This design comes from an exercise in tuning for small area and a short achievable clock period on the open sky130 flow, not from production work.
Function was checked by simulation only, so behaviour that the tests miss may differ from the original.
Not every run is shown, and edits may drop behaviour that the tests do not exercise.

### flow/run.sh
#!/bin/bash
# synth_recipe.tcl (not shown) runs the flow's synth.tcl, then flattens the netlist and writes it again
# the make line also repeats each setting of config.mk as NAME=value (left out here)
make -C /OpenROAD-flow-scripts/flow DESIGN_CONFIG=/design/flow/config.mk WORK_HOME=/design/flow/orfs CLKGATE_MAP_FILE= SYNTH_SCRIPT=/design/flow/synth_recipe.tcl finish
### flow/config.mk
export PLATFORM = sky130hd
export DESIGN_NAME = rgb2hsv
export DESIGN_NICKNAME = rgb2hsv
export VERILOG_FILES = /design/flow/design.v
export SDC_FILE = /design/flow/constraint.sdc
export NUM_CORES = 4
export LEC_CHECK = 0
export CAP_MARGIN = 20
export CORE_MARGIN = 2
export CORE_UTILIZATION = 40
export SLEW_MARGIN = 20
### flow/constraint.sdc
create_clock -name core_clock -period 80.0 [get_ports {clock}]
set_input_delay 16.0000 -clock core_clock [delete_from_list [all_inputs] [get_ports {clock}]]
set_output_delay 16.0000 -clock core_clock [all_outputs]
set_load 0.01 [all_outputs]
### flow/design.v
module rgb2hsv(
        input clock,
        input reset_n,
        input in_valid,
        input [7:0] in_red,
        input [7:0] in_green,
        input [7:0] in_blue,
        input in_visual,
        input in_done,
        output out_valid,
        output [7:0] out_red,
        output [7:0] out_green,
        output [7:0] out_blue,
        output [7:0] out_hue,
        output [7:0] out_saturation,
        output [7:0] out_brightness,
        output out_visual,
        output out_done
    );
    reg valid1;
    reg [7:0] red1;
    reg [7:0] green1;
    reg [7:0] blue1;
    reg visual1;
    reg done1;
    reg [7:0] max_value1;
    reg [1:0] max_index1;
    reg [7:0] min_value1;
    reg [1:0] min_index1;
    always @(posedge clock)
    begin
        if (reset_n) begin
            valid1 <= in_valid;
            red1[7:0] <= in_red[7:0];
            green1[7:0] <= in_green[7:0];
            blue1[7:0] <= in_blue[7:0];
            visual1 <= in_visual;
            done1 <= in_done;
            if (in_red >= in_green) begin
                if (in_red >= in_blue) begin
                    max_value1[7:0] <= in_red[7:0];
                    max_index1[1:0] <= 1;
                end
                else begin
                    max_value1[7:0] <= in_blue[7:0];
                    max_index1[1:0] <= 3;
                end
            end
            else begin
                if (in_blue >= in_green) begin
                    max_value1[7:0] <= in_blue[7:0];
                    max_index1[1:0] <= 3;
                end
                else begin
                    max_value1[7:0] <= in_green[7:0];
                    max_index1[1:0] <= 2;
                end
            end
            if (in_red < in_green) begin
                if (in_red < in_blue) begin
                    min_value1[7:0] <= in_red[7:0];
                    min_index1[1:0] <= 1;
                end
                else begin
                    min_value1[7:0] <= in_blue[7:0];
                    min_index1[1:0] <= 3;
                end
            end
            else begin
                if (in_blue < in_green) begin
                    min_value1[7:0] <= in_blue[7:0];
                    min_index1[1:0] <= 3;
                end
                else begin
                    min_value1[7:0] <= in_green[7:0];
                    min_index1[1:0] <= 2;
                end
            end
        end 
        else begin
            valid1 <= 1'b0;
            red1[7:0] <= 8'b0;
            green1[7:0] <= 8'b0;
            blue1[7:0] <= 8'b0;
            visual1 <= 1'b0;
            done1 <= 1'b0;
            max_value1[7:0] <= 8'd0;
            max_index1[1:0] <= 2'd0; 
            min_value1[7:0] <= 8'd0; 
            min_index1[1:0] <= 2'd0;
        end
    end
    reg valid2;
    reg [7:0] red2;
    reg [7:0] green2;
    reg [7:0] blue2;
    reg visual2;
    reg done2;
    reg [7:0] dif2;
    reg [7:0] max_value2;
    reg [1:0] max_index2;
    reg [7:0] min_value2;
    reg [1:0] min_index2;
    always @(posedge clock)
    begin
        if (reset_n) begin
            valid2 <= valid1;
            red2[7:0] <= red1[7:0];
            green2[7:0] <= green1[7:0];
            blue2[7:0] <= blue1[7:0];
            visual2 <= visual1;
            done2 <= done1;
            dif2[7:0] <= max_value1[7:0] - min_value1[7:0];
            max_value2[7:0] <= max_value1[7:0];
            max_index2[1:0] <= max_index1[1:0];
            min_value2[7:0] <= min_value1[7:0];
            min_index2[1:0] <= min_index1[1:0];
        end 
        else begin
            valid2 <= 1'b0;
            red2[7:0] <= 8'b0;
            green2[7:0] <= 8'b0;
            blue2[7:0] <= 8'b0;
            visual2 <= 1'b0;
            done2 <= 1'b0;
            dif2[7:0] <= 8'd0;
            max_value2[7:0] <= 8'd0;
            max_index2[1:0] <= 2'd0;
            min_value2[7:0] <= 8'd0; 
            min_index2[1:0] <= 2'd0;
        end
    end
    reg valid3;
    reg [7:0] red3;
    reg [7:0] green3;
    reg [7:0] blue3;
    reg visual3;
    reg done3;
    reg [11:0] hue3;
    reg [7:0] dif3;
    reg [7:0] max_value3;
    reg [1:0] max_index3;
    reg [7:0] min_value3;
    reg [1:0] min_index3;
    always @(posedge clock)
    begin
        if (reset_n) begin
            valid3 <= valid2;
            red3[7:0] <= red2[7:0];
            green3[7:0] <= green2[7:0];
            blue3[7:0] <= blue2[7:0];
            visual3 <= visual2;
            done3 <= done2;
            dif3[7:0] <= dif2[7:0];
            max_value3[7:0] <= max_value2[7:0];
            max_index3[1:0] <= max_index2[1:0];
            min_value3[7:0] <= min_value2[7:0];
            min_index3[1:0] <= min_index2[1:0];
            if (dif2 > 0) begin
                if (max_index2 == 1) begin
                    if (green2 < blue2) begin
                        hue3[11:0] <= ((blue2 - green2) << 4);
                    end
                    else begin
                        hue3[11:0] <= ((green2 - blue2) << 4);
                    end
                end
                if (max_index2 == 2) begin
                    if (blue2 < red2) begin
                        hue3[11:0] <= ((red2 - blue2) << 4);
                    end
                    else begin
                        hue3[11:0] <= ((blue2 - red2) << 4);
                    end
                end
                if (max_index2 == 3) begin
                    if (red2 < green2) begin
                        hue3[11:0] <= ((green2 - red2) << 4);
                    end
                    else begin
                        hue3[11:0] <= ((red2 - green2) << 4);
                    end
                end
            end
            else begin
                hue3[11:0] <= 12'd0;             
            end
        end
        else begin
            valid3 <= 1'b0;
            red3[7:0] <= 8'b0;
            green3[7:0] <= 8'b0;
            blue3[7:0] <= 8'b0;
            visual3 <= 1'b0;
            done3 <= 1'b0;
            hue3[11:0] <= 12'd0;
            dif3[7:0] <= 8'd0;
            max_value3[7:0] <= 8'd0;
            max_index3[1:0] <= 2'd0;
            min_value3[7:0] <= 8'd0;
            min_index3[1:0] <= 2'd0;
        end
    end
    reg valid4;
    reg [7:0] red4;
    reg [7:0] green4;
    reg [7:0] blue4;
    reg visual4;
    reg done4;
    reg [11:0] hue4;
    reg [7:0] dif4;
    reg [7:0] max_value4;
    reg [1:0] max_index4;
    always @(posedge clock)
    begin
        if (reset_n) begin
            valid4 <= valid3;
            red4[7:0] <= red3[7:0];
            green4[7:0] <= green3[7:0];
            blue4[7:0] <= blue3[7:0];
            visual4 <= visual3;
            done4 <= done3;          
            dif4[7:0] <= dif3[7:0];
            max_value4[7:0] <= max_value3[7:0];
            max_index4 <= max_index3;
            hue4[11:0] <= (hue3 / dif3);
        end
        else begin
            valid4 <= 1'b0;
            red4[7:0] <= 8'b0;
            green4[7:0] <= 8'b0;
            blue4[7:0] <= 8'b0;
            visual4 <= 1'b0;
            done4 <= 1'b0;
            hue4[11:0] <= 12'd0;
            dif4[7:0] <= 8'd0;
            max_value4 <= 8'd0;
            max_index4[1:0] <= 2'd0;
        end
    end
    reg valid5;
    reg [7:0] red5;
    reg [7:0] green5;
    reg [7:0] blue5;
    reg visual5;
    reg done5;
    reg [11:0] hue5;
    reg [7:0] dif5;
    reg [7:0] max_value5;
    always @(posedge clock)
    begin
        if (reset_n) begin
            valid5 <= valid4;
            red5[7:0] <= red4[7:0];
            green5[7:0] <= green4[7:0];
            blue5[7:0] <= blue4[7:0];
            visual5 <= visual4;
            done5 <= done4;
            dif5[7:0] <= dif4[7:0];
            max_value5[7:0] <= max_value4[7:0];
            if (dif4 > 0) begin
                if (max_index4 == 1) begin
                    if (green4 < blue4) begin
                        hue5[11:0] <= 96 - hue4;
                    end
                    else begin
                        hue5[11:0] <= 0 + hue4;
                    end
                end
                if (max_index4 == 2) begin
                    if (blue4 < red4) begin
                        hue5[11:0] <= 32 - hue4;
                    end
                    else begin
                        hue5[11:0] <= 32 + hue4;
                    end
                end
                if (max_index4 == 3) begin
                    if (red4 < green4) begin
                        hue5[11:0] <= 64 - hue4;
                    end
                    else begin
                        hue5[11:0] <= 64 + hue4;
                    end
                end
            end
            else begin
                hue5[11:0] <= 12'd0;             
            end
        end
        else begin
            valid5 <= 1'b0;
            red5[7:0] <= 8'b0;
            green5[7:0] <= 8'b0;
            blue5[7:0] <= 8'b0;
            visual5 <= 1'b0;
            done5 <= 1'b0;
            dif5[7:0] <= 8'd0;
            max_value5[7:0] <= 8'd0;
            hue5[11:0] <= 12'd0;
        end
    end
    reg valid;
    reg [7:0] red;
    reg [7:0] green;
    reg [7:0] blue;
    reg visual;
    reg done;
    reg [18:0] hue;
    reg [7:0] saturation;
    reg [7:0] max_value;
    always @(posedge clock)
    begin
        if (reset_n) begin
            valid <= valid5;
            red[7:0] <= red5[7:0];
            green[7:0] <= green5[7:0];
            blue[7:0] <= blue5[7:0];
            visual <= visual5;
            done <= done5;
            max_value[7:0] <= max_value5[7:0];
            hue[18:0] <= (85 * hue5);
            if (max_value5 == 0) begin
                saturation[7:0] <= 8'd0;
            end
            else begin
                saturation[7:0] <= 255 * dif5 / max_value5;
            end
        end
        else begin 
            valid <= 1'b0;
            red[7:0] <= 8'b0;
            green[7:0] <= 8'b0;
            blue[7:0] <= 8'b0;
            visual <= 1'b0;
            done <= 1'b0;
            max_value[7:0] <= 8'd0;
            hue[18:0] <= 19'd0;
            saturation [7:0] <= 8'd0;
        end
    end
    assign out_valid = valid;
    assign out_red[7:0] = red[7:0];
    assign out_green[7:0] = green[7:0];  
    assign out_blue[7:0] = blue[7:0];
    assign out_hue[7:0] = hue[12:5];
    assign out_saturation[7:0] = saturation[7:0];
    assign out_brightness[7:0] = max_value[7:0];
    assign out_visual = visual;
    assign out_done = done;
endmodule
Fig. 1: run 1, floorplan with the power grid
(1 px per micron) Pins as bars on the die edge.
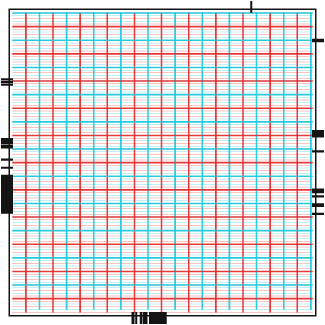
legend:
  cyan:
    net: VDD
  red:
    net: VSS
rows: 110
met5 straps: 22
signal pins: 80

Fig. 2: run 1, cells colored by class
(1.5 px per micron) Fill, decap, tap and diode cells in gray.
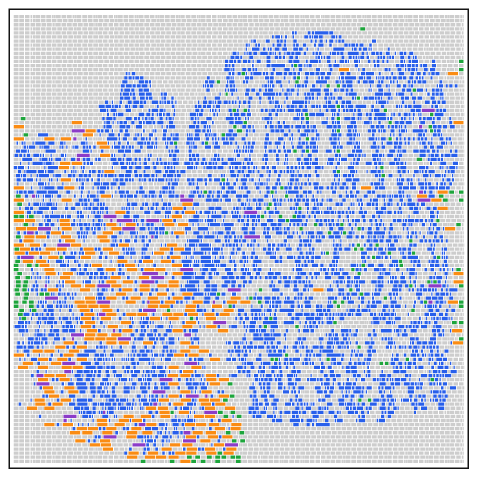
legend:
  green:
    class: other buffers and delay cells
    cells: 186
  blue:
    class: all other logic
    cells: 4,257
  purple:
    class: clock drivers and dummy loads
    cells: 64
  orange:
    class: flip-flops
    cells: 306
Seq/total area: 15.1%
core footprint: 0.0899 sq mm
fin util: 45.2%

==> results.sh, run 1 <==
export IMPL_dpl_cell_count=5888
export IMPL_htree_levels=2
export IMPL_overflow=0
export IMPL_hold_viol_final=0
export IMPL_postRouteAntennaNets=0
export IMPL_synth_top_area_cell="dfxtp_1"
export IMPL_clk_insertion_delay_late_ns=0.59
export IMPL_cts_path_max_buffers=3
export IMPL_initial_utilization_pct=40.3
export IMPL_ctsHoldBuffers=0
export IMPL_crit_path_start_kind="flop"
export IMPL_cts_tree="built"
export IMPL_seq_area_sq_mm=0.00613
export IMPL_fin_setup_tns_ns=0
export IMPL_antenna_found_initial=1
export IMPL_reg_top3="hue4 x12, hue5 x12"
export IMPL_io_buffers=79
export IMPL_path_common_cell="o21a_1"
export IMPL_die_y_microns=305
export IMPL_synth_edf_count=0
export IMPL_max_freq_mhz=13.4
export IMPL_rows=110
export IMPL_rr_worst_depth=377
export IMPL_viasPerCell=5.75
export IMPL_grtUsageTotal_pct=21.7
export IMPL_r2r_slack_ns=5.27
export IMPL_crit_slowest_cell="or4_4"
export IMPL_syn_inst=4675
export IMPL_worst_slack_ns=5.27
export IMPL_relSlewSlack_pct=23.4
export IMPL_die_width_microns=305
export IMPL_min_path_type="reg -> reg"
export IMPL_status="finished clean"
export IMPL_netlist_area_sq_mm=0.0362
export IMPL_post_route_min_period_ns=74.73
export IMPL_drive_gt1_share_pct=10.2
export IMPL_worst_ep_required_time_ns=80.42
export IMPL_finalSetupViolCount=0
Fig. 3: run 1, clock wires, drivers and flops
(2 px per micron)
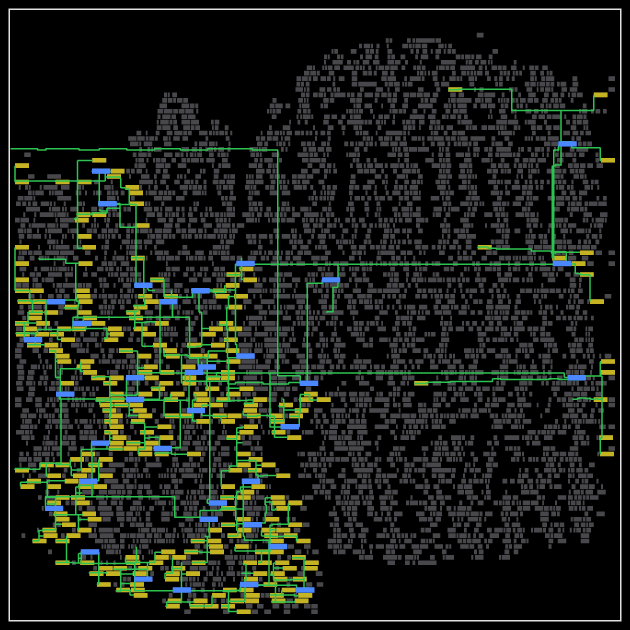
legend:
  yellow:
    item: flip-flops
    count: 306
  green:
    item: clock wires
    length: 4,620 microns
  blue:
    item: cells driving clock nets
    count: 36
routed clock nets: 37

[run 1: final cells by class]
| cell class | instances | area share [%] |
|---|---|---|
| clock inverter | 16 | 0.450 |
| timing repair buffer | 186 | 3.93 |
| clock buffer | 48 | 2.50 |
| inverter | 268 | 2.48 |
| tap | 1176 | 3.62 |
| sequential | 306 | 15.1 |
| multi-input combinational | 3989 | 71.9 |
[run 1: synth_stat cells (60+ instances only)]
cell	instances
a21o_1	88
o31ai_1	91
nand2b_1	66
nand3_1	86
o21a_1	215
clkbuf_1	101
xor2_1	67
nor2_1	455
nand4_1	68
xnor2_1	135
inv_1	267
o21ai_0	186
dfxtp_1	306
nand2_1	324
a21oi_1	239
and2_1	198
nor2b_1	60
nor3_1	272
mux2_2	74
ha_1	459
[run 1: logic make-up after synthesis]
logic type / after synthesis / share of synthesized area (%)
compound gates: 1281 / 25.0
fa+ha+maj: 502 / 18.2
flops: 306 / 16.9
other cells: 1 / 0.0104
xor+xnor: 204 / 4.97
buf+inv: 396 / 4.19
simple gates: 1848 / 26.5
mux: 137 / 4.20
[run 1: critical path, delay by kind of cell, from the launching register on]
kind	cells	cell delay, ns
fa+ha+maj	30	8.83
simple gates	124	24.11
mux	10	3.12
buf+inv	17	2.28
flops	1	0.41
compound gates	196	35.72
[run 1: layout by cell type (no fill, tap or decap), types with 38 or more instances in the layout]
cell type	Yosys	routed
ha_1	459	457
nor2_1	455	442
nand2_1	324	319
dfxtp_1	306	306
nor3_1	272	270
inv_1	267	267
a21oi_1	239	222
o21a_1	215	215
and2_1	198	197
o21ai_0	186	180
xnor2_1	135	135
buf_4	2	105
o31ai_1	91	89
a21o_1	88	88
nand3_1	86	84
clkdlybuf4s50_1	0	78
mux2_2	74	74
nand4_1	68	68
xor2_1	67	67
nand2b_1	66	65
nor2b_1	60	59
or3_1	55	54
mux2i_1	56	54
or2_2	47	47
fa_1	43	43
and3_1	43	42
o211ai_1	38	38
a31oi_1	39	38
[run 1: stage by stage]
step / util (%) / area (sq um)
final: 45.2 / 40600
after global routing: 45.2 / 40600
after CTS: 44.4 / 39900
after detailed placement: 42.9 / 38600
after global placement: 42.9 / 38600
after floorplan: - / 36300
[run 1: layer usage]
layer | up-vias | routed length [microns] | global-route usage [%]
li1 | 17430 | - | -
met4 | 0 | 1920 | 4.93
met2 | 742 | 47100 | 36.2
met5 | - | 0 | 0
met1 | 16136 | 50400 | 29.9
met3 | 129 | 4550 | 2.33
[run 1: how the worst max path moves through the flow]
stage	from	endpoint	slack [ns]
2_1_floorplan	max_value5[0]	saturation[0]	0.84
3_3_place_gp	max_value5[7]	saturation[0]	0.37
3_5_place_dp	max_value5[7]	saturation[0]	-1.83
4_1_cts	max_value5[7]	saturation[0]	0.08
5_1_grt	max_value5[7]	saturation[0]	-0.37
6_report	max_value5[7]	saturation[0]	5.27
[run 1: what timing repair did]
action,4_1_cts,5_1_grt
endpoints found under the setup margin,1,3
setup buffers,4,31
pin swaps,2,19
gates resized for setup,16,106
gates cloned,0,2
==> run 2: changes to the inputs <==
==> flow/design.v (replaced) <==
module rgb2hsv(
        input clock,
        input reset_n,
        input in_valid,
        input [7:0] in_red,
        input [7:0] in_green,
        input [7:0] in_blue,
        input in_visual,
        input in_done,
        output out_valid,
        output [7:0] out_red,
        output [7:0] out_green,
        output [7:0] out_blue,
        output [7:0] out_hue,
        output [7:0] out_saturation,
        output [7:0] out_brightness,
        output out_visual,
        output out_done
    );
    localparam SAT_A = 4;            
    reg [26:0] p1, p2, p3, p4, p5;
    always @(posedge clock) begin
        p1 <= {in_valid, in_visual, in_done, in_red, in_green, in_blue};
        p2 <= p1;
        p3 <= p2;
        p4 <= p3;
        p5 <= p4;
    end
    reg [2:0] rc;
    always @(posedge clock)
        rc <= {reset_n & (rc[1] | rc[2]), reset_n & rc[0], reset_n & ~rc[2]};
    wire live = reset_n & rc[2] & ~rc[1];
    wire [7:0] r4 = p4[23:16];
    wire [7:0] g4 = p4[15:8];
    wire [7:0] b4 = p4[7:0];
    wire r_ge_g = r4 >= g4;
    wire r_ge_b = r4 >= b4;
    wire g_lt_b = g4 < b4;
    wire rmax = r_ge_g & r_ge_b;
    wire bmax = ~rmax & g_lt_b;
    wire minus = rmax ? g_lt_b : (bmax ? ~r_ge_g : r_ge_b);
    reg [7:0] mx, lo, hi;
    always @* begin
        if (rmax) begin
            mx = r4;
            lo = minus ? g4 : b4;
            hi = minus ? b4 : g4;
        end else if (bmax) begin
            mx = b4;
            lo = minus ? r4 : g4;
            hi = minus ? g4 : r4;
        end else begin
            mx = g4;
            lo = minus ? b4 : r4;
            hi = minus ? r4 : b4;
        end
    end
    wire [7:0] e = mx + ~lo;
    wire zd = &e;
    wire [7:0] x = hi - lo;
    reg [4:0] q;
    reg [7:0] hr;
    reg [8:0] hv;
    reg [9:0] hs;
    integer i;
    always @* begin
        hs = {2'b0, x} + {2'b0, ~e};
        q[4] = hs[8];
        hr = q[4] ? 8'd0 : x;
        for (i = 3; i >= 0; i = i - 1) begin
            hv = {hr, 1'b0};
            hs = {1'b0, hv} + {2'b01, ~e};
            q[i] = hs[9];
            hr = q[i] ? hs[7:0] : hv[7:0];
        end
    end
    wire [2:0] sext = rmax ? (minus ? 3'd5 : 3'd0)
                    : bmax ? (minus ? 3'd3 : 3'd4)
                    :        (minus ? 3'd1 : 3'd2);
    wire [4:0] t = minus ? 5'd16 - q : q;
    wire [6:0] h5 = {sext + {2'b0, t[4]}, t[3:0]};
    reg [7:0] sr;
    reg [8:0] sv;
    reg [9:0] ss;
    reg [7:0] sq;
    integer j;
    always @* begin
        sr = e;
        sq = 8'd0;
        for (j = 7; j >= 8 - SAT_A; j = j - 1) begin
            sv = {sr, ~e[j]};
            ss = {1'b0, sv} + {2'b01, ~mx} + 10'd1;
            sq[j] = ss[9];
            sr = sq[j] ? ss[7:0] : sv[7:0];
        end
    end
    reg [7:0] mx5, sr5;
    reg [7:0] sd5;       
    reg [6:0] h55;
    reg zd5;
    always @(posedge clock) begin
        mx5 <= mx;
        sr5 <= sr;
        sd5 <= {sq[7:8-SAT_A], ~e[7-SAT_A:0]};
        h55 <= h5;
        zd5 <= zd;
    end
    reg [7:0] tr;
    reg [8:0] tv;
    reg [9:0] ts;
    reg [7:0] tq;
    integer k;
    always @* begin
        tr = sr5;
        tq = sd5;
        for (k = 7 - SAT_A; k >= 0; k = k - 1) begin
            tv = {tr, sd5[k]};
            ts = {1'b0, tv} + {2'b01, ~mx5} + 10'd1;
            tq[k] = ts[9];
            tr = tq[k] ? ts[7:0] : tv[7:0];
        end
    end
    wire [12:0] h85 = h55 * 7'd85;
    wire live_hs = live & ~zd5;
    reg [26:0] p6;
    reg [7:0] hue6, sat6, bri6;
    always @(posedge clock) begin
        p6 <= live ? p5 : 27'd0;
        bri6 <= live ? mx5 : 8'd0;
        sat6 <= live_hs ? tq : 8'd0;
        hue6 <= live_hs ? h85[12:5] : 8'd0;
    end
    assign out_valid = p6[26];
    assign out_visual = p6[25];
    assign out_done = p6[24];
    assign out_red = p6[23:16];
    assign out_green = p6[15:8];
    assign out_blue = p6[7:0];
    assign out_hue = hue6;
    assign out_saturation = sat6;
    assign out_brightness = bri6;
endmodule
==> results.sh, run 2 <==
export IMPL_status="finished clean"
export IMPL_crit_slowest_cell="clkdlybuf4s50_1"
export IMPL_htree_levels=1
export IMPL_hold_viol_final=0
export IMPL_relSlewSlack_pct=45.4
export IMPL_rr_worst_depth=73
export IMPL_crit_cells=1
export IMPL_worstSetupEndpoint="out_hue[7]"
export IMPL_max_freq_mhz=57.5
export IMPL_maxCapViolations=0
export IMPL_grt_pass1_wl_microns=41300
export IMPL_clk_insertion_delay_late_ns=0.50
export IMPL_overflow=0
export IMPL_ctsHoldBuffers=0
export IMPL_die_width_microns=175
export IMPL_synth_commonest_cells="dfxtp_1, ha_1, inv_1, nor2_1, a21oi_1"
export IMPL_fin_setup_tns_ns=0
export IMPL_grtUsageTotal_pct=16.7
export IMPL_grt_use_met1_pct=22.0
export IMPL_r2r_slack_ns=64.27
export IMPL_use_met3_pct=2.22
export IMPL_postRouteAntennaNets=0
export IMPL_final_cell_mix="dfxtp_1, ha_1, inv_1, nor2_1, clkdlybuf4s50_1"
export IMPL_rows=62
export IMPL_antenna_found_initial=1
export IMPL_drive_gt1_share_pct=7.00
export IMPL_crit_path_start="hue6[7]"
export IMPL_cts_setup_buffers=0
export IMPL_crit_path_start_kind="flop"
export IMPL_io_buffers=79
export IMPL_top_usage_layer="met2"
export IMPL_crit_family="buffers and inverters"
export IMPL_post_route_min_period_ns=17.38
export IMPL_netlist_area_sq_mm=0.0116
export IMPL_min_path_type="reg -> reg"
export IMPL_viasPerCell=4.93
export IMPL_layout_commonest_cell="dfxtp_1"
export IMPL_cts_path_max_buffers=3
export IMPL_coreArea_sq_mm=0.0287
export IMPL_drtIter0Drc=409
export IMPL_worst_slack_ns=62.62
export IMPL_path_cells="clkdlybuf4s50_1"
export IMPL_numCtsBuffers=23
export IMPL_yosysMostFrequentCell="dfxtp_1"
export IMPL_synth_edf_count=0
export IMPL_gr_usage_met2_pct=28.9
export IMPL_initial_utilization_pct=40.6
export IMPL_finalSetupViolCount=0
export IMPL_critPathBufInv=1
export IMPL_cts_resized=0
export IMPL_synth_top_area_cell="dfxtp_1"
export IMPL_worst_ep_required_time_ns=64.00
export IMPL_die_y_microns=175
export IMPL_cts_tree="built"
export IMPL_syn_inst=1197
[run 2: cell types whose count changed after synthesis, sizes merged, moves of 90 or more]
cell / delta
clkbuf: -90
o21ai: -148
o21a: -206
ha: -300
a21oi: -170
nor2: -368
nor3: -275
and2: -153
nand2: -268
inv: -161
[run 2: area by class of cell]
class | count | area [sq um] | share of cell area, %
tap | 384 | 480 | 3.54
clock inverter | 8 | 78.8 | 0.581
inverter | 107 | 402 | 2.96
multi-input combinational | 849 | 6730 | 49.6
timing repair buffer | 83 | 821 | 6.05
clock buffer | 32 | 639 | 4.71
sequential | 221 | 4420 | 32.6
[run 2: worst min path at each step]
stage            from      to  depth (start not counted)
2_1_floorplan   p1[0]   p2[0]                          0
3_3_place_gp   p2[19]  p3[19]                          0
3_5_place_dp   p1[10]  p2[10]                          0
4_1_cts        p2[20]  p3[20]                          0
5_1_grt        p1[24]  p2[24]                          0
6_report       p2[23]  p3[23]                          0
[run 2: cells by family after synthesis]
family | share of synthesized area (%)
xor+xnor | 5.04
simple gates | 13.1
mux | 3.13
buf+inv | 4.22
fa+ha+maj | 20.4
flops | 38.0
compound gates | 16.1
[run 2: through the flow]
step	util (%)	cells	hold WS (ns)	cell area [sq um]
after global placement	44.8	1644	0.310	12900
after CTS	47.3	1684	0.326	13600
after floorplan	-	1197	0.310	11600
final	47.3	1684	0.323	13600
after global routing	47.3	1684	0.329	13600
after detailed placement	44.8	1644	0.312	12900
[run 2: per-layer routing]
metal	wire (microns)	vias to the layer above
met5	13	-
met4	474	2
met3	1130	27
met2	11700	146
met1	11600	3820
li1	-	4315
[run 2: worst reg2reg max path, delay by kind of cell, from the launching register on]
| kind | cells | cell delay (ns) |
|---|---|---|
| compound gates | 23 | 4.90 |
| xor+xnor | 2 | 0.24 |
| fa+ha+maj | 12 | 3.24 |
| buf+inv | 7 | 0.79 |
| flops | 1 | 0.50 |
| mux | 1 | 0.43 |
| simple gates | 28 | 5.50 |
Fig. 4: run 2, floorplan with the power grid
(2 px per micron) Pins as bars on the die edge.
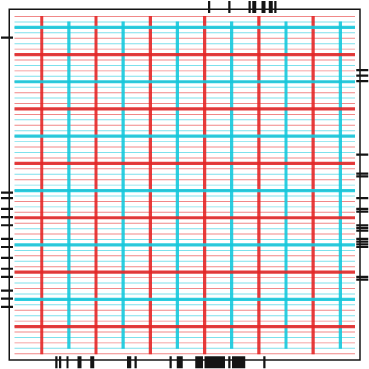
legend:
  red:
    net: VSS
  cyan:
    net: VDD
met1 rails: 63
rows: 62

Fig. 5: run 2, wiring by layer
(3 px per micron)
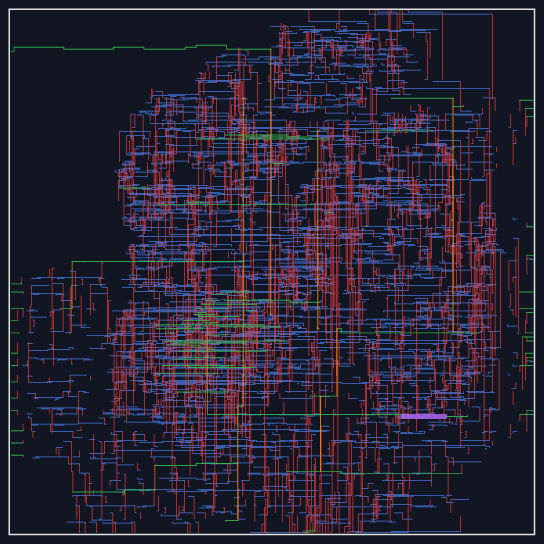
legend:
  purple:
    layer: met5
    wire_length: 13.8 microns
  orange:
    layer: met4
    wire_length: 475 microns
  red:
    layer: met2
    wire_length: 11,700 microns
  green:
    layer: met3
    wire_length: 1,130 microns
  blue:
    layer: met1
    wire_length: 11,600 microns

--- run 3 (changed files replaced; the others as in run 2) ---
removed: flow/run.sh
==> flow/design.v <==
module rgb2hsv(
        input clock,
        input reset_n,
        input in_valid,
        input [7:0] in_red,
        input [7:0] in_green,
        input [7:0] in_blue,
        input in_visual,
        input in_done,
        output out_valid,
        output [7:0] out_red,
        output [7:0] out_green,
        output [7:0] out_blue,
        output [7:0] out_hue,
        output [7:0] out_saturation,
        output [7:0] out_brightness,
        output out_visual,
        output out_done
    );
    function ge8;
        input [7:0] a;
        input [7:0] b;
        integer i;
        reg c;
        begin
            c = 1'b1;
            for (i = 0; i < 8; i = i + 1)
                c = (a[i] & ~b[i]) | (a[i] & c) | (~b[i] & c);
            ge8 = c;
        end
    endfunction
    function [8:0] step_c;
        input [8:0] v;
        input [7:0] dn;
        integer i;
        reg c, q;
        reg [7:0] t;
        begin
            c = 1'b1;
            for (i = 0; i < 8; i = i + 1) begin
                t[i] = v[i] ^ dn[i] ^ c;
                c = (v[i] & dn[i]) | (v[i] & c) | (dn[i] & c);
            end
            q = v[8] | c;
            step_c = {q, ~(q ? t : v[7:0])};
        end
    endfunction
    function [8:0] step_b;
        input [8:0] vn;
        input [7:0] d;
        integer i;
        reg w, q;
        reg [7:0] tn;
        begin
            w = 1'b0;
            for (i = 0; i < 8; i = i + 1) begin
                tn[i] = vn[i] ^ d[i] ^ w;
                w = (vn[i] & d[i]) | (vn[i] & w) | (d[i] & w);
            end
            q = ~(vn[8] & w);
            step_b = {q, ~(q ? tn : vn[7:0])};
        end
    endfunction
    reg [26:0] p1, p2, p3, p4, p5;
    always @(posedge clock) begin
        p1 <= {in_valid, in_visual, in_done, in_red, in_green, in_blue};
        p2 <= p1;
        p3 <= p2;
        p4 <= p3;
        p5 <= p4;
    end
    reg [2:0] rc;
    always @(posedge clock)
        rc <= {reset_n & (rc[1] | rc[2]), reset_n & rc[0], reset_n & ~rc[2]};
    wire live = reset_n & rc[2] & ~rc[1];
    wire [7:0] r4 = p3[23:16];
    wire [7:0] g4 = p3[15:8];
    wire [7:0] b4 = p3[7:0];
    wire r_ge_g = ge8(r4, g4);
    wire r_ge_b = ge8(r4, b4);
    wire g_lt_b = ~ge8(g4, b4);
    wire rmax = r_ge_g & r_ge_b;
    wire bmax = ~rmax & g_lt_b;
    wire gmax = ~rmax & ~g_lt_b;
    wire minus = rmax ? g_lt_b : (bmax ? ~r_ge_g : r_ge_b);
    wire lo_r = (bmax & minus) | (gmax & ~minus);
    wire lo_g = (rmax & minus) | (bmax & ~minus);
    wire lo_b = (rmax & ~minus) | (gmax & minus);
    wire [7:0] mx = ({8{rmax}} & r4) | ({8{gmax}} & g4) | ({8{bmax}} & b4);
    wire [7:0] lo = ({8{lo_r}} & r4) | ({8{lo_g}} & g4) | ({8{lo_b}} & b4);
    wire [7:0] hi = ({8{~rmax & ~lo_r}} & r4) | ({8{~gmax & ~lo_g}} & g4)
                  | ({8{~bmax & ~lo_b}} & b4);
    reg [7:0] e, x;
    reg ce, cx;
    integer n;
    always @* begin
        ce = 1'b0;
        cx = 1'b1;
        for (n = 0; n < 8; n = n + 1) begin
            e[n] = mx[n] ^ ~lo[n] ^ ce;
            ce = (mx[n] & ~lo[n]) | (mx[n] & ce) | (~lo[n] & ce);
            x[n] = hi[n] ^ ~lo[n] ^ cx;
            cx = (hi[n] & ~lo[n]) | (hi[n] & cx) | (~lo[n] & cx);
        end
    end
    wire [1:0] hk = rmax ? {minus, minus} : (bmax ? 2'd2 : 2'd1);
    reg [7:0] mx4, e4, x4;
    reg [1:0] hk4;
    reg minus4, q44;
    always @(posedge clock) begin
        mx4 <= mx;
        e4 <= e;
        x4 <= x;
        hk4 <= hk;
        minus4 <= minus;
        q44 <= (hi == mx);       
    end
    wire zd = &e4;
    wire [7:0] en = ~e4;             
    wire [7:0] hr0 = q44 ? 8'd0 : x4;
    reg [8:0] hs3, hs2, hs1;
    reg q0h;
    always @* begin
        hs3 = hstep_c({hr0, 1'b0}, e4);
        hs2 = hstep_b({hs3[7:0], 1'b1}, en);
        hs1 = hstep_c({hs2[7:0], 1'b0}, e4);
        q0h = hlast_b({hs1[7:0], 1'b1}, en);
    end
    wire [4:0] q = {q44, hs3[8], hs2[8], hs1[8], q0h};
    function [8:0] hstep_c;
        input [8:0] v;
        input [7:0] ee;      
        integer i;
        reg c, qq;
        reg [7:0] t;
        begin
            c = 1'b0;
            for (i = 0; i < 8; i = i + 1) begin
                t[i] = v[i] ^ ~ee[i] ^ c;
                c = (v[i] & ~ee[i]) | (v[i] & c) | (~ee[i] & c);
            end
            qq = v[8] | c;
            hstep_c = {qq, ~(qq ? t : v[7:0])};
        end
    endfunction
    function [8:0] hstep_b;
        input [8:0] vn;
        input [7:0] een;     
        integer i;
        reg w, qq;
        reg [7:0] tn;
        begin
            w = 1'b1;
            for (i = 0; i < 8; i = i + 1) begin
                tn[i] = vn[i] ^ ~een[i] ^ w;
                w = (vn[i] & ~een[i]) | (vn[i] & w) | (~een[i] & w);
            end
            qq = ~(vn[8] & w);
            hstep_b = {qq, ~(qq ? tn : vn[7:0])};
        end
    endfunction
    function hlast_b;
        input [8:0] vn;
        input [7:0] een;
        integer i;
        reg w;
        begin
            w = 1'b1;
            for (i = 0; i < 8; i = i + 1)
                w = (vn[i] & ~een[i]) | (vn[i] & w) | (~een[i] & w);
            hlast_b = ~(vn[8] & w);
        end
    endfunction
    wire [7:0] mxn = ~mx4;
    wire [8:0] sa7 = step_c({e4, en[7]}, mxn);
    wire [8:0] sa6 = step_b({sa7[7:0], ~en[6]}, mx4);
    wire [8:0] sa5 = step_c({sa6[7:0], en[5]}, mxn);
    wire [8:0] sa4 = step_b({sa5[7:0], ~en[4]}, mx4);
    reg [7:0] mx5, sr5;
    reg [3:0] sq5, sd5;
    reg [4:0] q5;
    reg [1:0] hk5;
    reg minus5, zd5;
    always @(posedge clock) begin
        mx5 <= mx4;
        sr5 <= sa4[7:0];
        sq5 <= {sa7[8], sa6[8], sa5[8], sa4[8]};
        sd5 <= en[3:0];
        q5 <= q;
        hk5 <= hk4;
        minus5 <= minus4 & (q != 5'd0);
        zd5 <= zd;
    end
    wire [7:0] mx5n = ~mx5;
    wire [8:0] sb3 = step_c({sr5, sd5[3]}, mx5n);
    wire [8:0] sb2 = step_b({sb3[7:0], ~sd5[2]}, mx5);
    wire [8:0] sb1 = step_c({sb2[7:0], sd5[1]}, mx5n);
    wire [8:0] sb0 = step_b({sb1[7:0], ~sd5[0]}, mx5);
    wire [7:0] sat = {sq5, sb3[8], sb2[8], sb1[8], sb0[8]};
    reg [5:0] fp;
    always @* begin
        case (q5)
            5'd0: fp = 6'd0;
            5'd1: fp = 6'd2;
            5'd2: fp = 6'd5;
            5'd3: fp = 6'd7;
            5'd4: fp = 6'd10;
            5'd5: fp = 6'd13;
            5'd6: fp = 6'd15;
            5'd7: fp = 6'd18;
            5'd8: fp = 6'd21;
            5'd9: fp = 6'd23;
            5'd10: fp = 6'd26;
            5'd11: fp = 6'd29;
            5'd12: fp = 6'd31;
            5'd13: fp = 6'd34;
            5'd14: fp = 6'd37;
            5'd15: fp = 6'd39;
            default: fp = 6'd42;
        endcase
    end
    wire [7:0] hf = {minus5, minus5, fp ^ {6{minus5}}};
    wire [7:0] hue = {hk5[1], hk5[0], hk5[1], hk5[0], hk5[1], hk5[0], hk5[1], hk5[0]} + hf;
    wire live_hs = live & ~zd5;
    reg [26:0] p6;
    reg [7:0] hue6, sat6, bri6;
    always @(posedge clock) begin
        p6 <= live ? p5 : 27'd0;
        bri6 <= live ? mx5 : 8'd0;
        sat6 <= live_hs ? sat : 8'd0;
        hue6 <= live_hs ? hue : 8'd0;
    end
    assign out_valid = p6[26];
    assign out_visual = p6[25];
    assign out_done = p6[24];
    assign out_red = p6[23:16];
    assign out_green = p6[15:8];
    assign out_blue = p6[7:0];
    assign out_hue = hue6;
    assign out_saturation = sat6;
    assign out_brightness = bri6;
endmodule
==> flow/flow/run.sh <==
#!/bin/bash
# Standard layout (bash standard.sh), with two changes:
#  - every port gets the smallest plain buffer (buf_1) instead of the default;
#  - CTS without dummy loads and with larger sink clusters (flow/cts_args).
export BUFFER_PORTS_ARGS="-buffer_cell sky130_fd_sc_hd__buf_1"
export CTS_ARGS="$(cat flow/cts_args)"
bash standard.sh finish > standard.log 2>&1
==> flow/flow/cts_args <==
-sink_clustering_enable -repair_clock_nets -buf_list sky130_fd_sc_hd__clkbuf_8 -root_buf sky130_fd_sc_hd__clkbuf_16 -dont_use_dummy_load -sink_clustering_size 14 -sink_clustering_max_diameter 50
==> flow/standard.sh <==
#!/bin/bash
# synth_recipe.tcl (not shown) runs the flow's synth.tcl, then flattens the netlist and writes it again
# the make line also repeats each setting of config.mk as NAME=value (left out here)
make -C /OpenROAD-flow-scripts/flow DESIGN_CONFIG=/design/flow/config.mk WORK_HOME=/design/flow/orfs CLKGATE_MAP_FILE= SYNTH_SCRIPT=/design/flow/synth_recipe.tcl "${@:-finish}"
==> flow/config.mk <==
export PLATFORM = sky130hd
export DESIGN_NAME = rgb2hsv
export DESIGN_NICKNAME = rgb2hsv
export VERILOG_FILES = /design/flow/design.v
export SDC_FILE = /design/flow/constraint.sdc
export NUM_CORES = 4
export LEC_CHECK = 0
export CAP_MARGIN = 20
export CORE_MARGIN = 2
export CORE_UTILIZATION = 40
export CTS_BUF_LIST = sky130_fd_sc_hd__clkbuf_4
export SLEW_MARGIN = 20
==> results.sh, run 3 <==
export IMPL_htree_levels=1
export IMPL_post_route_min_period_ns=16.99
export IMPL_viasPerCell=4.74
export IMPL_yosysMostFrequentCell="dfxtp_1"
export IMPL_fin_setup_tns_ns=0
export IMPL_min_path_type="reg -> reg"
export IMPL_io_buffers=79
export IMPL_drtIter0Drc=361
export IMPL_finalSetupViolCount=0
export IMPL_syn_inst=916
export IMPL_numCtsBuffers=28
export IMPL_cts_setup_buffers=0
export IMPL_synth_top_area_cell="dfxtp_1"
export IMPL_die_width_microns=163
export IMPL_status="finished clean"
export IMPL_final_cell_mix="dfxtp_1, nand2_1, inv_1, buf_1, fa_1"
export IMPL_grt_pass1_wl_microns=32200
export IMPL_cts_resized=0
export IMPL_cts_tree="built"
export IMPL_relSlewSlack_pct=53.5
export IMPL_worst_ep_required_time_ns=64.00
export IMPL_overflow=0
export IMPL_hold_path_startpoint="p2[16]"
export IMPL_postRouteAntennaNets=0
export IMPL_ctsHoldBuffers=0
export IMPL_crit_path_start_kind="flop"
export IMPL_crit_slowest_cell="dfxtp_1"
export IMPL_cts_path_max_buffers=3
[run 3: cell types whose count changed after synthesis, sizes merged, moves of 34 or more]
cell / previous run / this run
nor2: 88 / 49
ha: 159 / 24
fa: 17 / 76
a21oi: 76 / 35
nand2: 58 / 92
a21o: 42 / 7
[run 3: path summary, 6_finish.rpt]
kind	end	cells past startpoint	slack (ns)
hold reg to reg	p3[16]	0	0.27
setup / recovery	out_blue[3]	1	63.01
setup reg to reg	sr5[2]	43	65.43
hold / removal	p3[16]	0	0.27
[run 3: layout make-up]
class / instances / area (sq um) / area share (%)
clock buffer: 28 / 419 / 3.73
multi-input combinational: 560 / 4720 / 42.0
inverter: 85 / 320 / 2.85
sequential: 251 / 5020 / 44.7
tap: 330 / 413 / 3.67
timing repair buffer: 86 / 349 / 3.10
[run 3: per-layer routing]
| layer | up-vias | global-route usage [%] | share of wire (%) |
|---|---|---|---|
| met5 | - | 0 | 0 |
| li1 | 3179 | - | - |
| met2 | 159 | 26.2 | 49 |
| met3 | 41 | 2.69 | 4.2 |
| met1 | 2966 | 18.7 | 43 |
| met4 | 0 | 5.87 | 3.5 |
[run 3: cells by family (layout without fill, tap and decap cells)]
kind of cell | Yosys count | after routing | share of synthesized area, %
AOI/OAI and AO/OA | 140 | 140 | 9.27
DFF | 251 | 251 | 49.5
muxes | 46 | 46 | 4.86
xor gates and xnor gates | 31 | 31 | 2.68
and+or+nand+nor | 237 | 237 | 11.1
buffers and inverters | 105 | 199 | 4.01
adders and majority gates | 106 | 106 | 18.6
[run 3: through the flow]
| step | area [sq um] | instances | worst slack [ns] |
|---|---|---|---|
| after global routing | 11200 | 1340 | 62.94 |
| after CTS | 11200 | 1340 | 62.98 |
| after detailed placement | 10800 | 1312 | 62.87 |
| after floorplan | 10100 | 916 | 63.15 |
| after global placement | 10800 | 1312 | 62.92 |
| final | 11200 | 1340 | 63.01 |
Fig. 6: run 3, routing congestion map
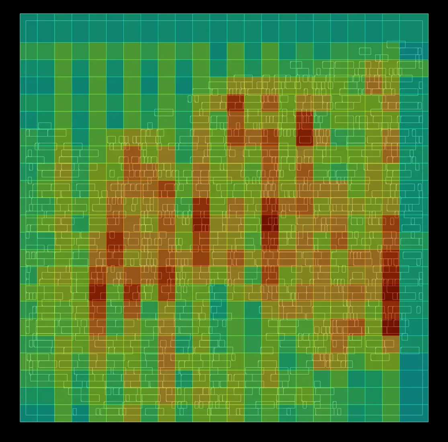
gr busiest metal: met2
grt met2 use: 26.2%

Fig. 7: run 3, cells colored by class
(3 px per micron) Fill, decap, tap and diode cells in gray.
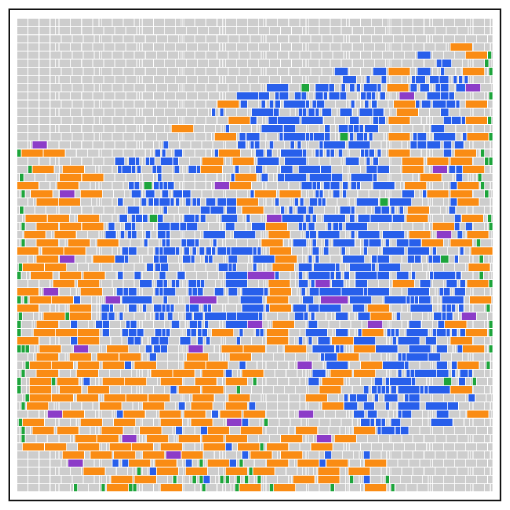
cell area after layout: 0.0112 sq mm
Cell Rows: 58
Seq/total area: 44.7%
fin util: 44.9%

==> run 4: changes to the inputs <==
==> flow/flow/cts_args (replaced) <==
-sink_clustering_enable -repair_clock_nets -buf_list sky130_fd_sc_hd__clkbuf_4 -dont_use_dummy_load -sink_clustering_size 10 -sink_clustering_max_diameter 40
==> results.sh, run 4 <==
export IMPL_cts_setup_buffers=0
export IMPL_dpl_cell_count=1312
export IMPL_postRouteAntennaNets=0
export IMPL_pre_cts_ws_ns=62.87
export IMPL_crit_fanout=1
export IMPL_numCtsBuffers=35
export IMPL_cts_resized=0
export IMPL_critPathBufInv=1
export IMPL_htree_levels=2
export IMPL_synth_top_area_cell="dfxtp_1"
export IMPL_overflow=0
export IMPL_syn_inst=916
export IMPL_worst_ep_required_time_ns=64.00
export IMPL_rows=58
export IMPL_hold_viol_final=0
export IMPL_grt_pass1_wl_microns=32200
export IMPL_die_width_microns=163
export IMPL_synth_commonest_cells="dfxtp_1, nand2_1, inv_1, fa_1, nor2_1"
export IMPL_cp_end_kind="output pin"
export IMPL_final_cells=1348
export IMPL_worst_slack_ns=62.87
export IMPL_crit_path_start="p6[5]"
export IMPL_max_freq_mhz=58.4
export IMPL_path_cells="buf_1"
export IMPL_final_cell_mix="dfxtp_1, nand2_1, inv_1, buf_1, fa_1"
export IMPL_drive_gt1_share_pct=8.06
export IMPL_crit_family="flip-flops"
export IMPL_yosysMostFrequentCell="dfxtp_1"
export IMPL_drcViolationCount=0
export IMPL_clk_insertion_delay_late_ns=0.64
export IMPL_crit_slowest_cell="dfxtp_1"
export IMPL_seq_area_sq_mm=0.00502
export IMPL_viasPerCell=4.77
export IMPL_antenna_found_initial=1
export IMPL_netlist_area_sq_mm=0.0101
export IMPL_post_route_min_period_ns=17.13
export IMPL_multiInputGateArea_sq_mm=0.00472
export IMPL_die_y_microns=163
export IMPL_drtIter0Drc=333
export IMPL_synth_edf_count=0
export IMPL_io_buffers=79
export IMPL_status="finished clean"
export IMPL_cts_tree="built"
export IMPL_initial_utilization_pct=40.5
export IMPL_yosys_area_top_type_share_pct=49.5
export IMPL_hold_path_startpoint="p4[3]"
export IMPL_ctsHoldBuffers=0
export IMPL_finalSetupViolCount=0
export IMPL_cts_path_max_buffers=3
export IMPL_rsz0062_at_grt="no"
export IMPL_layout_commonest_cell="dfxtp_1"
export IMPL_min_path_type="reg -> reg"
export IMPL_maxCapViolations=0
export IMPL_fin_setup_tns_ns=0
export IMPL_relSlewSlack_pct=51.9
-- run 4: kinds of logic after synthesis --
family,Yosys count,share of synthesized area (%)
DFF,251,49.5
and+or+nand+nor,237,11.1
adders and majority gates,106,18.6
muxes,46,4.86
AOI/OAI and AO/OA,140,9.27
xor gates and xnor gates,31,2.68
buffers and inverters,105,4.01
-- run 4: final cells by class --
class                           instances  area share (%)
Sequential cell                       251            45.3
Multi-Input combinational cell        560            42.5
Tap cell                              330            3.72
Timing Repair Buffer                   86            3.15
Inverter                               85            2.89
Clock buffer                           35            2.37
Antenna cell                            1          0.0226
-- run 4: stage by stage --
stage,cell area [sq um],hold WS (ns),util [%]
6_report,11100,0.264,44.3
5_1_grt,11100,0.263,44.3
4_1_cts,11100,0.258,44.3
3_5_place_dp,10800,0.312,43.2
3_3_place_gp,10800,0.310,43.2
2_1_floorplan,10100,0.310,-
-- run 4: worst paths after layout --
path            endpoint  slack (ns)  cells after the start
max          out_blue[5]       62.87                      1
min                p5[3]        0.26                      0
max reg2reg       sr5[2]       65.49                     43
min reg2reg        p5[3]        0.26                      0
-- run 4: metal layers --
metal | track usage [%] | wire length, microns | vias up
met4 | 6.68 | 804 | 0
met5 | 0 | 0 | -
met1 | 18.5 | 8320 | 3008
li1 | - | - | 3204
met3 | 3.17 | 911 | 52
met2 | 26.2 | 9470 | 160
Fig. 8: run 4, wiring by layer
(3 px per micron)
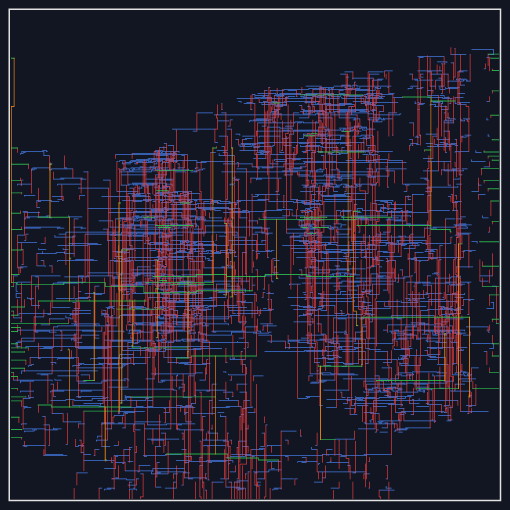
legend:
  red:
    layer: met2
    wire_length: 9,470 microns
  green:
    layer: met3
    wire_length: 912 microns
  blue:
    layer: met1
    wire_length: 8,320 microns
  orange:
    layer: met4
    wire_length: 804 microns
gr usage total: 15.3%
DR WL/cell: 14.5 microns
WL final: 19,500 microns
DR vias: 6,424

Fig. 9: run 4, cells colored by class
(3 px per micron) Fill, decap, tap and diode cells in gray.
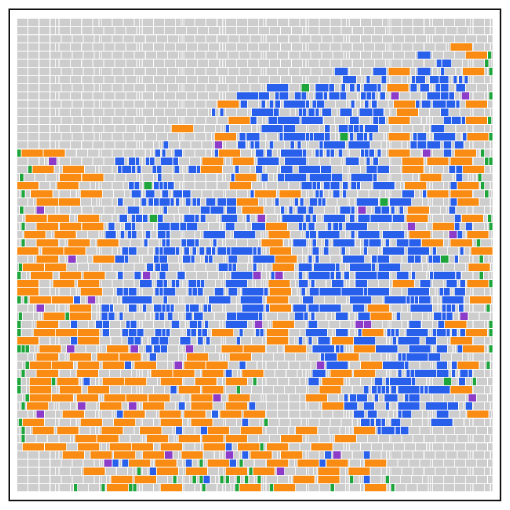
fin util: 44.3%
Seq/total area: 45.3%
core footprint: 0.0250 sq mm
cell area after layout: 0.0111 sq mm

==> run 5: changes to the inputs <==
==> flow/flow/cts_args (replaced) <==
-sink_clustering_enable -repair_clock_nets -buf_list sky130_fd_sc_hd__clkbuf_8 -root_buf sky130_fd_sc_hd__clkbuf_16 -dont_use_dummy_load -sink_clustering_size 20 -sink_clustering_max_diameter 60
--- a/flow/config.mk
+++ b/flow/config.mk
@@ -7,6 +7,5 @@
 export LEC_CHECK = 0
 export CAP_MARGIN = 20
 export CORE_MARGIN = 2
-export CORE_UTILIZATION = 40
-export CTS_BUF_LIST = sky130_fd_sc_hd__clkbuf_4
+export CORE_UTILIZATION = 55
 export SLEW_MARGIN = 20
==> results.sh, run 5 <==
export IMPL_rsz0062_at_grt="no"
export IMPL_cts_tree="built"
export IMPL_multiInputGateArea_sq_mm=0.00472
export IMPL_wl_per_cell_microns=16.7
export IMPL_min_path_type="reg -> reg"
export IMPL_path_cells="buf_1"
export IMPL_crit_fanout=1
export IMPL_maxCapViolations=0
export IMPL_max_freq_mhz=58.9
export IMPL_worst_ep_required_time_ns=64.00
export IMPL_crit_path_start="hue6[0]"
export IMPL_layout_commonest_cell="dfxtp_1"
export IMPL_crit_path_start_kind="flop"
export IMPL_status="finished clean"
export IMPL_hold_path_startpoint="p1[16]"
export IMPL_cts_setup_buffers=0
export IMPL_synth_edf_count=0
export IMPL_hold_ws_ns=0.279
export IMPL_finalSetupViolCount=0
export IMPL_drcViolationCount=0
export IMPL_r2r_slack_ns=65.70
export IMPL_io_buffers=79
export IMPL_final_cell_mix="dfxtp_1, nand2_1, inv_1, buf_1, fa_1"
export IMPL_cp_end_kind="output pin"
-- run 5: worst register-to-register path, delay by kind of cell, from the launching register on --
kind                       cells  cell delay, ns
AOI/OAI and AO/OA              5            0.69
adders and majority gates     28           10.91
buffers and inverters          5            0.62
DFF                            1            0.54
muxes                          1            0.35
and+or+nand+nor                4            1.10
-- run 5: per-stage QoR --
step	cell area, sq um	util [%]	setup slack, ns
5_1_grt	11000	60.9	62.94
3_3_place_gp	10700	59.3	62.38
2_1_floorplan	10100	-	63.15
4_1_cts	11000	60.9	63.01
3_5_place_dp	10700	59.3	62.65
6_report	11000	60.9	63.04
-- run 5: cell type report --
cell class | count | share of cell area [%]
clock buffer | 19 | 2.69
timing repair buffer | 84 | 3.04
tap | 229 | 2.61
sequential | 251 | 45.8
multi-input combinational | 560 | 43.0
inverter | 85 | 2.92
-- run 5: logic make-up (layout without fill, tap and decap cells) --
| group | after synthesis | in the layout | synth area share (%) |
|---|---|---|---|
| muxes | 46 | 46 | 4.86 |
| adders and majority gates | 106 | 106 | 18.6 |
| and+or+nand+nor | 237 | 237 | 11.1 |
| xor gates and xnor gates | 31 | 31 | 2.68 |
| DFF | 251 | 251 | 49.5 |
| AOI/OAI and AO/OA | 140 | 140 | 9.27 |
| buffers and inverters | 105 | 188 | 4.01 |
-- run 5: routing by layer --
layer	routed length [microns]	vias up	global-route usage (%)
li1	-	3160	-
met1	9450	3143	30.0
met2	9350	203	34.5
met3	1090	42	3.48
met4	605	0	6.47
met5	0	-	0
-- run 5: path summary, 6_finish.rpt --
kind	depth (start not counted)	to
setup / recovery	1	out_hue[0]
hold reg to reg	0	p2[16]
hold / removal	0	p2[16]
setup reg to reg	43	sr5[3]
Fig. 10: run 5, routing congestion map
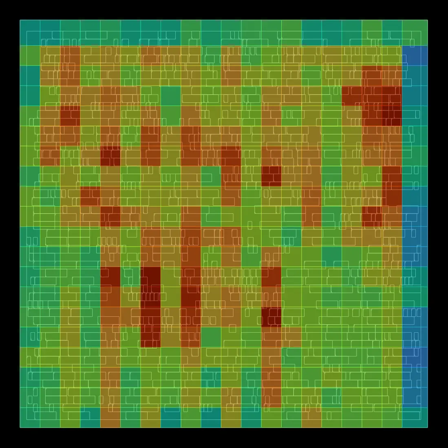
gr usage total: 21.4%
GR met3 Demand/Resource: 3.48%
grt met2 use: 34.5%
fin util: 60.9%
grt met1 use: 30.0%

Fig. 11: run 5, wiring by layer
(3 px per micron)
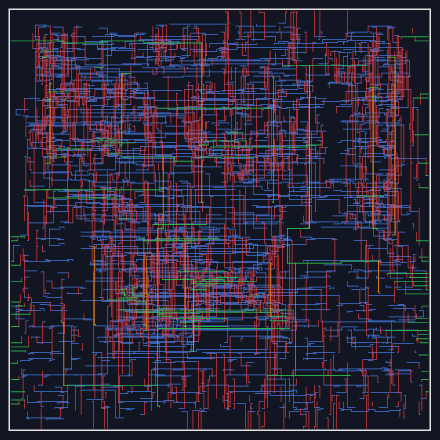
legend:
  orange:
    layer: met4
    wire_length: 606 microns
  green:
    layer: met3
    wire_length: 1,090 microns
  red:
    layer: met2
    wire_length: 9,350 microns
  blue:
    layer: met1
    wire_length: 9,450 microns

==> run 6: changes to the inputs <==
--- a/flow/config.mk
+++ b/flow/config.mk
@@ -7,5 +7,6 @@
 export LEC_CHECK = 0
 export CAP_MARGIN = 20
 export CORE_MARGIN = 2
-export CORE_UTILIZATION = 55
+export CORE_UTILIZATION = 65
+export PLACE_DENSITY = 0.8
 export SLEW_MARGIN = 20
==> results.sh, run 6 <==
export IMPL_cts_tree="built"
export IMPL_synth_edf_count=0
export IMPL_grt_pass1_wl_microns=31400
export IMPL_io_buffers=79
export IMPL_wl_microns=18800
export IMPL_r2r_end="sr5[7]"
export IMPL_yosys_area_share_simple_pct=11.1
export IMPL_numCtsBuffers=18
export IMPL_overflow=0
export IMPL_rsz0062_at_grt="no"
export IMPL_synth_mux_area_share_pct=4.86
export IMPL_crit_fanout=1
export IMPL_yosysMostFrequentCell="dfxtp_1"
export IMPL_rr_worst_depth=42
export IMPL_crit_slowest_cell="dfxtp_1"
export IMPL_place_area_sq_mm=0.0106
export IMPL_netlist_area_sq_mm=0.0101
export IMPL_antenna_found_initial=0
export IMPL_holdPathEnd="p2[3]"
export IMPL_htree_levels=1
export IMPL_path_cells="buf_1"
export IMPL_syn_inst=916
export IMPL_clk_insertion_delay_late_ns=0.48
export IMPL_crit_family="flip-flops"
export IMPL_worst_ep_required_time_ns=64.00
export IMPL_final_cell_mix="dfxtp_1, nand2_1, inv_1, buf_1, fa_1"
export IMPL_cp_end_kind="output pin"
export IMPL_initial_utilization_pct=66.8
export IMPL_wl_per_cell_microns=15.8
export IMPL_hold_path_startpoint="p1[3]"
export IMPL_critPathBufInv=1
export IMPL_layout_commonest_cell="dfxtp_1"
export IMPL_min_path_type="reg -> reg"
export IMPL_hold_viol_final=0
export IMPL_hold_ws_ns=0.293
export IMPL_cts_resized=0
export IMPL_drcViolationCount=0
export IMPL_viasPerCell=5.48
export IMPL_finalSetupViolCount=0
export IMPL_grtUsageTotal_pct=23.8
export IMPL_cts_setup_buffers=0
export IMPL_status="finished clean"
export IMPL_synth_xor_area_share_pct=2.68
export IMPL_yosys_area_top_type_share_pct=49.5
export IMPL_fin_setup_tns_ns=0
export IMPL_synth_top_area_cell="dfxtp_1"
export IMPL_synth_compound_area_share_pct=9.27
export IMPL_maxCapViolations=0
-- run 6: per-stage QoR --
stage / util, % / setup WS (ns) / instances
after floorplan: - / 63.15 / 916
after detailed placement: 70.0 / 62.85 / 1170
final: 71.9 / 63.02 / 1188
after global placement: 70.0 / 62.93 / 1170
after global routing: 71.9 / 62.96 / 1188
after CTS: 71.9 / 62.99 / 1188
-- run 6: how the worst max path moves through the flow --
stage / end / slack, ns / from / depth (start not counted)
after floorplan: bri6[0] / 63.15 / reset_n / 4
after global placement: sat6[0] / 62.93 / reset_n / 4
after detailed placement: sat6[0] / 62.85 / reset_n / 4
after CTS: out_blue[4] / 62.99 / p6[4] / 1
after global routing: out_green[0] / 62.96 / p6[8] / 1
final: out_blue[4] / 63.02 / p6[4] / 1
-- run 6: per-layer routing --
layer  vias to the layer above  wire length (microns)  track usage [%]
met3                        49                   1140             3.41
met5                         -                      0                0
met2                       237                   9690             42.8
met4                         0                    610             9.08
met1                      3064                   7390             29.1
li1                       3158                      -                -
-- run 6: layout make-up --
type | count | area, sq um | area share (%)
timing repair buffer | 86 | 349 | 3.19
multi-input combinational | 560 | 4720 | 43.2
inverter | 85 | 320 | 2.93
clock buffer | 18 | 282 | 2.58
tap | 188 | 235 | 2.15
sequential | 251 | 5020 | 46.0
-- run 6: kinds of logic (layout without fill, tap and decap cells) --
kind of cell | Yosys count | count (layout)
adder cells (fa/ha/maj) | 106 | 106
flip-flops | 251 | 251
buffers and inverters | 105 | 189
XOR/XNOR | 31 | 31
multiplexers | 46 | 46
AO/OA/AOI/OAI | 140 | 140
AND/OR/NAND/NOR | 237 | 237
Fig. 12: run 6, cells colored by class
(4 px per micron) Fill, decap, tap and diode cells in gray.
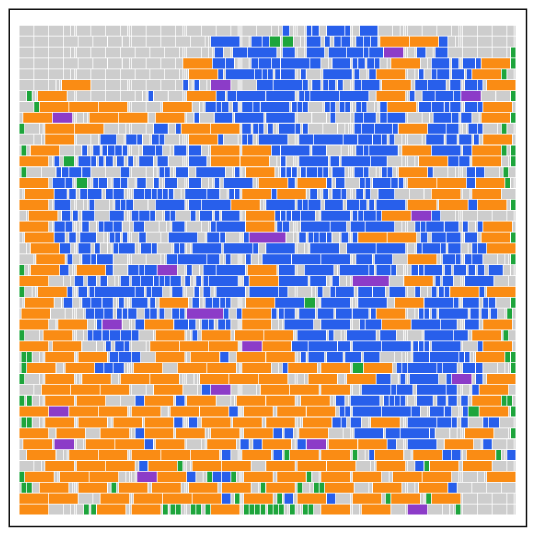
core footprint: 0.0152 sq mm
Cell Rows: 45
fin util: 71.9%
Seq/total area: 46.0%
cell area after layout: 0.0109 sq mm

Fig. 13: run 6, floorplan with the power grid
(3 px per micron) Pins as bars on the die edge.
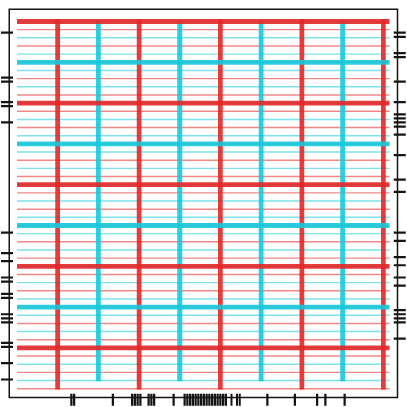
Die Y: 129 microns
Die X: 129 microns

==> run 7: changes to the inputs <==
--- a/flow/config.mk
+++ b/flow/config.mk
@@ -7,6 +7,6 @@
 export LEC_CHECK = 0
 export CAP_MARGIN = 20
 export CORE_MARGIN = 2
-export CORE_UTILIZATION = 65
-export PLACE_DENSITY = 0.8
+export CORE_UTILIZATION = 40
+export CTS_BUF_LIST = sky130_fd_sc_hd__clkbuf_4
 export SLEW_MARGIN = 20
==> results.sh, run 7 <==
export IMPL_pre_cts_ws_ns=62.87
export IMPL_postRouteAntennaNets=0
export IMPL_finalSetupViolCount=0
export IMPL_synth_commonest_cells="dfxtp_1, nand2_1, inv_1, fa_1, nor2_1"
export IMPL_yosysMostFrequentCell="dfxtp_1"
export IMPL_cts_path_max_buffers=3
export IMPL_path_cells="buf_1"
export IMPL_grt_pass1_wl_microns=31900
export IMPL_syn_inst=916
export IMPL_ctsHoldBuffers=0
export IMPL_netlist_area_sq_mm=0.0101
export IMPL_rsz0062_at_grt="no"
export IMPL_crit_fanout=1
export IMPL_maxCapViolations=0
export IMPL_n_antenna_cell=0
export IMPL_max_freq_mhz=58.8
export IMPL_wl_microns=19400
export IMPL_drcViolationCount=0
export IMPL_worst_slack_ns=63.00
export IMPL_crit_path_start_kind="flop"
export IMPL_yosys_area_top_type_share_pct=49.5
export IMPL_hold_viol_final=0
export IMPL_io_buffers=79
export IMPL_grtUsageTotal_pct=15.0
export IMPL_viasPerCell=4.74
export IMPL_status="finished clean"
export IMPL_cts_tree="built"
export IMPL_drive_gt1_share_pct=6.69
export IMPL_htree_levels=1
export IMPL_numCtsBuffers=20
export IMPL_cts_resized=0
export IMPL_cts_num_sinks=251
export IMPL_coreArea_sq_mm=0.0250
export IMPL_crit_family="flip-flops"
export IMPL_vias=6320
export IMPL_critPathBufInv=1
export IMPL_synth_top_area_cell="dfxtp_1"
export IMPL_worst_ep_required_time_ns=64.00
export IMPL_die_width_microns=163
export IMPL_min_path_type="reg -> reg"
export IMPL_overflow=0
export IMPL_final_cell_mix="dfxtp_1, nand2_1, inv_1, buf_1, fa_1"
export IMPL_initial_utilization_pct=40.5
export IMPL_post_route_min_period_ns=17.00
## run 7: final timing paths
kind	from	endpoint	slack (ns)	depth (start not counted)
worst min register to register	p4[4]	p5[4]	0.32	0
worst min-delay path	p4[4]	p5[4]	0.32	0
worst max-delay path	p6[3]	out_blue[3]	63.00	1
worst max register to register	e4[7]	sr5[5]	65.45	43
## run 7: layer usage
metal / vias up / track usage, % / wire length (microns)
li1: 3164 / - / -
met1: 2969 / 18.9 / 8440
met2: 145 / 26.0 / 9550
met3: 42 / 2.29 / 682
met4: 0 / 5.87 / 706
met5: - / 0 / 0
## run 7: cells by family after synthesis
logic type,share of synthesized area (%)
xor+xnor,2.68
simple gates,11.1
flops,49.5
buf+inv,4.01
compound gates,9.27
fa+ha+maj,18.6
mux,4.86
## run 7: area by class of cell
| cell class | instances | area (sq um) | area share (%) |
|---|---|---|---|
| Sequential cell | 251 | 5020 | 45.1 |
| Tap cell | 330 | 413 | 3.71 |
| Timing Repair Buffer | 86 | 349 | 3.14 |
| Inverter | 85 | 320 | 2.88 |
| Multi-Input combinational cell | 560 | 4720 | 42.4 |
| Clock buffer | 20 | 309 | 2.78 |
## run 7: worst register-to-register path, delay by kind of cell, from the launching register on
kind / cells / cell delay, ns
flops: 1 / 0.50
fa+ha+maj: 28 / 11.04
compound gates: 5 / 0.70
buf+inv: 5 / 0.68
simple gates: 4 / 1.15
mux: 1 / 0.34
## run 7: metrics by stage
stage          instances  hold slack (ns)
2_1_floorplan        916            0.310
3_3_place_gp        1312            0.310
3_5_place_dp        1312            0.312
4_1_cts             1332            0.313
5_1_grt             1332            0.322
6_report            1332            0.316
Fig. 14: run 7, clock wires, drivers and flops
(3 px per micron)
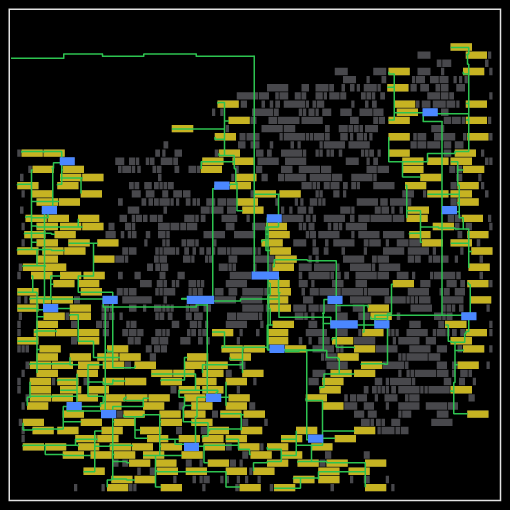
Setup Skew: 0.0612 ns
Worst-Skew Late Latency: 0.48 ns

Fig. 15: run 7, final layout
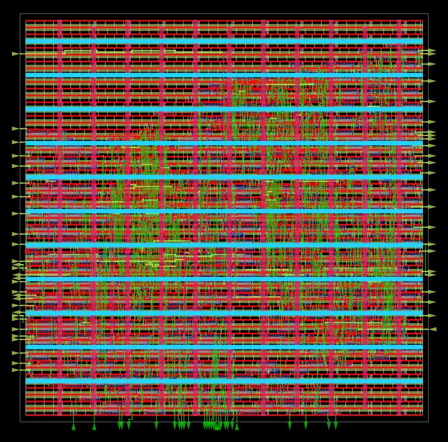
cell area after layout: 0.0111 sq mm
fin util: 44.5%
Die Y: 163 microns
post-route insts no fill: 1,332
Die ar.: 0.0267 sq mm

==> run 8: changes to the inputs <==
==> flow/flow/cts_args (replaced) <==
-sink_clustering_enable -repair_clock_nets -buf_list sky130_fd_sc_hd__clkbuf_4 -root_buf sky130_fd_sc_hd__clkbuf_16 -dont_use_dummy_load -sink_clustering_size 14 -sink_clustering_max_diameter 40
--- a/flow/config.mk
+++ b/flow/config.mk
@@ -7,6 +7,5 @@
 export LEC_CHECK = 0
 export CAP_MARGIN = 20
 export CORE_MARGIN = 2
-export CORE_UTILIZATION = 40
-export CTS_BUF_LIST = sky130_fd_sc_hd__clkbuf_4
+export CORE_UTILIZATION = 55
 export SLEW_MARGIN = 20
==> results.sh, run 8 <==
export IMPL_relSlewSlack_pct=31.3
export IMPL_grtUsageTotal_pct=21.6
export IMPL_antenna_found_initial=0
export IMPL_die_area_sq_mm=0.0196
export IMPL_critPathBufInv=1
export IMPL_synth_commonest_cells="dfxtp_1, nand2_1, inv_1, fa_1, nor2_1"
export IMPL_die_width_microns=140
export IMPL_vias=6570
export IMPL_cts_num_sinks=251
export IMPL_ctsHoldBuffers=0
export IMPL_crit_fanout=1
export IMPL_crit_family="flip-flops"
export IMPL_cts_tree="built"
export IMPL_worst_slack_ns=63.01
export IMPL_status="finished clean"
export IMPL_layout_commonest_cell="dfxtp_1"
export IMPL_grt_pass1_wl_microns=34000
export IMPL_min_path_type="reg -> reg"
export IMPL_drive_gt1_share_pct=7.43
export IMPL_numCtsBuffers=29
export IMPL_rsz0062_at_grt="no"
export IMPL_finalSetupViolCount=0
export IMPL_crit_path_start_kind="flop"
export IMPL_max_freq_mhz=58.9
export IMPL_maxCapViolations=0
export IMPL_cp_end_kind="output pin"
export IMPL_htree_levels=1
export IMPL_n_antenna_cell=0
export IMPL_path_cells="buf_1"
export IMPL_post_route_min_period_ns=16.99
export IMPL_cts_setup_buffers=0
export IMPL_overflow=0
==> run 8: cell types whose count changed in the layout (fill, tap and decap cells not counted) <==
| cell | before | now |
|---|---|---|
| clkbuf_8 | 17 | 0 |
| clkbuf_4 | 0 | 26 |
| buf_4 | 7 | 5 |
| nor2_2 | 1 | 2 |
| nor2_1 | 47 | 46 |
==> run 8: worst paths after layout <==
check	start	endpoint	depth (start not counted)	slack, ns
worst max-delay path	hue6[0]	out_hue[0]	1	63.01
worst min-delay path	p1[18]	p2[18]	0	0.31
worst max register to register	e4[7]	sr5[3]	43	65.70
worst min register to register	p1[18]	p2[18]	0	0.31
==> run 8: cells by family after synthesis <==
family,count (synthesis),share of synthesized area (%)
AOI/OAI and AO/OA,140,9.27
xor gates and xnor gates,31,2.68
adders and majority gates,106,18.6
buffers and inverters,105,4.01
DFF,251,49.5
muxes,46,4.86
and+or+nand+nor,237,11.1
==> run 8: layout make-up <==
class                   count  area (sq um)
fillers                  1579          7070
repair buffers             84           334
multi-input cells         560          4720
flip-flops and latches    251          5020
inverters                  85           320
clock buffers              29           270
well taps                 229           287
==> run 8: worst reg2reg max path: cells and delay by family, from the launching register on <==
family | cells | cell delay [ns]
adders and majority gates | 28 | 10.93
and+or+nand+nor | 4 | 1.10
buffers and inverters | 5 | 0.62
AOI/OAI and AO/OA | 5 | 0.68
muxes | 1 | 0.35
DFF | 1 | 0.53
==> run 8: metal layers <==
metal	GRT usage, %	up-vias	share of wire (%)
met5	0	-	0
met4	7.32	0	3.1
met3	3.92	45	5.5
met2	34.7	197	46
met1	29.6	3146	46
li1	-	3182	-
==> run 8: through the flow <==
step | utilization [%] | instances | hold WS, ns
2_1_floorplan | - | 916 | 0.310
6_report | 60.8 | 1238 | 0.312
5_1_grt | 60.8 | 1238 | 0.313
4_1_cts | 60.8 | 1238 | 0.318
3_5_place_dp | 59.3 | 1209 | 0.312
3_3_place_gp | 59.3 | 1209 | 0.310
Fig. 16: run 8, cells colored by class
(3 px per micron) Fill, decap, tap and diode cells in gray.
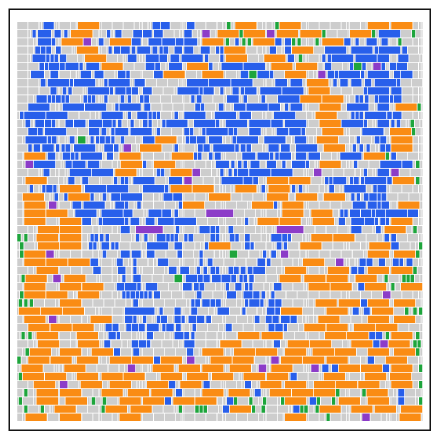
legend:
  purple:
    class: cells driving clock nets
    cells: 29
  green:
    class: other buffers and delay cells
    cells: 84
  orange:
    class: flip-flops
    cells: 251
  blue:
    class: all other logic
    cells: 645

Fig. 17: run 8, clock wires, drivers and flops
(4 px per micron)
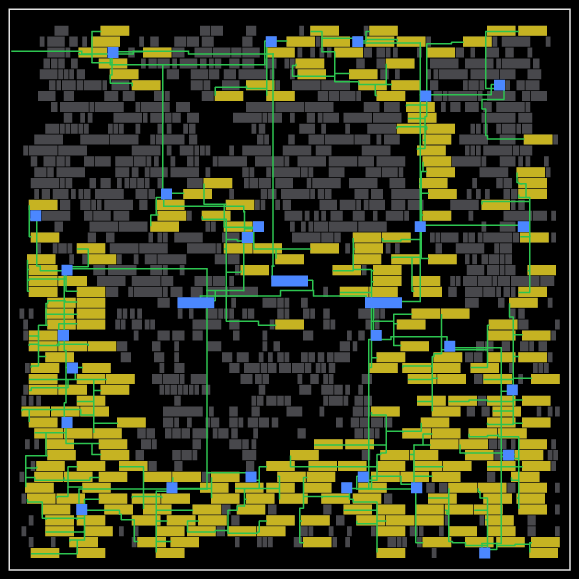
Setup Skew: 0.0726 ns
Worst-Skew Late Latency: 0.50 ns

==> run 9: changes to the inputs <==
==> flow/flow/cts_args (replaced) <==
-sink_clustering_enable -repair_clock_nets -buf_list sky130_fd_sc_hd__clkbuf_8 -root_buf sky130_fd_sc_hd__clkbuf_16 -dont_use_dummy_load -sink_clustering_size 16 -sink_clustering_max_diameter 45
==> results.sh, run 9 <==
export IMPL_drive_gt1_share_pct=7.25
export IMPL_max_freq_mhz=58.9
export IMPL_synth_compound_area_share_pct=9.27
export IMPL_cts_setup_buffers=0
export IMPL_status="finished clean"
export IMPL_worst_ep_required_time_ns=64.00
export IMPL_synth_edf_count=0
export IMPL_dpl_cell_count=1209
export IMPL_fin_setup_tns_ns=0
export IMPL_multiInputGateArea_sq_mm=0.00472
export IMPL_ctsHoldBuffers=0
export IMPL_final_cell_mix="dfxtp_1, nand2_1, inv_1, buf_1, fa_1"
export IMPL_io_buffers=79
export IMPL_clock_skew_ns=0.0502
export IMPL_cts_tree="built"
export IMPL_synth_mux_area_share_pct=4.86
export IMPL_rows=49
export IMPL_path_cells="buf_1"
export IMPL_cts_resized=0
export IMPL_die_area_sq_mm=0.0196
export IMPL_antenna_found_initial=0
export IMPL_synthAdderAreaFrac_pct=18.6
export IMPL_place_area_sq_mm=0.0107
export IMPL_overflow=0
export IMPL_synth_xor_area_share_pct=2.68
export IMPL_synth_commonest_cells="dfxtp_1, nand2_1, inv_1, fa_1, nor2_1"
export IMPL_seq_area_sq_mm=0.00502
export IMPL_crit_path_start_kind="flop"
export IMPL_cts_path_max_buffers=3
export IMPL_netlist_area_sq_mm=0.0101
export IMPL_postRouteAntennaNets=0
export IMPL_drcViolationCount=0
export IMPL_yosysMostFrequentCell="dfxtp_1"
export IMPL_relSlewSlack_pct=31.2
export IMPL_post_route_min_period_ns=16.97
export IMPL_critPathBufInv=1
run 9: final timing paths:
path | cells past startpoint | startpoint | to | slack [ns]
max | 1 | p6[14] | out_green[6] | 63.03
min | 0 | p1[18] | p2[18] | 0.29
max reg2reg | 43 | e4[7] | sr5[6] | 65.72
min reg2reg | 0 | p1[18] | p2[18] | 0.29
run 9: metal layers:
| metal | vias to the layer above | global-route usage [%] | wire (microns) |
|---|---|---|---|
| li1 | 3172 | - | - |
| met1 | 3148 | 29.9 | 9400 |
| met2 | 207 | 35.0 | 9500 |
| met3 | 45 | 3.85 | 1140 |
| met4 | 0 | 6.79 | 597 |
| met5 | - | 0 | 0 |
run 9: cells by family (layout without fill, tap and decap cells):
family / Yosys count / after routing
adder cells (fa/ha/maj): 106 / 106
buffers and inverters: 105 / 196
AO/OA/AOI/OAI: 140 / 140
AND/OR/NAND/NOR: 237 / 237
XOR/XNOR: 31 / 31
flip-flops: 251 / 251
multiplexers: 46 / 46
run 9: area by class of cell:
type                    instances  share of cell area (%)
inverters                      85                    2.89
clock buffers                  27                    3.66
repair buffers                 84                    3.01
well taps                     229                    2.58
flip-flops and latches        251                    45.3
multi-input cells             560                    42.6
run 9: through the flow:
step / hold slack, ns / worst slack (ns)
global route: 0.298 / 62.95
finish: 0.294 / 63.03
global placement: 0.310 / 62.38
detailed placement: 0.312 / 62.65
CTS: 0.300 / 62.99
floorplan: 0.310 / 63.15
Fig. 18: run 9, wiring by layer
(3 px per micron)
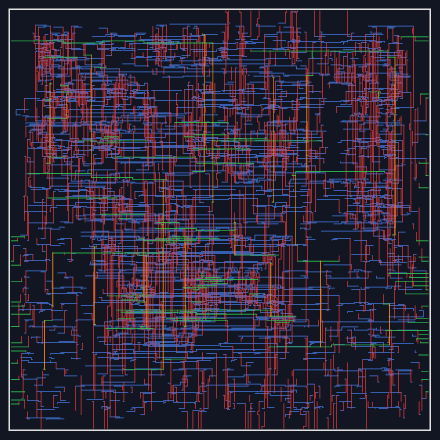
legend:
  green:
    layer: met3
    wire_length: 1,140 microns
  orange:
    layer: met4
    wire_length: 597 microns
  red:
    layer: met2
    wire_length: 9,500 microns
  blue:
    layer: met1
    wire_length: 9,400 microns

Fig. 19: run 9, floorplan with the power grid
(3 px per micron) Pins as bars on the die edge.
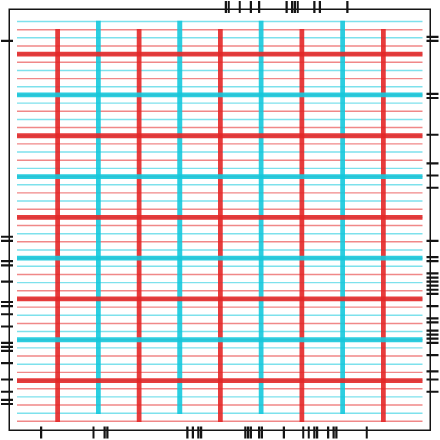
core footprint: 0.0180 sq mm
Die Y: 140 microns
Die X: 140 microns

==> run 10: changes to the inputs <==
==> flow/flow/cts_args (replaced) <==
-sink_clustering_enable -repair_clock_nets -buf_list sky130_fd_sc_hd__clkbuf_16 -root_buf sky130_fd_sc_hd__clkbuf_16 -dont_use_dummy_load -sink_clustering_size 20 -sink_clustering_max_diameter 60
==> results.sh, run 10 <==
export IMPL_cts_path_max_buffers=3
export IMPL_crit_cells=1
export IMPL_fin_setup_tns_ns=0
export IMPL_antenna_found_initial=0
export IMPL_worstSetupEndpoint="out_hue[0]"
export IMPL_worst_ep_required_time_ns=64.00
export IMPL_cts_resized=0
export IMPL_drive_gt1_share_pct=6.51
export IMPL_cts_tree="built"
export IMPL_final_cell_mix="dfxtp_1, nand2_1, inv_1, buf_1, fa_1"
export IMPL_finalSetupViolCount=0
export IMPL_crit_slowest_cell="dfxtp_1"
export IMPL_rsz0062_at_grt="no"
export IMPL_vias=6545
export IMPL_clk_insertion_delay_late_ns=0.48
export IMPL_syn_inst=916
export IMPL_grt_pass1_wl_microns=33900
export IMPL_crit_path_start_kind="flop"
export IMPL_drcViolationCount=0
export IMPL_pre_cts_ws_ns=62.65
export IMPL_r2r_end="sr5[3]"
export IMPL_synth_edf_count=0
export IMPL_cts_num_sinks=251
export IMPL_r2r_slack_ns=65.72
export IMPL_post_route_min_period_ns=16.97
export IMPL_grtUsageTotal_pct=21.5
export IMPL_wl_per_cell_microns=16.7
export IMPL_crit_path_start="hue6[0]"
export IMPL_relSlewSlack_pct=30.4
export IMPL_status="finished clean"
export IMPL_layout_commonest_cell="dfxtp_1"
export IMPL_die_y_microns=140
export IMPL_htree_levels=1
export IMPL_synth_commonest_cells="dfxtp_1, nand2_1, inv_1, fa_1, nor2_1"
export IMPL_die_area_sq_mm=0.0196
export IMPL_max_freq_mhz=58.9
export IMPL_yosys_area_top_type_share_pct=49.5
export IMPL_yosysMostFrequentCell="dfxtp_1"
export IMPL_postRouteAntennaNets=0
export IMPL_die_width_microns=140
export IMPL_cp_end_kind="output pin"
export IMPL_io_buffers=79
export IMPL_coreArea_sq_mm=0.0180
## run 10: cell types whose count changed in the layout (fill, tap and decap cells not counted)
cell,before,now
clkbuf_16,3,19
clkbuf_8,24,0
## run 10: logic make-up after synthesis
| group | synth area share (%) |
|---|---|
| AO/OA/AOI/OAI | 9.27 |
| XOR/XNOR | 2.68 |
| adder cells (fa/ha/maj) | 18.6 |
| buffers and inverters | 4.01 |
| flip-flops | 49.5 |
| multiplexers | 4.86 |
| AND/OR/NAND/NOR | 11.1 |
## run 10: how the worst min path moves through the flow
stage	from	endpoint	slack [ns]	depth (start not counted)
after detailed placement	p1[13]	p2[13]	0.31	0
final	p1[18]	p2[18]	0.29	0
after global routing	p1[18]	p2[18]	0.30	0
after floorplan	hk4[0]	hk5[0]	0.31	0
after global placement	p4[10]	p5[10]	0.31	0
after CTS	p4[8]	p5[8]	0.30	0
## run 10: per-stage QoR
stage          utilization (%)  hold WS, ns  cell area, sq um  std cells
4_1_cts                   61.9        0.297             11200       1228
3_3_place_gp              59.3        0.310             10700       1209
5_1_grt                   61.9        0.297             11200       1228
6_report                  61.9        0.294             11200       1228
3_5_place_dp              59.3        0.312             10700       1209
2_1_floorplan                -        0.310             10100        916
## run 10: per-layer routing
metal	track usage, %	vias to the layer above	share of wire (%)
li1	-	3160	-
met1	30.0	3145	46
met2	35.0	198	46
met3	3.58	42	5.3
met4	5.79	0	2.6
met5	0	-	0
## run 10: final cells by class
class,count,area (sq um)
clock buffer,19,475
fill,1539,6860
timing repair buffer,84,334
tap,229,287
inverter,85,320
sequential,251,5020
multi-input combinational,560,4720
Fig. 20: run 10, final layout
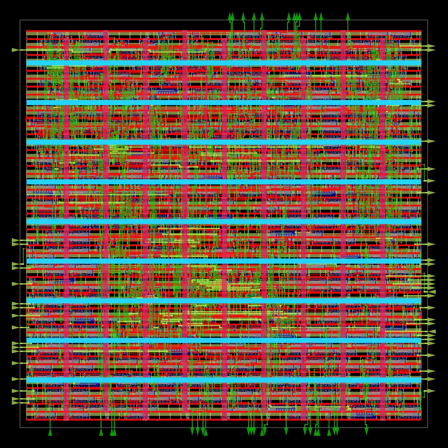
Cell Rows: 49
post-route insts no fill: 1,228

Fig. 21: run 10, cells colored by class
(3 px per micron) Fill, decap, tap and diode cells in gray.
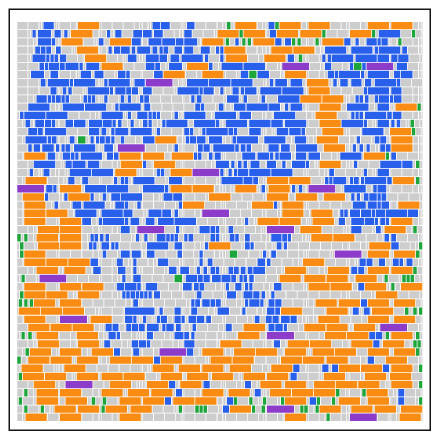
fin util: 61.9%
cell area after layout: 0.0112 sq mm
Seq/total area: 45.0%

==> run 11: changes to the inputs <==
==> flow/flow/cts_args (replaced) <==
-sink_clustering_enable -repair_clock_nets -buf_list sky130_fd_sc_hd__clkbuf_4 -root_buf sky130_fd_sc_hd__clkbuf_4 -dont_use_dummy_load -sink_clustering_size 12 -sink_clustering_max_diameter 40
==> results.sh, run 11 <==
export IMPL_viasPerCell=5.30
export IMPL_maxCapViolations=0
export IMPL_hold_viol_final=0
export IMPL_vias=6583
export IMPL_status="finished clean"
export IMPL_cts_resized=0
export IMPL_final_cell_mix="dfxtp_1, nand2_1, inv_1, buf_1, fa_1"
export IMPL_synth_commonest_cells="dfxtp_1, nand2_1, inv_1, fa_1, nor2_1"
export IMPL_cp_end_kind="output pin"
export IMPL_clock_skew_ns=0.0739
export IMPL_path_cells="buf_1"
export IMPL_die_y_microns=140
export IMPL_layout_commonest_cell="dfxtp_1"
export IMPL_grt_pass1_wl_microns=33900
export IMPL_crit_path_start_kind="flop"
export IMPL_initial_utilization_pct=56.3
export IMPL_synth_top_area_cell="dfxtp_1"
export IMPL_coreArea_sq_mm=0.0180
export IMPL_min_path_type="reg -> reg"
export IMPL_nFillCells=1575
export IMPL_numCtsBuffers=31
export IMPL_post_route_min_period_ns=17.16
export IMPL_drtIter0Drc=350
export IMPL_place_area_sq_mm=0.0107
export IMPL_wl_per_cell_microns=16.5
export IMPL_finalSetupViolCount=0
export IMPL_relSlewSlack_pct=30.6
export IMPL_rows=49
export IMPL_syn_inst=916
export IMPL_synth_edf_count=0
export IMPL_htree_levels=1
export IMPL_crit_fanout=1
-- run 11: cell count changes in the layout (fill, tap and decap cells not counted), sizes merged --
cell,delta
clkbuf,+12
diode,+1
-- run 11: routing by layer --
metal	up-vias	global-route usage (%)	part of all wire [%]
met5	-	0	0
met4	0	7.00	2.9
met3	43	3.85	6.1
met2	214	34.6	46
met1	3133	29.7	45
li1	3193	-	-
-- run 11: stage by stage --
stage | utilization (%) | hold WS [ns] | setup slack (ns) | instances
after floorplan | - | 0.310 | 63.15 | 916
after CTS | 60.6 | 0.261 | 62.76 | 1240
final | 60.6 | 0.267 | 62.84 | 1241
after detailed placement | 59.3 | 0.312 | 62.65 | 1209
after global routing | 60.6 | 0.254 | 62.72 | 1241
after global placement | 59.3 | 0.310 | 62.38 | 1209
-- run 11: logic make-up (layout without fill, tap and decap cells) --
family | Yosys count | count (layout) | synth area share [%]
flops | 251 | 251 | 49.5
simple gates | 237 | 237 | 11.1
compound gates | 140 | 140 | 9.27
fa+ha+maj | 106 | 106 | 18.6
buf+inv | 105 | 200 | 4.01
mux | 46 | 46 | 4.86
xor+xnor | 31 | 31 | 2.68
other cells | 0 | 1 | 0
-- run 11: cell type report --
class	count	area share, %
diodes	1	0.0229
clock buffers	31	2.13
inverters	85	2.93
multi-input cells	560	43.2
flip-flops and latches	251	46.0
well taps	229	2.62
repair buffers	84	3.06
-- run 11: worst paths after layout --
check               from            to  slack [ns]  depth (start not counted)
hold / removal    p4[22]        p5[22]        0.27                          0
setup reg to reg   e4[7]        sr5[3]       65.69                         43
hold reg to reg   p4[22]        p5[22]        0.27                          0
setup / recovery  p6[14]  out_green[6]       62.84                          1
Fig. 22: run 11, routing congestion map
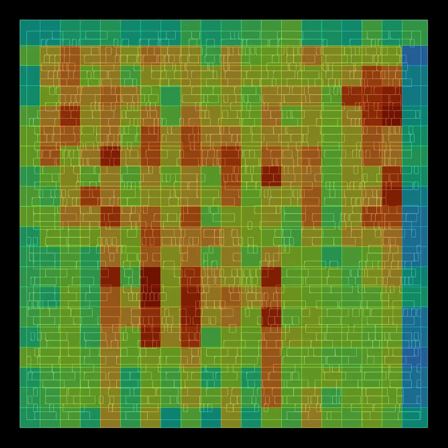
fin util: 60.6%
GR met3 Demand/Resource: 3.85%

Fig. 23: run 11, final layout
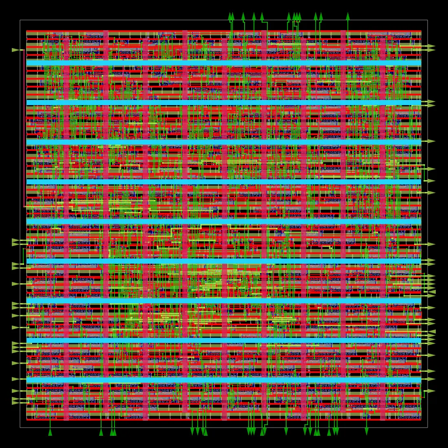
cell area after layout: 0.0109 sq mm
WL final: 20,500 microns
post-route insts no fill: 1,241
Die ar.: 0.0196 sq mm

==> run 12: changes to the inputs <==
==> flow/flow/cts_args (replaced) <==
-sink_clustering_enable -repair_clock_nets -buf_list sky130_fd_sc_hd__clkbuf_4 -root_buf sky130_fd_sc_hd__clkbuf_8 -dont_use_dummy_load -sink_clustering_size 14 -sink_clustering_max_diameter 40
==> results.sh, run 12 <==
export IMPL_fin_setup_tns_ns=0
export IMPL_crit_path_start_kind="flop"
export IMPL_netlist_area_sq_mm=0.0101
export IMPL_holdPathEnd="p2[16]"
export IMPL_r2r_slack_ns=65.72
export IMPL_synth_commonest_cells="dfxtp_1, nand2_1, inv_1, fa_1, nor2_1"
export IMPL_yosysMostFrequentCell="dfxtp_1"
export IMPL_cp_end_kind="output pin"
export IMPL_cts_num_sinks=251
export IMPL_maxCapViolations=0
export IMPL_crit_fanout=1
export IMPL_postRouteAntennaNets=0
export IMPL_layout_commonest_cell="dfxtp_1"
export IMPL_drive_gt1_share_pct=7.43
export IMPL_io_buffers=79
export IMPL_wl_microns=20400
export IMPL_utilization_pct=60.6
export IMPL_r2r_start="e4[7]"
export IMPL_status="finished clean"
export IMPL_die_area_sq_mm=0.0196
export IMPL_worst_slack_ns=62.96
export IMPL_viasPerCell=5.29
export IMPL_synth_top_area_cell="dfxtp_1"
export IMPL_rr_worst_depth=43
export IMPL_worst_ep_required_time_ns=64.00
export IMPL_finalSetupViolCount=0
export IMPL_clock_skew_ns=0.0729
export IMPL_drcViolationCount=0
==> run 12: routing by layer <==
| metal | global-route usage [%] | part of all wire (%) |
|---|---|---|
| met1 | 29.5 | 46 |
| met2 | 34.5 | 46 |
| met3 | 3.85 | 5.7 |
| met4 | 7.32 | 3.0 |
| met5 | 0 | 0 |
==> run 12: cell type report <==
cell class	count	area, sq um
Multi-Input combinational cell	560	4720
Tap cell	229	287
Inverter	85	320
Fill cell	1584	7100
Timing Repair Buffer	84	334
Clock buffer	29	236
Sequential cell	251	5020
==> run 12: through the flow <==
| stage | hold WS [ns] | instance area [sq um] | std cells |
|---|---|---|---|
| finish | 0.312 | 10900 | 1238 |
| global route | 0.313 | 10900 | 1238 |
| CTS | 0.318 | 10900 | 1238 |
| detailed placement | 0.312 | 10700 | 1209 |
| global placement | 0.310 | 10700 | 1209 |
| floorplan | 0.310 | 10100 | 916 |
==> run 12: how the worst max path moves through the flow <==
stage                    to  slack [ns]  depth (start not counted)
6_report       out_green[6]       62.96                          1
5_1_grt          out_hue[0]       62.86                          1
3_3_place_gp         p6[14]       62.38                          4
4_1_cts        out_green[6]       62.90                          1
3_5_place_dp         p6[14]       62.65                          4
2_1_floorplan       bri6[0]       63.15                          4
==> run 12: logic make-up after synthesis <==
family	Yosys count	share of synthesized area, %
DFF	251	49.5
and+or+nand+nor	237	11.1
xor gates and xnor gates	31	2.68
buffers and inverters	105	4.01
adders and majority gates	106	18.6
muxes	46	4.86
AOI/OAI and AO/OA	140	9.27
Fig. 24: run 12, routing congestion map
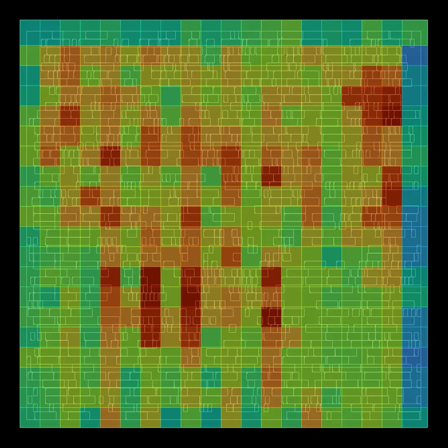
DR WL/cell: 16.5 microns
gr usage total: 21.5%

Fig. 25: run 12, final layout
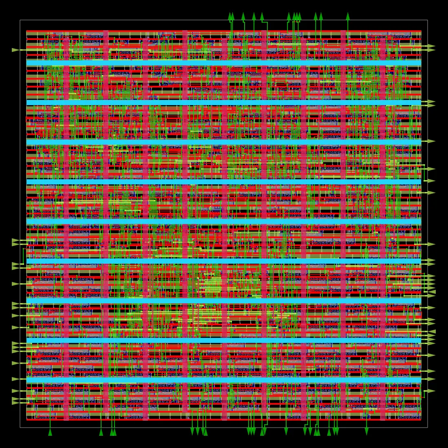
number of placed I/O pins: 80
cell area after layout: 0.0109 sq mm
post-route insts no fill: 1,238

==> run 13: changes to the inputs <==
==> flow/flow/cts_args (replaced) <==
-sink_clustering_enable -repair_clock_nets -buf_list sky130_fd_sc_hd__clkbuf_4 -root_buf sky130_fd_sc_hd__clkbuf_8 -dont_use_dummy_load -sink_clustering_size 12 -sink_clustering_max_diameter 45
==> results.sh, run 13 <==
export IMPL_io_buffers=79
export IMPL_synth_top_area_cell="dfxtp_1"
export IMPL_netlist_area_sq_mm=0.0101
export IMPL_crit_family="flip-flops"
export IMPL_antenna_found_initial=0
export IMPL_die_width_microns=140
export IMPL_hold_viol_final=0
export IMPL_numCtsBuffers=29
export IMPL_finalSetupViolCount=0
export IMPL_max_freq_mhz=58.7
export IMPL_final_cell_mix="dfxtp_1, nand2_1, inv_1, buf_1, fa_1"
export IMPL_vias=6575
export IMPL_drtIter0Drc=372
export IMPL_status="finished clean"
export IMPL_min_path_type="reg -> reg"
export IMPL_grtUsageTotal_pct=21.5
export IMPL_worst_slack_ns=62.97
export IMPL_crit_path_start_kind="flop"
export IMPL_drcViolationCount=0
export IMPL_worst_ep_required_time_ns=64.00
export IMPL_rsz0062_at_grt="no"
export IMPL_cp_end_kind="output pin"
export IMPL_syn_inst=916
export IMPL_critPathBufInv=1
export IMPL_cts_tree="built"
export IMPL_yosys_area_top_type_share_pct=49.5
export IMPL_maxCapViolations=0
export IMPL_cts_setup_buffers=0
export IMPL_path_cells="buf_1"
export IMPL_cts_resized=0
-- run 13: layout make-up --
cell class                 count  area (sq um)
timing repair buffer          84           334
clock buffer                  29           236
sequential                   251          5020
fill                        1575          7100
tap                          229           287
inverter                      85           320
multi-input combinational    560          4720
-- run 13: routing by layer --
| layer | vias to the layer above | share of wire [%] | track usage (%) |
|---|---|---|---|
| li1 | 3184 | - | - |
| met1 | 3136 | 46 | 29.8 |
| met2 | 201 | 45 | 34.4 |
| met3 | 54 | 5.3 | 3.79 |
| met4 | 0 | 3.5 | 7.42 |
| met5 | - | 0 | 0 |
-- run 13: kinds of logic after synthesis --
kind of cell               count (synthesis)  synth area share [%]
and+or+nand+nor                          237                  11.1
adders and majority gates                106                  18.6
AOI/OAI and AO/OA                        140                  9.27
xor gates and xnor gates                  31                  2.68
DFF                                      251                  49.5
muxes                                     46                  4.86
buffers and inverters                    105                  4.01
-- run 13: path summary, 6_finish.rpt --
path                from            to  slack (ns)  depth (start not counted)
hold / removal    p1[22]        p2[22]        0.31                          0
setup / recovery  p6[14]  out_green[6]       62.97                          1
setup reg to reg   e4[7]        sr5[3]       65.70                         43
hold reg to reg   p1[22]        p2[22]        0.31                          0
-- run 13: through the flow --
step                util [%]  area [sq um]
global route            60.6         10900
global placement        59.3         10700
floorplan                  -         10100
finish                  60.6         10900
CTS                     60.6         10900
detailed placement      59.3         10700
Fig. 26: run 13, final layout
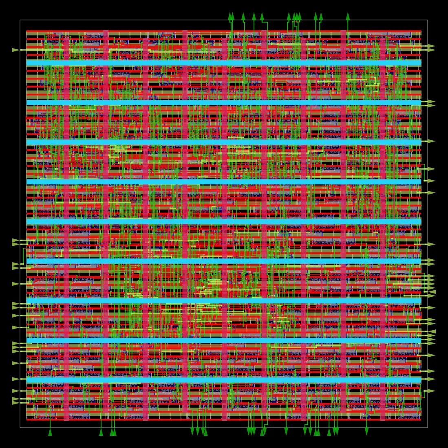
fin util: 60.6%
WL final: 20,500 microns

Fig. 27: run 13, clock wires, drivers and flops
(4 px per micron)
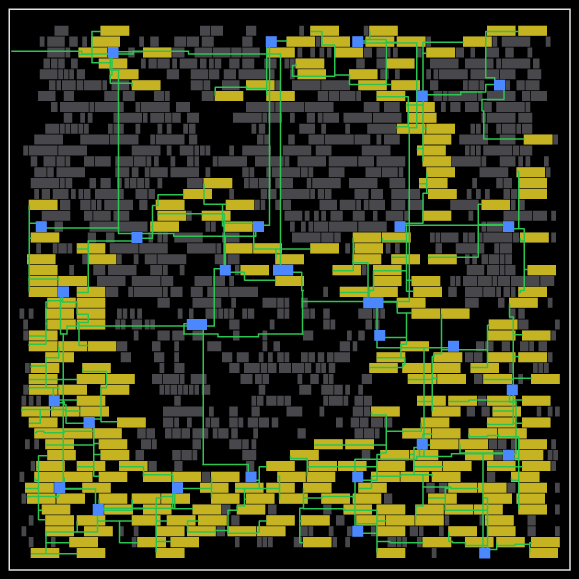
Setup Skew: 0.0425 ns

==> run 14: changes to the inputs <==
--- a/flow/design.v
+++ b/flow/design.v
@@ -220,7 +220,17 @@
         endcase
     end
     wire [7:0] hf = {minus5, minus5, fp ^ {6{minus5}}};
-    wire [7:0] hue = {hk5[1], hk5[0], hk5[1], hk5[0], hk5[1], hk5[0], hk5[1], hk5[0]} + hf;
+    wire [7:0] hk85 = {hk5[1], hk5[0], hk5[1], hk5[0], hk5[1], hk5[0], hk5[1], hk5[0]};
+    reg [7:0] hue;
+    reg ch;
+    integer m;
+    always @* begin
+        ch = 1'b0;
+        for (m = 0; m < 8; m = m + 1) begin
+            hue[m] = hk85[m] ^ hf[m] ^ ch;
+            ch = (hk85[m] & hf[m]) | (hk85[m] & ch) | (hf[m] & ch);
+        end
+    end
     wire live_hs = live & ~zd5;
     reg [26:0] p6;
     reg [7:0] hue6, sat6, bri6;
==> results.sh, run 14 <==
export IMPL_cp_end_kind="output pin"
export IMPL_drtIter0Drc=309
export IMPL_maxCapViolations=0
export IMPL_final_cell_mix="dfxtp_1, inv_1, fa_1, buf_1, nand2_1"
export IMPL_ctsHoldBuffers=0
export IMPL_crit_fanout=1
export IMPL_grt_pass1_wl_microns=32800
export IMPL_drcViolationCount=0
export IMPL_antenna_found_initial=0
export IMPL_vias=6401
export IMPL_htree_levels=1
export IMPL_relSlewSlack_pct=39.7
export IMPL_syn_inst=893
export IMPL_coreArea_sq_mm=0.0180
export IMPL_worst_ep_required_time_ns=64.00
export IMPL_cts_tree="built"
export IMPL_finalSetupViolCount=0
export IMPL_crit_family="flip-flops"
export IMPL_fin_setup_tns_ns=0
export IMPL_cts_num_sinks=251
export IMPL_wl_per_cell_microns=16.1
export IMPL_hold_viol_final=0
export IMPL_synth_edf_count=0
export IMPL_crit_path_start_kind="flop"
export IMPL_post_route_min_period_ns=17.04
export IMPL_n_antenna_cell=0
export IMPL_rows=49
export IMPL_synth_top_area_cell="dfxtp_1"
export IMPL_seq_area_sq_mm=0.00502
export IMPL_cts_resized=0
export IMPL_yosys_area_top_type_share_pct=49.6
export IMPL_min_path_type="reg -> reg"
export IMPL_critPathBufInv=1
export IMPL_status="finished clean"
export IMPL_numCtsBuffers=31
export IMPL_overflow=0
export IMPL_layout_commonest_cell="dfxtp_1"
export IMPL_viasPerCell=5.27
export IMPL_wl_microns=19500
export IMPL_postRouteAntennaNets=0
export IMPL_io_buffers=79
export IMPL_die_area_sq_mm=0.0195
export IMPL_max_freq_mhz=58.7
export IMPL_grtUsageTotal_pct=20.7
export IMPL_yosysMostFrequentCell="dfxtp_1"
-- run 14: cell type report --
cell class | count | share of cell area (%)
clock buffer | 31 | 2.31
inverter | 91 | 3.14
multi-input combinational | 529 | 42.8
sequential | 251 | 46.2
tap | 229 | 2.63
timing repair buffer | 83 | 3.00
-- run 14: metal layers --
metal	track usage, %	vias to the layer above	part of all wire, %
met1	29.6	3042	46
met3	4.37	41	6.8
met5	0	-	0
li1	-	3089	-
met4	5.79	0	2.4
met2	32.2	229	45
-- run 14: worst paths after layout --
kind | start | endpoint | cells past startpoint
worst max-delay path | p6[5] | out_blue[5] | 1
worst max register to register | e4[7] | sr5[3] | 42
worst min-delay path | p4[5] | p5[5] | 0
worst min register to register | p4[5] | p5[5] | 0
-- run 14: kinds of logic (layout without fill, tap and decap cells) --
| logic type | Yosys count | in the layout | share of synthesized area [%] |
|---|---|---|---|
| DFF | 251 | 251 | 49.6 |
| and+or+nand+nor | 226 | 226 | 10.9 |
| AOI/OAI and AO/OA | 118 | 118 | 8.13 |
| adders and majority gates | 114 | 114 | 19.8 |
| buffers and inverters | 113 | 205 | 4.39 |
| muxes | 45 | 45 | 4.93 |
| xor gates and xnor gates | 26 | 26 | 2.25 |
-- run 14: through the flow --
step	setup WS [ns]	utilization [%]	instances	hold WS, ns	cell area [sq um]
finish	62.96	60.4	1214	0.253	10900
global route	62.88	60.4	1214	0.247	10900
CTS	62.91	60.4	1214	0.248	10900
detailed placement	62.59	59.0	1183	0.312	10600
global placement	62.63	59.0	1183	0.310	10600
floorplan	62.92	-	893	0.310	10100
Fig. 28: run 14, floorplan with the power grid
(3 px per micron) Pins as bars on the die edge.
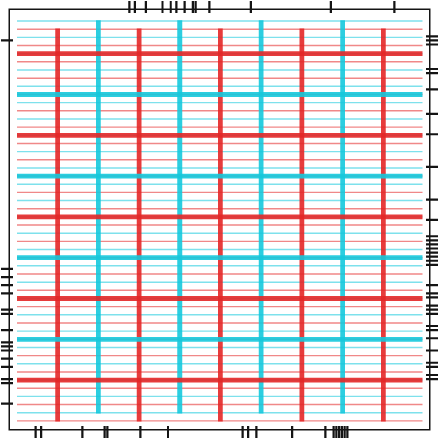
Die Y: 140 microns
Die X: 140 microns

Fig. 29: run 14, clock wires, drivers and flops
(4 px per micron)
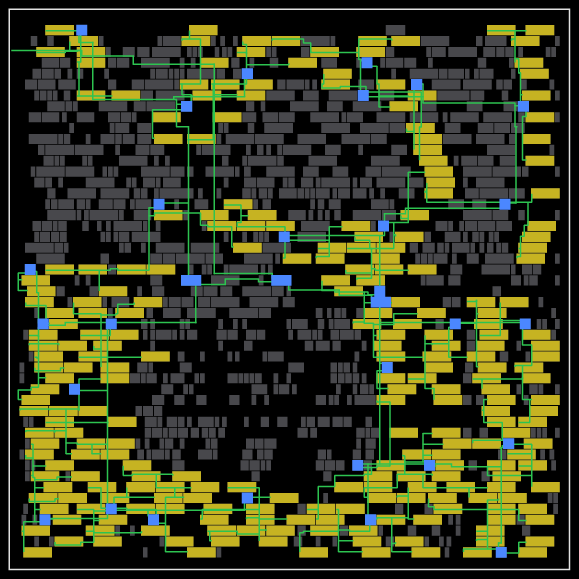
legend:
  green:
    item: clock wires
    length: 2,470 microns
  blue:
    item: cells driving clock nets
    count: 31
  yellow:
    item: flip-flops
    count: 251
routed clock nets: 32
Setup Skew: 0.0872 ns
Worst-Skew Late Latency: 0.55 ns

==> run 15: changes to the inputs <==
--- a/flow/config.mk
+++ b/flow/config.mk
@@ -5,7 +5,7 @@
 export SDC_FILE = /design/flow/constraint.sdc
 export NUM_CORES = 4
 export LEC_CHECK = 0
-export CAP_MARGIN = 20
+export CAP_MARGIN = 0
 export CORE_MARGIN = 2
 export CORE_UTILIZATION = 55
-export SLEW_MARGIN = 20
+export SLEW_MARGIN = 0
==> results.sh, run 15 <==
export IMPL_yosys_area_top_type_share_pct=49.6
export IMPL_n_antenna_cell=0
export IMPL_rows=49
export IMPL_cts_path_max_buffers=3
export IMPL_cts_tree="built"
export IMPL_nFillCells=1568
export IMPL_initial_utilization_pct=56.2
export IMPL_synth_top_area_cell="dfxtp_1"
export IMPL_viasPerCell=5.27
export IMPL_pre_cts_ws_ns=62.59
export IMPL_top_usage_layer="met2"
export IMPL_netlist_area_sq_mm=0.0101
export IMPL_crit_path_start_kind="flop"
export IMPL_die_width_microns=140
export IMPL_numCtsBuffers=31
export IMPL_cp_end_kind="output pin"
export IMPL_fin_setup_tns_ns=0
export IMPL_grt_pass1_wl_microns=32800
export IMPL_antenna_found_initial=0
export IMPL_syn_inst=893
export IMPL_cts_num_sinks=251
export IMPL_status="finished clean"
export IMPL_coreArea_sq_mm=0.0180
export IMPL_critPathBufInv=1
export IMPL_min_path_type="reg -> reg"
-- run 15: cell counts after synthesis --
Identical to the previous run, type by type.
-- run 15: per-layer routing --
layer / part of all wire (%) / vias to the layer above
met5: 0 / -
met4: 2.4 / 0
met3: 6.8 / 41
met2: 45 / 229
met1: 46 / 3042
li1: - / 3089
-- run 15: layout make-up --
class | count | area [sq um] | share of cell area (%)
repair buffers | 83 | 327 | 3.00
flip-flops and latches | 251 | 5020 | 46.2
inverters | 91 | 342 | 3.14
multi-input cells | 529 | 4660 | 42.8
clock buffers | 31 | 251 | 2.31
well taps | 229 | 287 | 2.63
-- run 15: worst paths after layout --
kind          from          end  slack [ns]  cells past startpoint
max reg2reg  e4[7]       sr5[3]       65.63                     42
min          p4[5]        p5[5]        0.25                      0
min reg2reg  p4[5]        p5[5]        0.25                      0
max          p6[5]  out_blue[5]       62.96                      1
-- run 15: metrics by stage --
step           instances  cell area, sq um  hold WS (ns)
2_1_floorplan        893             10100         0.310
3_3_place_gp        1183             10600         0.310
3_5_place_dp        1183             10600         0.312
4_1_cts             1214             10900         0.248
5_1_grt             1214             10900         0.247
6_report            1214             10900         0.253
-- run 15: kinds of logic (layout without fill, tap and decap cells) --
group	after synthesis	after routing	share of synthesized area [%]
AO/OA/AOI/OAI	118	118	8.13
flip-flops	251	251	49.6
AND/OR/NAND/NOR	226	226	10.9
buffers and inverters	113	205	4.39
multiplexers	45	45	4.93
XOR/XNOR	26	26	2.25
adder cells (fa/ha/maj)	114	114	19.8
Fig. 30: run 15, final layout
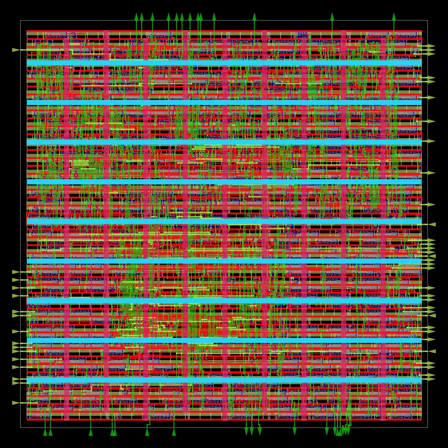
cell area after layout: 0.0109 sq mm
WL final: 19,500 microns
post-route insts no fill: 1,214
fin util: 60.4%

Fig. 31: run 15, routing congestion map
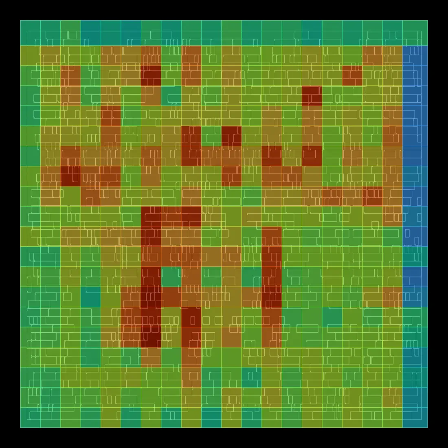
grt met1 use: 29.6%
grt met2 use: 32.2%

==> run 16: changes to the inputs <==
==> flow/config.mk (replaced) <==
export PLATFORM = sky130hd
export DESIGN_NAME = rgb2hsv
export DESIGN_NICKNAME = rgb2hsv
export VERILOG_FILES = /design/flow/design.v
export SDC_FILE = /design/flow/constraint.sdc
export NUM_CORES = 4
export LEC_CHECK = 0
export CAP_MARGIN = 20
export CORE_MARGIN = 2
export CORE_UTILIZATION = 70
export PLACE_DENSITY = 0.8
export SLEW_MARGIN = 20
==> results.sh, run 16 <==
export IMPL_status="finished clean"
export IMPL_coreArea_sq_mm=0.0140
export IMPL_initial_utilization_pct=72.4
export IMPL_n_antenna_cell=0
export IMPL_crit_slowest_cell="dfxtp_1"
export IMPL_drcViolationCount=0
export IMPL_critPathBufInv=1
export IMPL_die_area_sq_mm=0.0154
export IMPL_crit_path_start_kind="flop"
export IMPL_relSlewSlack_pct=33.1
export IMPL_netlist_area_sq_mm=0.0101
export IMPL_wl_per_cell_microns=17.5
export IMPL_cts_num_sinks=251
export IMPL_hold_path_startpoint="mx4[5]"
export IMPL_drtIter0Drc=448
export IMPL_die_y_microns=124
export IMPL_rows=43
export IMPL_crit_family="flip-flops"
export IMPL_finalSetupViolCount=0
export IMPL_r2r_start="e4[7]"
export IMPL_crit_path_start="p6[9]"
export IMPL_layout_commonest_cell="dfxtp_1"
export IMPL_wl_microns=20300
export IMPL_syn_inst=893
export IMPL_path_cells="buf_1"
export IMPL_post_route_min_period_ns=17.05
export IMPL_htree_levels=1
export IMPL_max_freq_mhz=58.7
export IMPL_grt_pass1_wl_microns=34400
export IMPL_hold_viol_final=0
-- run 16: cell counts after synthesis --
No cell type changed its count.
-- run 16: final cells by class --
class | instances | area (sq um)
inverters | 91 | 342
flip-flops and latches | 251 | 5020
fillers | 907 | 3190
well taps | 180 | 225
multi-input cells | 529 | 4660
repair buffers | 82 | 319
clock buffers | 28 | 229
-- run 16: per-layer routing --
layer / global-route usage [%] / up-vias / routed length (microns)
li1: - / 3086 / -
met1: 35.5 / 3170 / 8130
met2: 45.9 / 286 / 9960
met3: 5.67 / 64 / 1610
met4: 10.3 / 2 / 616
met5: 0 / - / 15
-- run 16: kinds of logic (layout without fill, tap and decap cells) --
kind of cell / Yosys count / count (layout) / share of synthesized area [%]
AO/OA/AOI/OAI: 118 / 118 / 8.13
XOR/XNOR: 26 / 26 / 2.25
adder cells (fa/ha/maj): 114 / 114 / 19.8
buffers and inverters: 113 / 201 / 4.39
flip-flops: 251 / 251 / 49.6
multiplexers: 45 / 45 / 4.93
AND/OR/NAND/NOR: 226 / 226 / 10.9
-- run 16: metrics by stage --
step | hold slack, ns | util, %
after floorplan | 0.310 | -
after global placement | 0.310 | 75.5
after detailed placement | 0.312 | 75.5
after CTS | 0.304 | 77.1
after global routing | 0.306 | 77.2
final | 0.299 | 77.2
-- run 16: worst paths after layout --
path | cells after the start | slack [ns] | end
hold / removal | 0 | 0.30 | mx5[5]
hold reg to reg | 0 | 0.30 | mx5[5]
setup / recovery | 1 | 62.95 | out_green[1]
setup reg to reg | 42 | 65.51 | sr5[6]
Fig. 32: run 16, cells colored by class
(4 px per micron) Fill, decap, tap and diode cells in gray.
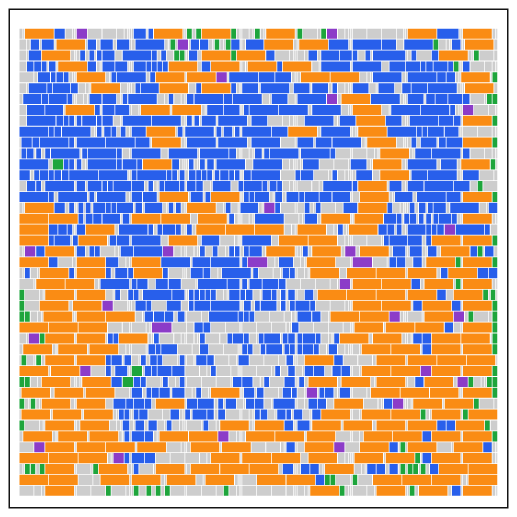
legend:
  purple:
    class: cells driving clock nets
    cells: 28
  orange:
    class: flip-flops
    cells: 251
  green:
    class: other buffers and delay cells
    cells: 82
  blue:
    class: all other logic
    cells: 620

Fig. 33: run 16, routing congestion map
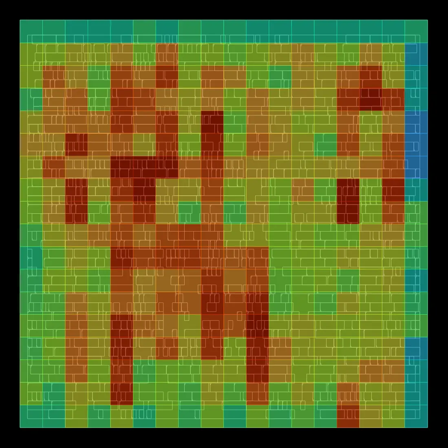
GR met3 Demand/Resource: 5.67%
grt met1 use: 35.5%
gr usage total: 27.4%

==> run 17: changes to the inputs <==
==> flow/flow/cts_args (replaced) <==
-sink_clustering_enable -repair_clock_nets -buf_list sky130_fd_sc_hd__clkbuf_4 sky130_fd_sc_hd__clkbuf_8 -root_buf sky130_fd_sc_hd__clkbuf_16 -dont_use_dummy_load -sink_clustering_size 12 -sink_clustering_max_diameter 45
--- a/flow/config.mk
+++ b/flow/config.mk
@@ -7,6 +7,5 @@
 export LEC_CHECK = 0
 export CAP_MARGIN = 20
 export CORE_MARGIN = 2
-export CORE_UTILIZATION = 70
-export PLACE_DENSITY = 0.8
+export CORE_UTILIZATION = 55
 export SLEW_MARGIN = 20
==> results.sh, run 17 <==
export IMPL_synth_area_leaders="dfxtp_1, fa_1, inv_1"
export IMPL_status="aborted with a tool error"
export IMPL_io_pins=80
export IMPL_die_width_microns=140
export IMPL_synth_compound_area_share_pct=8.13
export IMPL_io_buffers=79
export IMPL_initial_utilization_pct=56.2
export IMPL_synth_xor_area_share_pct=2.25
export IMPL_yosysWarnings=1
export IMPL_synth_edf_count=0
export IMPL_synth_top_family_by_area="adder cells"
export IMPL_avgSynthCellArea_sq_um=11.3
export IMPL_netlist_area_sq_mm=0.0101
export IMPL_yosysMostFrequentCell="dfxtp_1"
export IMPL_place_area_sq_mm=0.0106
export IMPL_yosys_register_bits=251
export IMPL_hpwlAfterDp_microns=15100
export IMPL_synth_top_area_cell="dfxtp_1"
export IMPL_synth_mux_area_share_pct=4.93
export IMPL_die_y_microns=140
export IMPL_synthFlopType="dfxtp_1"
export IMPL_syn_inst=893
export IMPL_synthArstFlopShare_pct=0
export IMPL_gp_congestion=0.876
export IMPL_tool_error="[ERROR STA-0564] clock_tree_synthesis positional arguments not supported."
export IMPL_rows=49
export IMPL_synthAdderAreaFrac_pct=19.8
export IMPL_yosys_area_share_simple_pct=10.9
export IMPL_failed_stage="clock tree synthesis (4_1_cts)"
export IMPL_synth_commonest_cells="dfxtp_1, inv_1, fa_1, nand2_1, nor2_1"
export IMPL_yosys_area_top_type_share_pct=49.6
export IMPL_yosysUniqueCellTypes=64
export IMPL_ys_seq_area_share_pct=49.6
-- run 17: worst max path at each step --
stage / startpoint / endpoint / slack, ns
detailed placement: reset_n / sat6[0] / 62.59
floorplan: reset_n / sat6[0] / 62.92
global placement: reset_n / sat6[0] / 62.63
-- run 17: cell families after synthesis --
logic type	after synthesis
adders and majority gates	114
and+or+nand+nor	226
DFF	251
buffers and inverters	113
muxes	45
xor gates and xnor gates	26
AOI/OAI and AO/OA	118
-- run 17: per-stage QoR --
stage	hold slack, ns	setup slack, ns	instances	utilization [%]
after floorplan	0.310	62.92	893	-
after global placement	0.310	62.63	1183	59.0
after detailed placement	0.312	62.59	1183	59.0
==> run 18: changes to the inputs <==
==> flow/flow/cts_args (replaced) <==
-sink_clustering_enable -repair_clock_nets -buf_list sky130_fd_sc_hd__clkbuf_4 -root_buf sky130_fd_sc_hd__clkbuf_16 -dont_use_dummy_load -sink_clustering_size 12 -sink_clustering_max_diameter 45
==> results.sh, run 18 <==
export IMPL_status="finished clean"
export IMPL_die_area_sq_mm=0.0195
export IMPL_cts_num_sinks=251
export IMPL_rsz0062_at_grt="no"
export IMPL_yosysWarnings=1
export IMPL_ctsHoldBuffers=0
export IMPL_overflow=0
export IMPL_r2r_slack_ns=65.66
export IMPL_crit_path_start_kind="flop"
export IMPL_crit_fanout=1
export IMPL_cts_resized=0
export IMPL_crit_slowest_cell="dfxtp_1"
export IMPL_relSlewSlack_pct=40.3
export IMPL_htree_levels=1
export IMPL_hold_viol_final=0
export IMPL_gp_congestion=0.876
export IMPL_final_cell_mix="dfxtp_1, inv_1, fa_1, buf_1, nand2_1"
export IMPL_crit_path_start="p6[14]"
export IMPL_initial_utilization_pct=56.2
export IMPL_crit_family="flip-flops"
export IMPL_hpwlAfterDp_microns=15100
export IMPL_postRouteAntennaNets=0
export IMPL_max_freq_mhz=58.9
export IMPL_r2r_start="e4[7]"
export IMPL_avgSynthCellArea_sq_um=11.3
export IMPL_cp_end_kind="output pin"
export IMPL_crit_cells=1
export IMPL_path_cells="buf_1"
export IMPL_drcViolationCount=0
export IMPL_finalSetupViolCount=0
export IMPL_synth_edf_count=0
export IMPL_die_y_microns=140
export IMPL_rows=49
export IMPL_viasPerCell=5.28
export IMPL_synth_area_leaders="dfxtp_1, fa_1, inv_1"
export IMPL_coreArea_sq_mm=0.0180
export IMPL_grt_pass1_wl_microns=32900
export IMPL_rr_worst_depth=42
export IMPL_yosysUniqueCellTypes=64
export IMPL_worst_slack_ns=63.01
export IMPL_drive_gt1_share_pct=8.63
export IMPL_io_pins=80
export IMPL_cts_setup_buffers=0
export IMPL_clk_insertion_delay_late_ns=0.50
export IMPL_antenna_found_initial=0
export IMPL_io_buffers=79
export IMPL_maxCapViolations=0
export IMPL_synth_top_area_cell="dfxtp_1"
export IMPL_worstSetupEndpoint="out_green[6]"
export IMPL_min_path_type="reg -> reg"
export IMPL_synth_commonest_cells="dfxtp_1, inv_1, fa_1, nand2_1, nor2_1"
export IMPL_critPathBufInv=1
export IMPL_post_route_min_period_ns=16.99
export IMPL_die_width_microns=140
export IMPL_ys_seq_area_share_pct=49.6
export IMPL_drtIter0Drc=316
-- run 18: area by class of cell --
cell class / count / area [sq um]
repair buffers: 83 / 327
flip-flops and latches: 251 / 5020
inverters: 91 / 342
clock buffers: 31 / 285
fillers: 1567 / 7100
multi-input cells: 529 / 4660
well taps: 229 / 287
-- run 18: worst min path at each step --
stage / start / to / slack, ns / cells past startpoint
floorplan: hk4[0] / hk5[0] / 0.31 / 0
global placement: p2[25] / p3[25] / 0.31 / 0
detailed placement: p2[12] / p3[12] / 0.31 / 0
CTS: p4[5] / p5[5] / 0.25 / 0
global route: p4[5] / p5[5] / 0.25 / 0
finish: p4[5] / p5[5] / 0.25 / 0
-- run 18: per-stage QoR --
| stage | hold slack [ns] | area [sq um] | cells | util, % |
|---|---|---|---|---|
| floorplan | 0.310 | 10100 | 893 | - |
| global placement | 0.310 | 10600 | 1183 | 59.0 |
| detailed placement | 0.312 | 10600 | 1183 | 59.0 |
| CTS | 0.248 | 10900 | 1214 | 60.6 |
| global route | 0.247 | 10900 | 1214 | 60.6 |
| finish | 0.254 | 10900 | 1214 | 60.6 |
-- run 18: metal layers --
| layer | up-vias | part of all wire, % | global-route usage (%) |
|---|---|---|---|
| met5 | - | 0 | 0 |
| met3 | 43 | 6.4 | 4.27 |
| met1 | 3066 | 46 | 29.6 |
| met4 | 0 | 2.5 | 6.32 |
| met2 | 210 | 45 | 32.2 |
| li1 | 3089 | - | - |
-- run 18: kinds of logic (layout without fill, tap and decap cells) --
group | after synthesis | in the layout | share of synthesized area [%]
AOI/OAI and AO/OA | 118 | 118 | 8.13
adders and majority gates | 114 | 114 | 19.8
and+or+nand+nor | 226 | 226 | 10.9
muxes | 45 | 45 | 4.93
xor gates and xnor gates | 26 | 26 | 2.25
DFF | 251 | 251 | 49.6
buffers and inverters | 113 | 205 | 4.39
Fig. 34: run 18, final layout
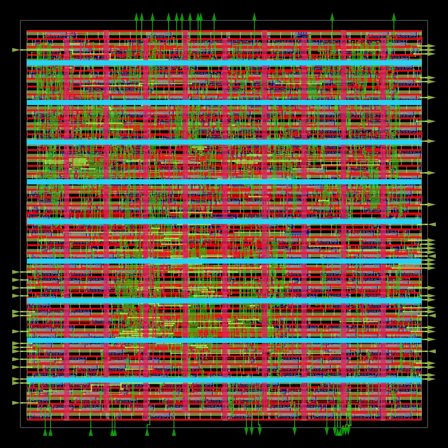
fin util: 60.6%
cell area after layout: 0.0109 sq mm
WL final: 19,600 microns

Fig. 35: run 18, wiring by layer
(3 px per micron)
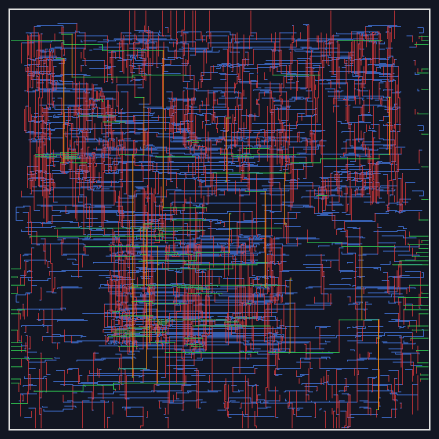
DR vias: 6,408
DR WL/cell: 16.2 microns
gr usage total: 20.8%

==> run 19: changes to the inputs <==
==> flow/flow/cts_args (replaced) <==
-sink_clustering_enable -repair_clock_nets -buf_list sky130_fd_sc_hd__clkbuf_4 -root_buf sky130_fd_sc_hd__clkbuf_8 -dont_use_dummy_load -sink_clustering_size 14 -sink_clustering_max_diameter 40
--- a/flow/config.mk
+++ b/flow/config.mk
@@ -7,5 +7,6 @@
 export LEC_CHECK = 0
 export CAP_MARGIN = 20
 export CORE_MARGIN = 2
-export CORE_UTILIZATION = 55
+export CORE_UTILIZATION = 75
+export PLACE_DENSITY = 0.85
 export SLEW_MARGIN = 20
==> results.sh, run 19 <==
export IMPL_overflow=0
export IMPL_fin_setup_tns_ns=0
export IMPL_gp_congestion=0.953
export IMPL_htree_levels=1
export IMPL_antenna_found_initial=0
export IMPL_cp_end_kind="output pin"
export IMPL_relSlewSlack_pct=32.1
export IMPL_synth_edf_count=0
export IMPL_post_route_min_period_ns=17.06
export IMPL_ys_seq_area_share_pct=49.6
export IMPL_top_usage_layer="met2"
export IMPL_status="finished clean"
export IMPL_nFillCells=783
export IMPL_numCtsBuffers=29
export IMPL_vias=6667
export IMPL_cts_num_sinks=251
export IMPL_worst_ep_required_time_ns=64.00
export IMPL_grt_use_met1_pct=39.3
export IMPL_ctsHoldBuffers=0
export IMPL_clk_insertion_delay_late_ns=0.54
export IMPL_rows=42
export IMPL_hold_viol_final=0
export IMPL_synth_area_leaders="dfxtp_1, fa_1, inv_1"
export IMPL_layout_commonest_cell="dfxtp_1"
export IMPL_crit_path_start="sat6[6]"
export IMPL_synthFlopType="dfxtp_1"
export IMPL_crit_path_start_kind="flop"
export IMPL_synth_commonest_cells="dfxtp_1, inv_1, fa_1, nand2_1, nor2_1"
export IMPL_viasPerCell=5.77
export IMPL_yosysWarnings=1
export IMPL_critPathBufInv=1
export IMPL_grt_pass1_wl_microns=34000
export IMPL_n_antenna_cell=0
export IMPL_yosys_area_top_type_share_pct=49.6
export IMPL_wl_per_cell_microns=17.7
export IMPL_netlist_area_sq_mm=0.0101
export IMPL_postRouteAntennaNets=0
export IMPL_initial_utilization_pct=76.8
export IMPL_wl_microns=20400
export IMPL_syn_inst=893
export IMPL_hpwlAfterDp_microns=15900
export IMPL_drive_gt1_share_pct=8.27
export IMPL_r2r_start="e4[7]"
export IMPL_final_cell_mix="dfxtp_1, inv_1, fa_1, buf_1, nand2_1"
export IMPL_rsz0062_at_grt="no"
export IMPL_hold_path_startpoint="p4[5]"
export IMPL_crit_family="flip-flops"
export IMPL_yosysUniqueCellTypes=64
export IMPL_synth_top_area_cell="dfxtp_1"
export IMPL_avgSynthCellArea_sq_um=11.3
==> run 19: cells by family (layout without fill, tap and decap cells) <==
group | count (synthesis) | after routing | share of synthesized area (%)
AO/OA/AOI/OAI | 118 | 118 | 8.13
XOR/XNOR | 26 | 26 | 2.25
adder cells (fa/ha/maj) | 114 | 114 | 19.8
buffers and inverters | 113 | 200 | 4.39
flip-flops | 251 | 251 | 49.6
multiplexers | 45 | 45 | 4.93
AND/OR/NAND/NOR | 226 | 226 | 10.9
==> run 19: cell type report <==
cell class,count,share of cell area [%]
Clock buffer,29,2.19
Sequential cell,251,46.6
Inverter,91,3.17
Timing Repair Buffer,80,2.82
Tap cell,176,2.04
Multi-Input combinational cell,529,43.2
==> run 19: path summary, 6_finish.rpt <==
path | to | slack (ns) | cells past startpoint
max | out_saturation[6] | 62.95 | 1
min | p5[5] | 0.28 | 0
max reg2reg | sr5[4] | 65.53 | 42
min reg2reg | p5[5] | 0.28 | 0
==> run 19: routing by layer <==
metal / vias to the layer above / part of all wire, % / wire (microns)
met2: 304 / 49 / 10000
met5: - / 0 / 0
met4: 0 / 2.7 / 552
met3: 51 / 7.4 / 1510
li1: 3080 / - / -
met1: 3232 / 41 / 8340
==> run 19: per-stage QoR <==
stage               cell area (sq um)  utilization (%)  std cells  worst slack, ns
floorplan                       10100                -        893            62.92
global placement                10500             80.0       1127            62.49
detailed placement              10500             80.0       1127            62.33
CTS                             10800             81.7       1156            62.88
global route                    10800             81.8       1156            62.90
finish                          10800             81.8       1156            62.95
Fig. 36: run 19, floorplan with the power grid
(3 px per micron) Pins as bars on the die edge.
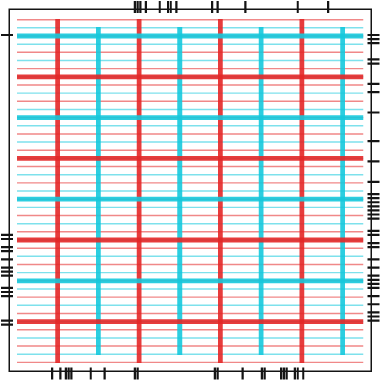
legend:
  cyan:
    net: VDD
  red:
    net: VSS
met1 rails: 43
signal pins: 80
core footprint: 0.0132 sq mm
Die Y: 120 microns
Die X: 120 microns

Fig. 37: run 19, routing congestion map
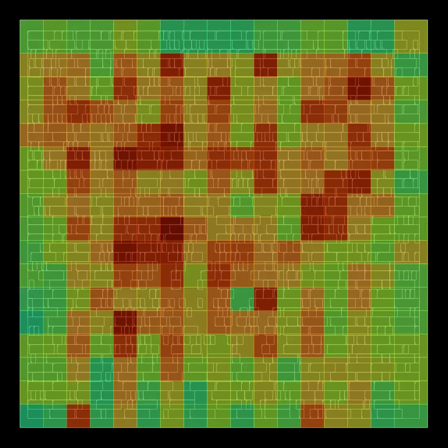
GR met3 Demand/Resource: 5.14%
gr usage total: 29.9%

static timing again, ports no longer ideal:
Ports are ideal in the flow. The routed layouts listed here were re-timed in OpenROAD.
Step 1, drivers: a clkbuf_16 drives clock and a buf_2 each remaining input, both assumed.
Step 2 moves the port delays by t, midway between the first and last clock arrival at a register: inputs arrive t later, outputs are due t later. That takes back most of the time a late clock gives input paths.
Slacks: ideal ports / drivers / drivers and shift; pairs: ideal ports / drivers.
run	t, ns	setup WS [ns]	worst data-port slew with drivers (ns)	cell pins on the clock port's net
run 1	0.633	5.274 / 5.274 / 5.274	0.04	1
run 2	0.542	62.622 / 62.572 / 62.319	0.04	1
run 3	0.510	63.010 / 62.967 / 62.848	0.03	1
run 4	0.618	62.867 / 62.824 / 62.877	0.03	1
run 5	0.494	63.036 / 62.991 / 62.714	0.03	1
run 6	0.492	63.017 / 62.977 / 62.850	0.03	1
run 7	0.496	63.004 / 62.959 / 62.878	0.03	1
run 8	0.510	63.011 / 62.968 / 62.722	0.03	1
run 9	0.514	63.026 / 62.982 / 62.693	0.03	1
run 10	0.510	63.032 / 62.988 / 62.704	0.03	1
run 11	0.667	62.839 / 62.805 / 62.701	0.03	1
run 12	0.556	62.961 / 62.922 / 62.718	0.03	1
run 13	0.562	62.966 / 62.927 / 62.694	0.03	1
run 14	0.544	62.963 / 62.925 / 62.596	0.03	1
run 15	0.544	62.963 / 62.925 / 62.596	0.03	1
run 16	0.550	62.953 / 62.913 / 62.468	0.04	1
run 18	0.507	63.008 / 62.965 / 62.593	0.03	1
run 19	0.542	62.945 / 62.906 / 62.502	0.04	1
After both steps setup and hold are still met in every run listed. For run 16, which loses most, drivers alone change the setup slack by -0.040 ns; drivers and shift together by -0.485 ns.
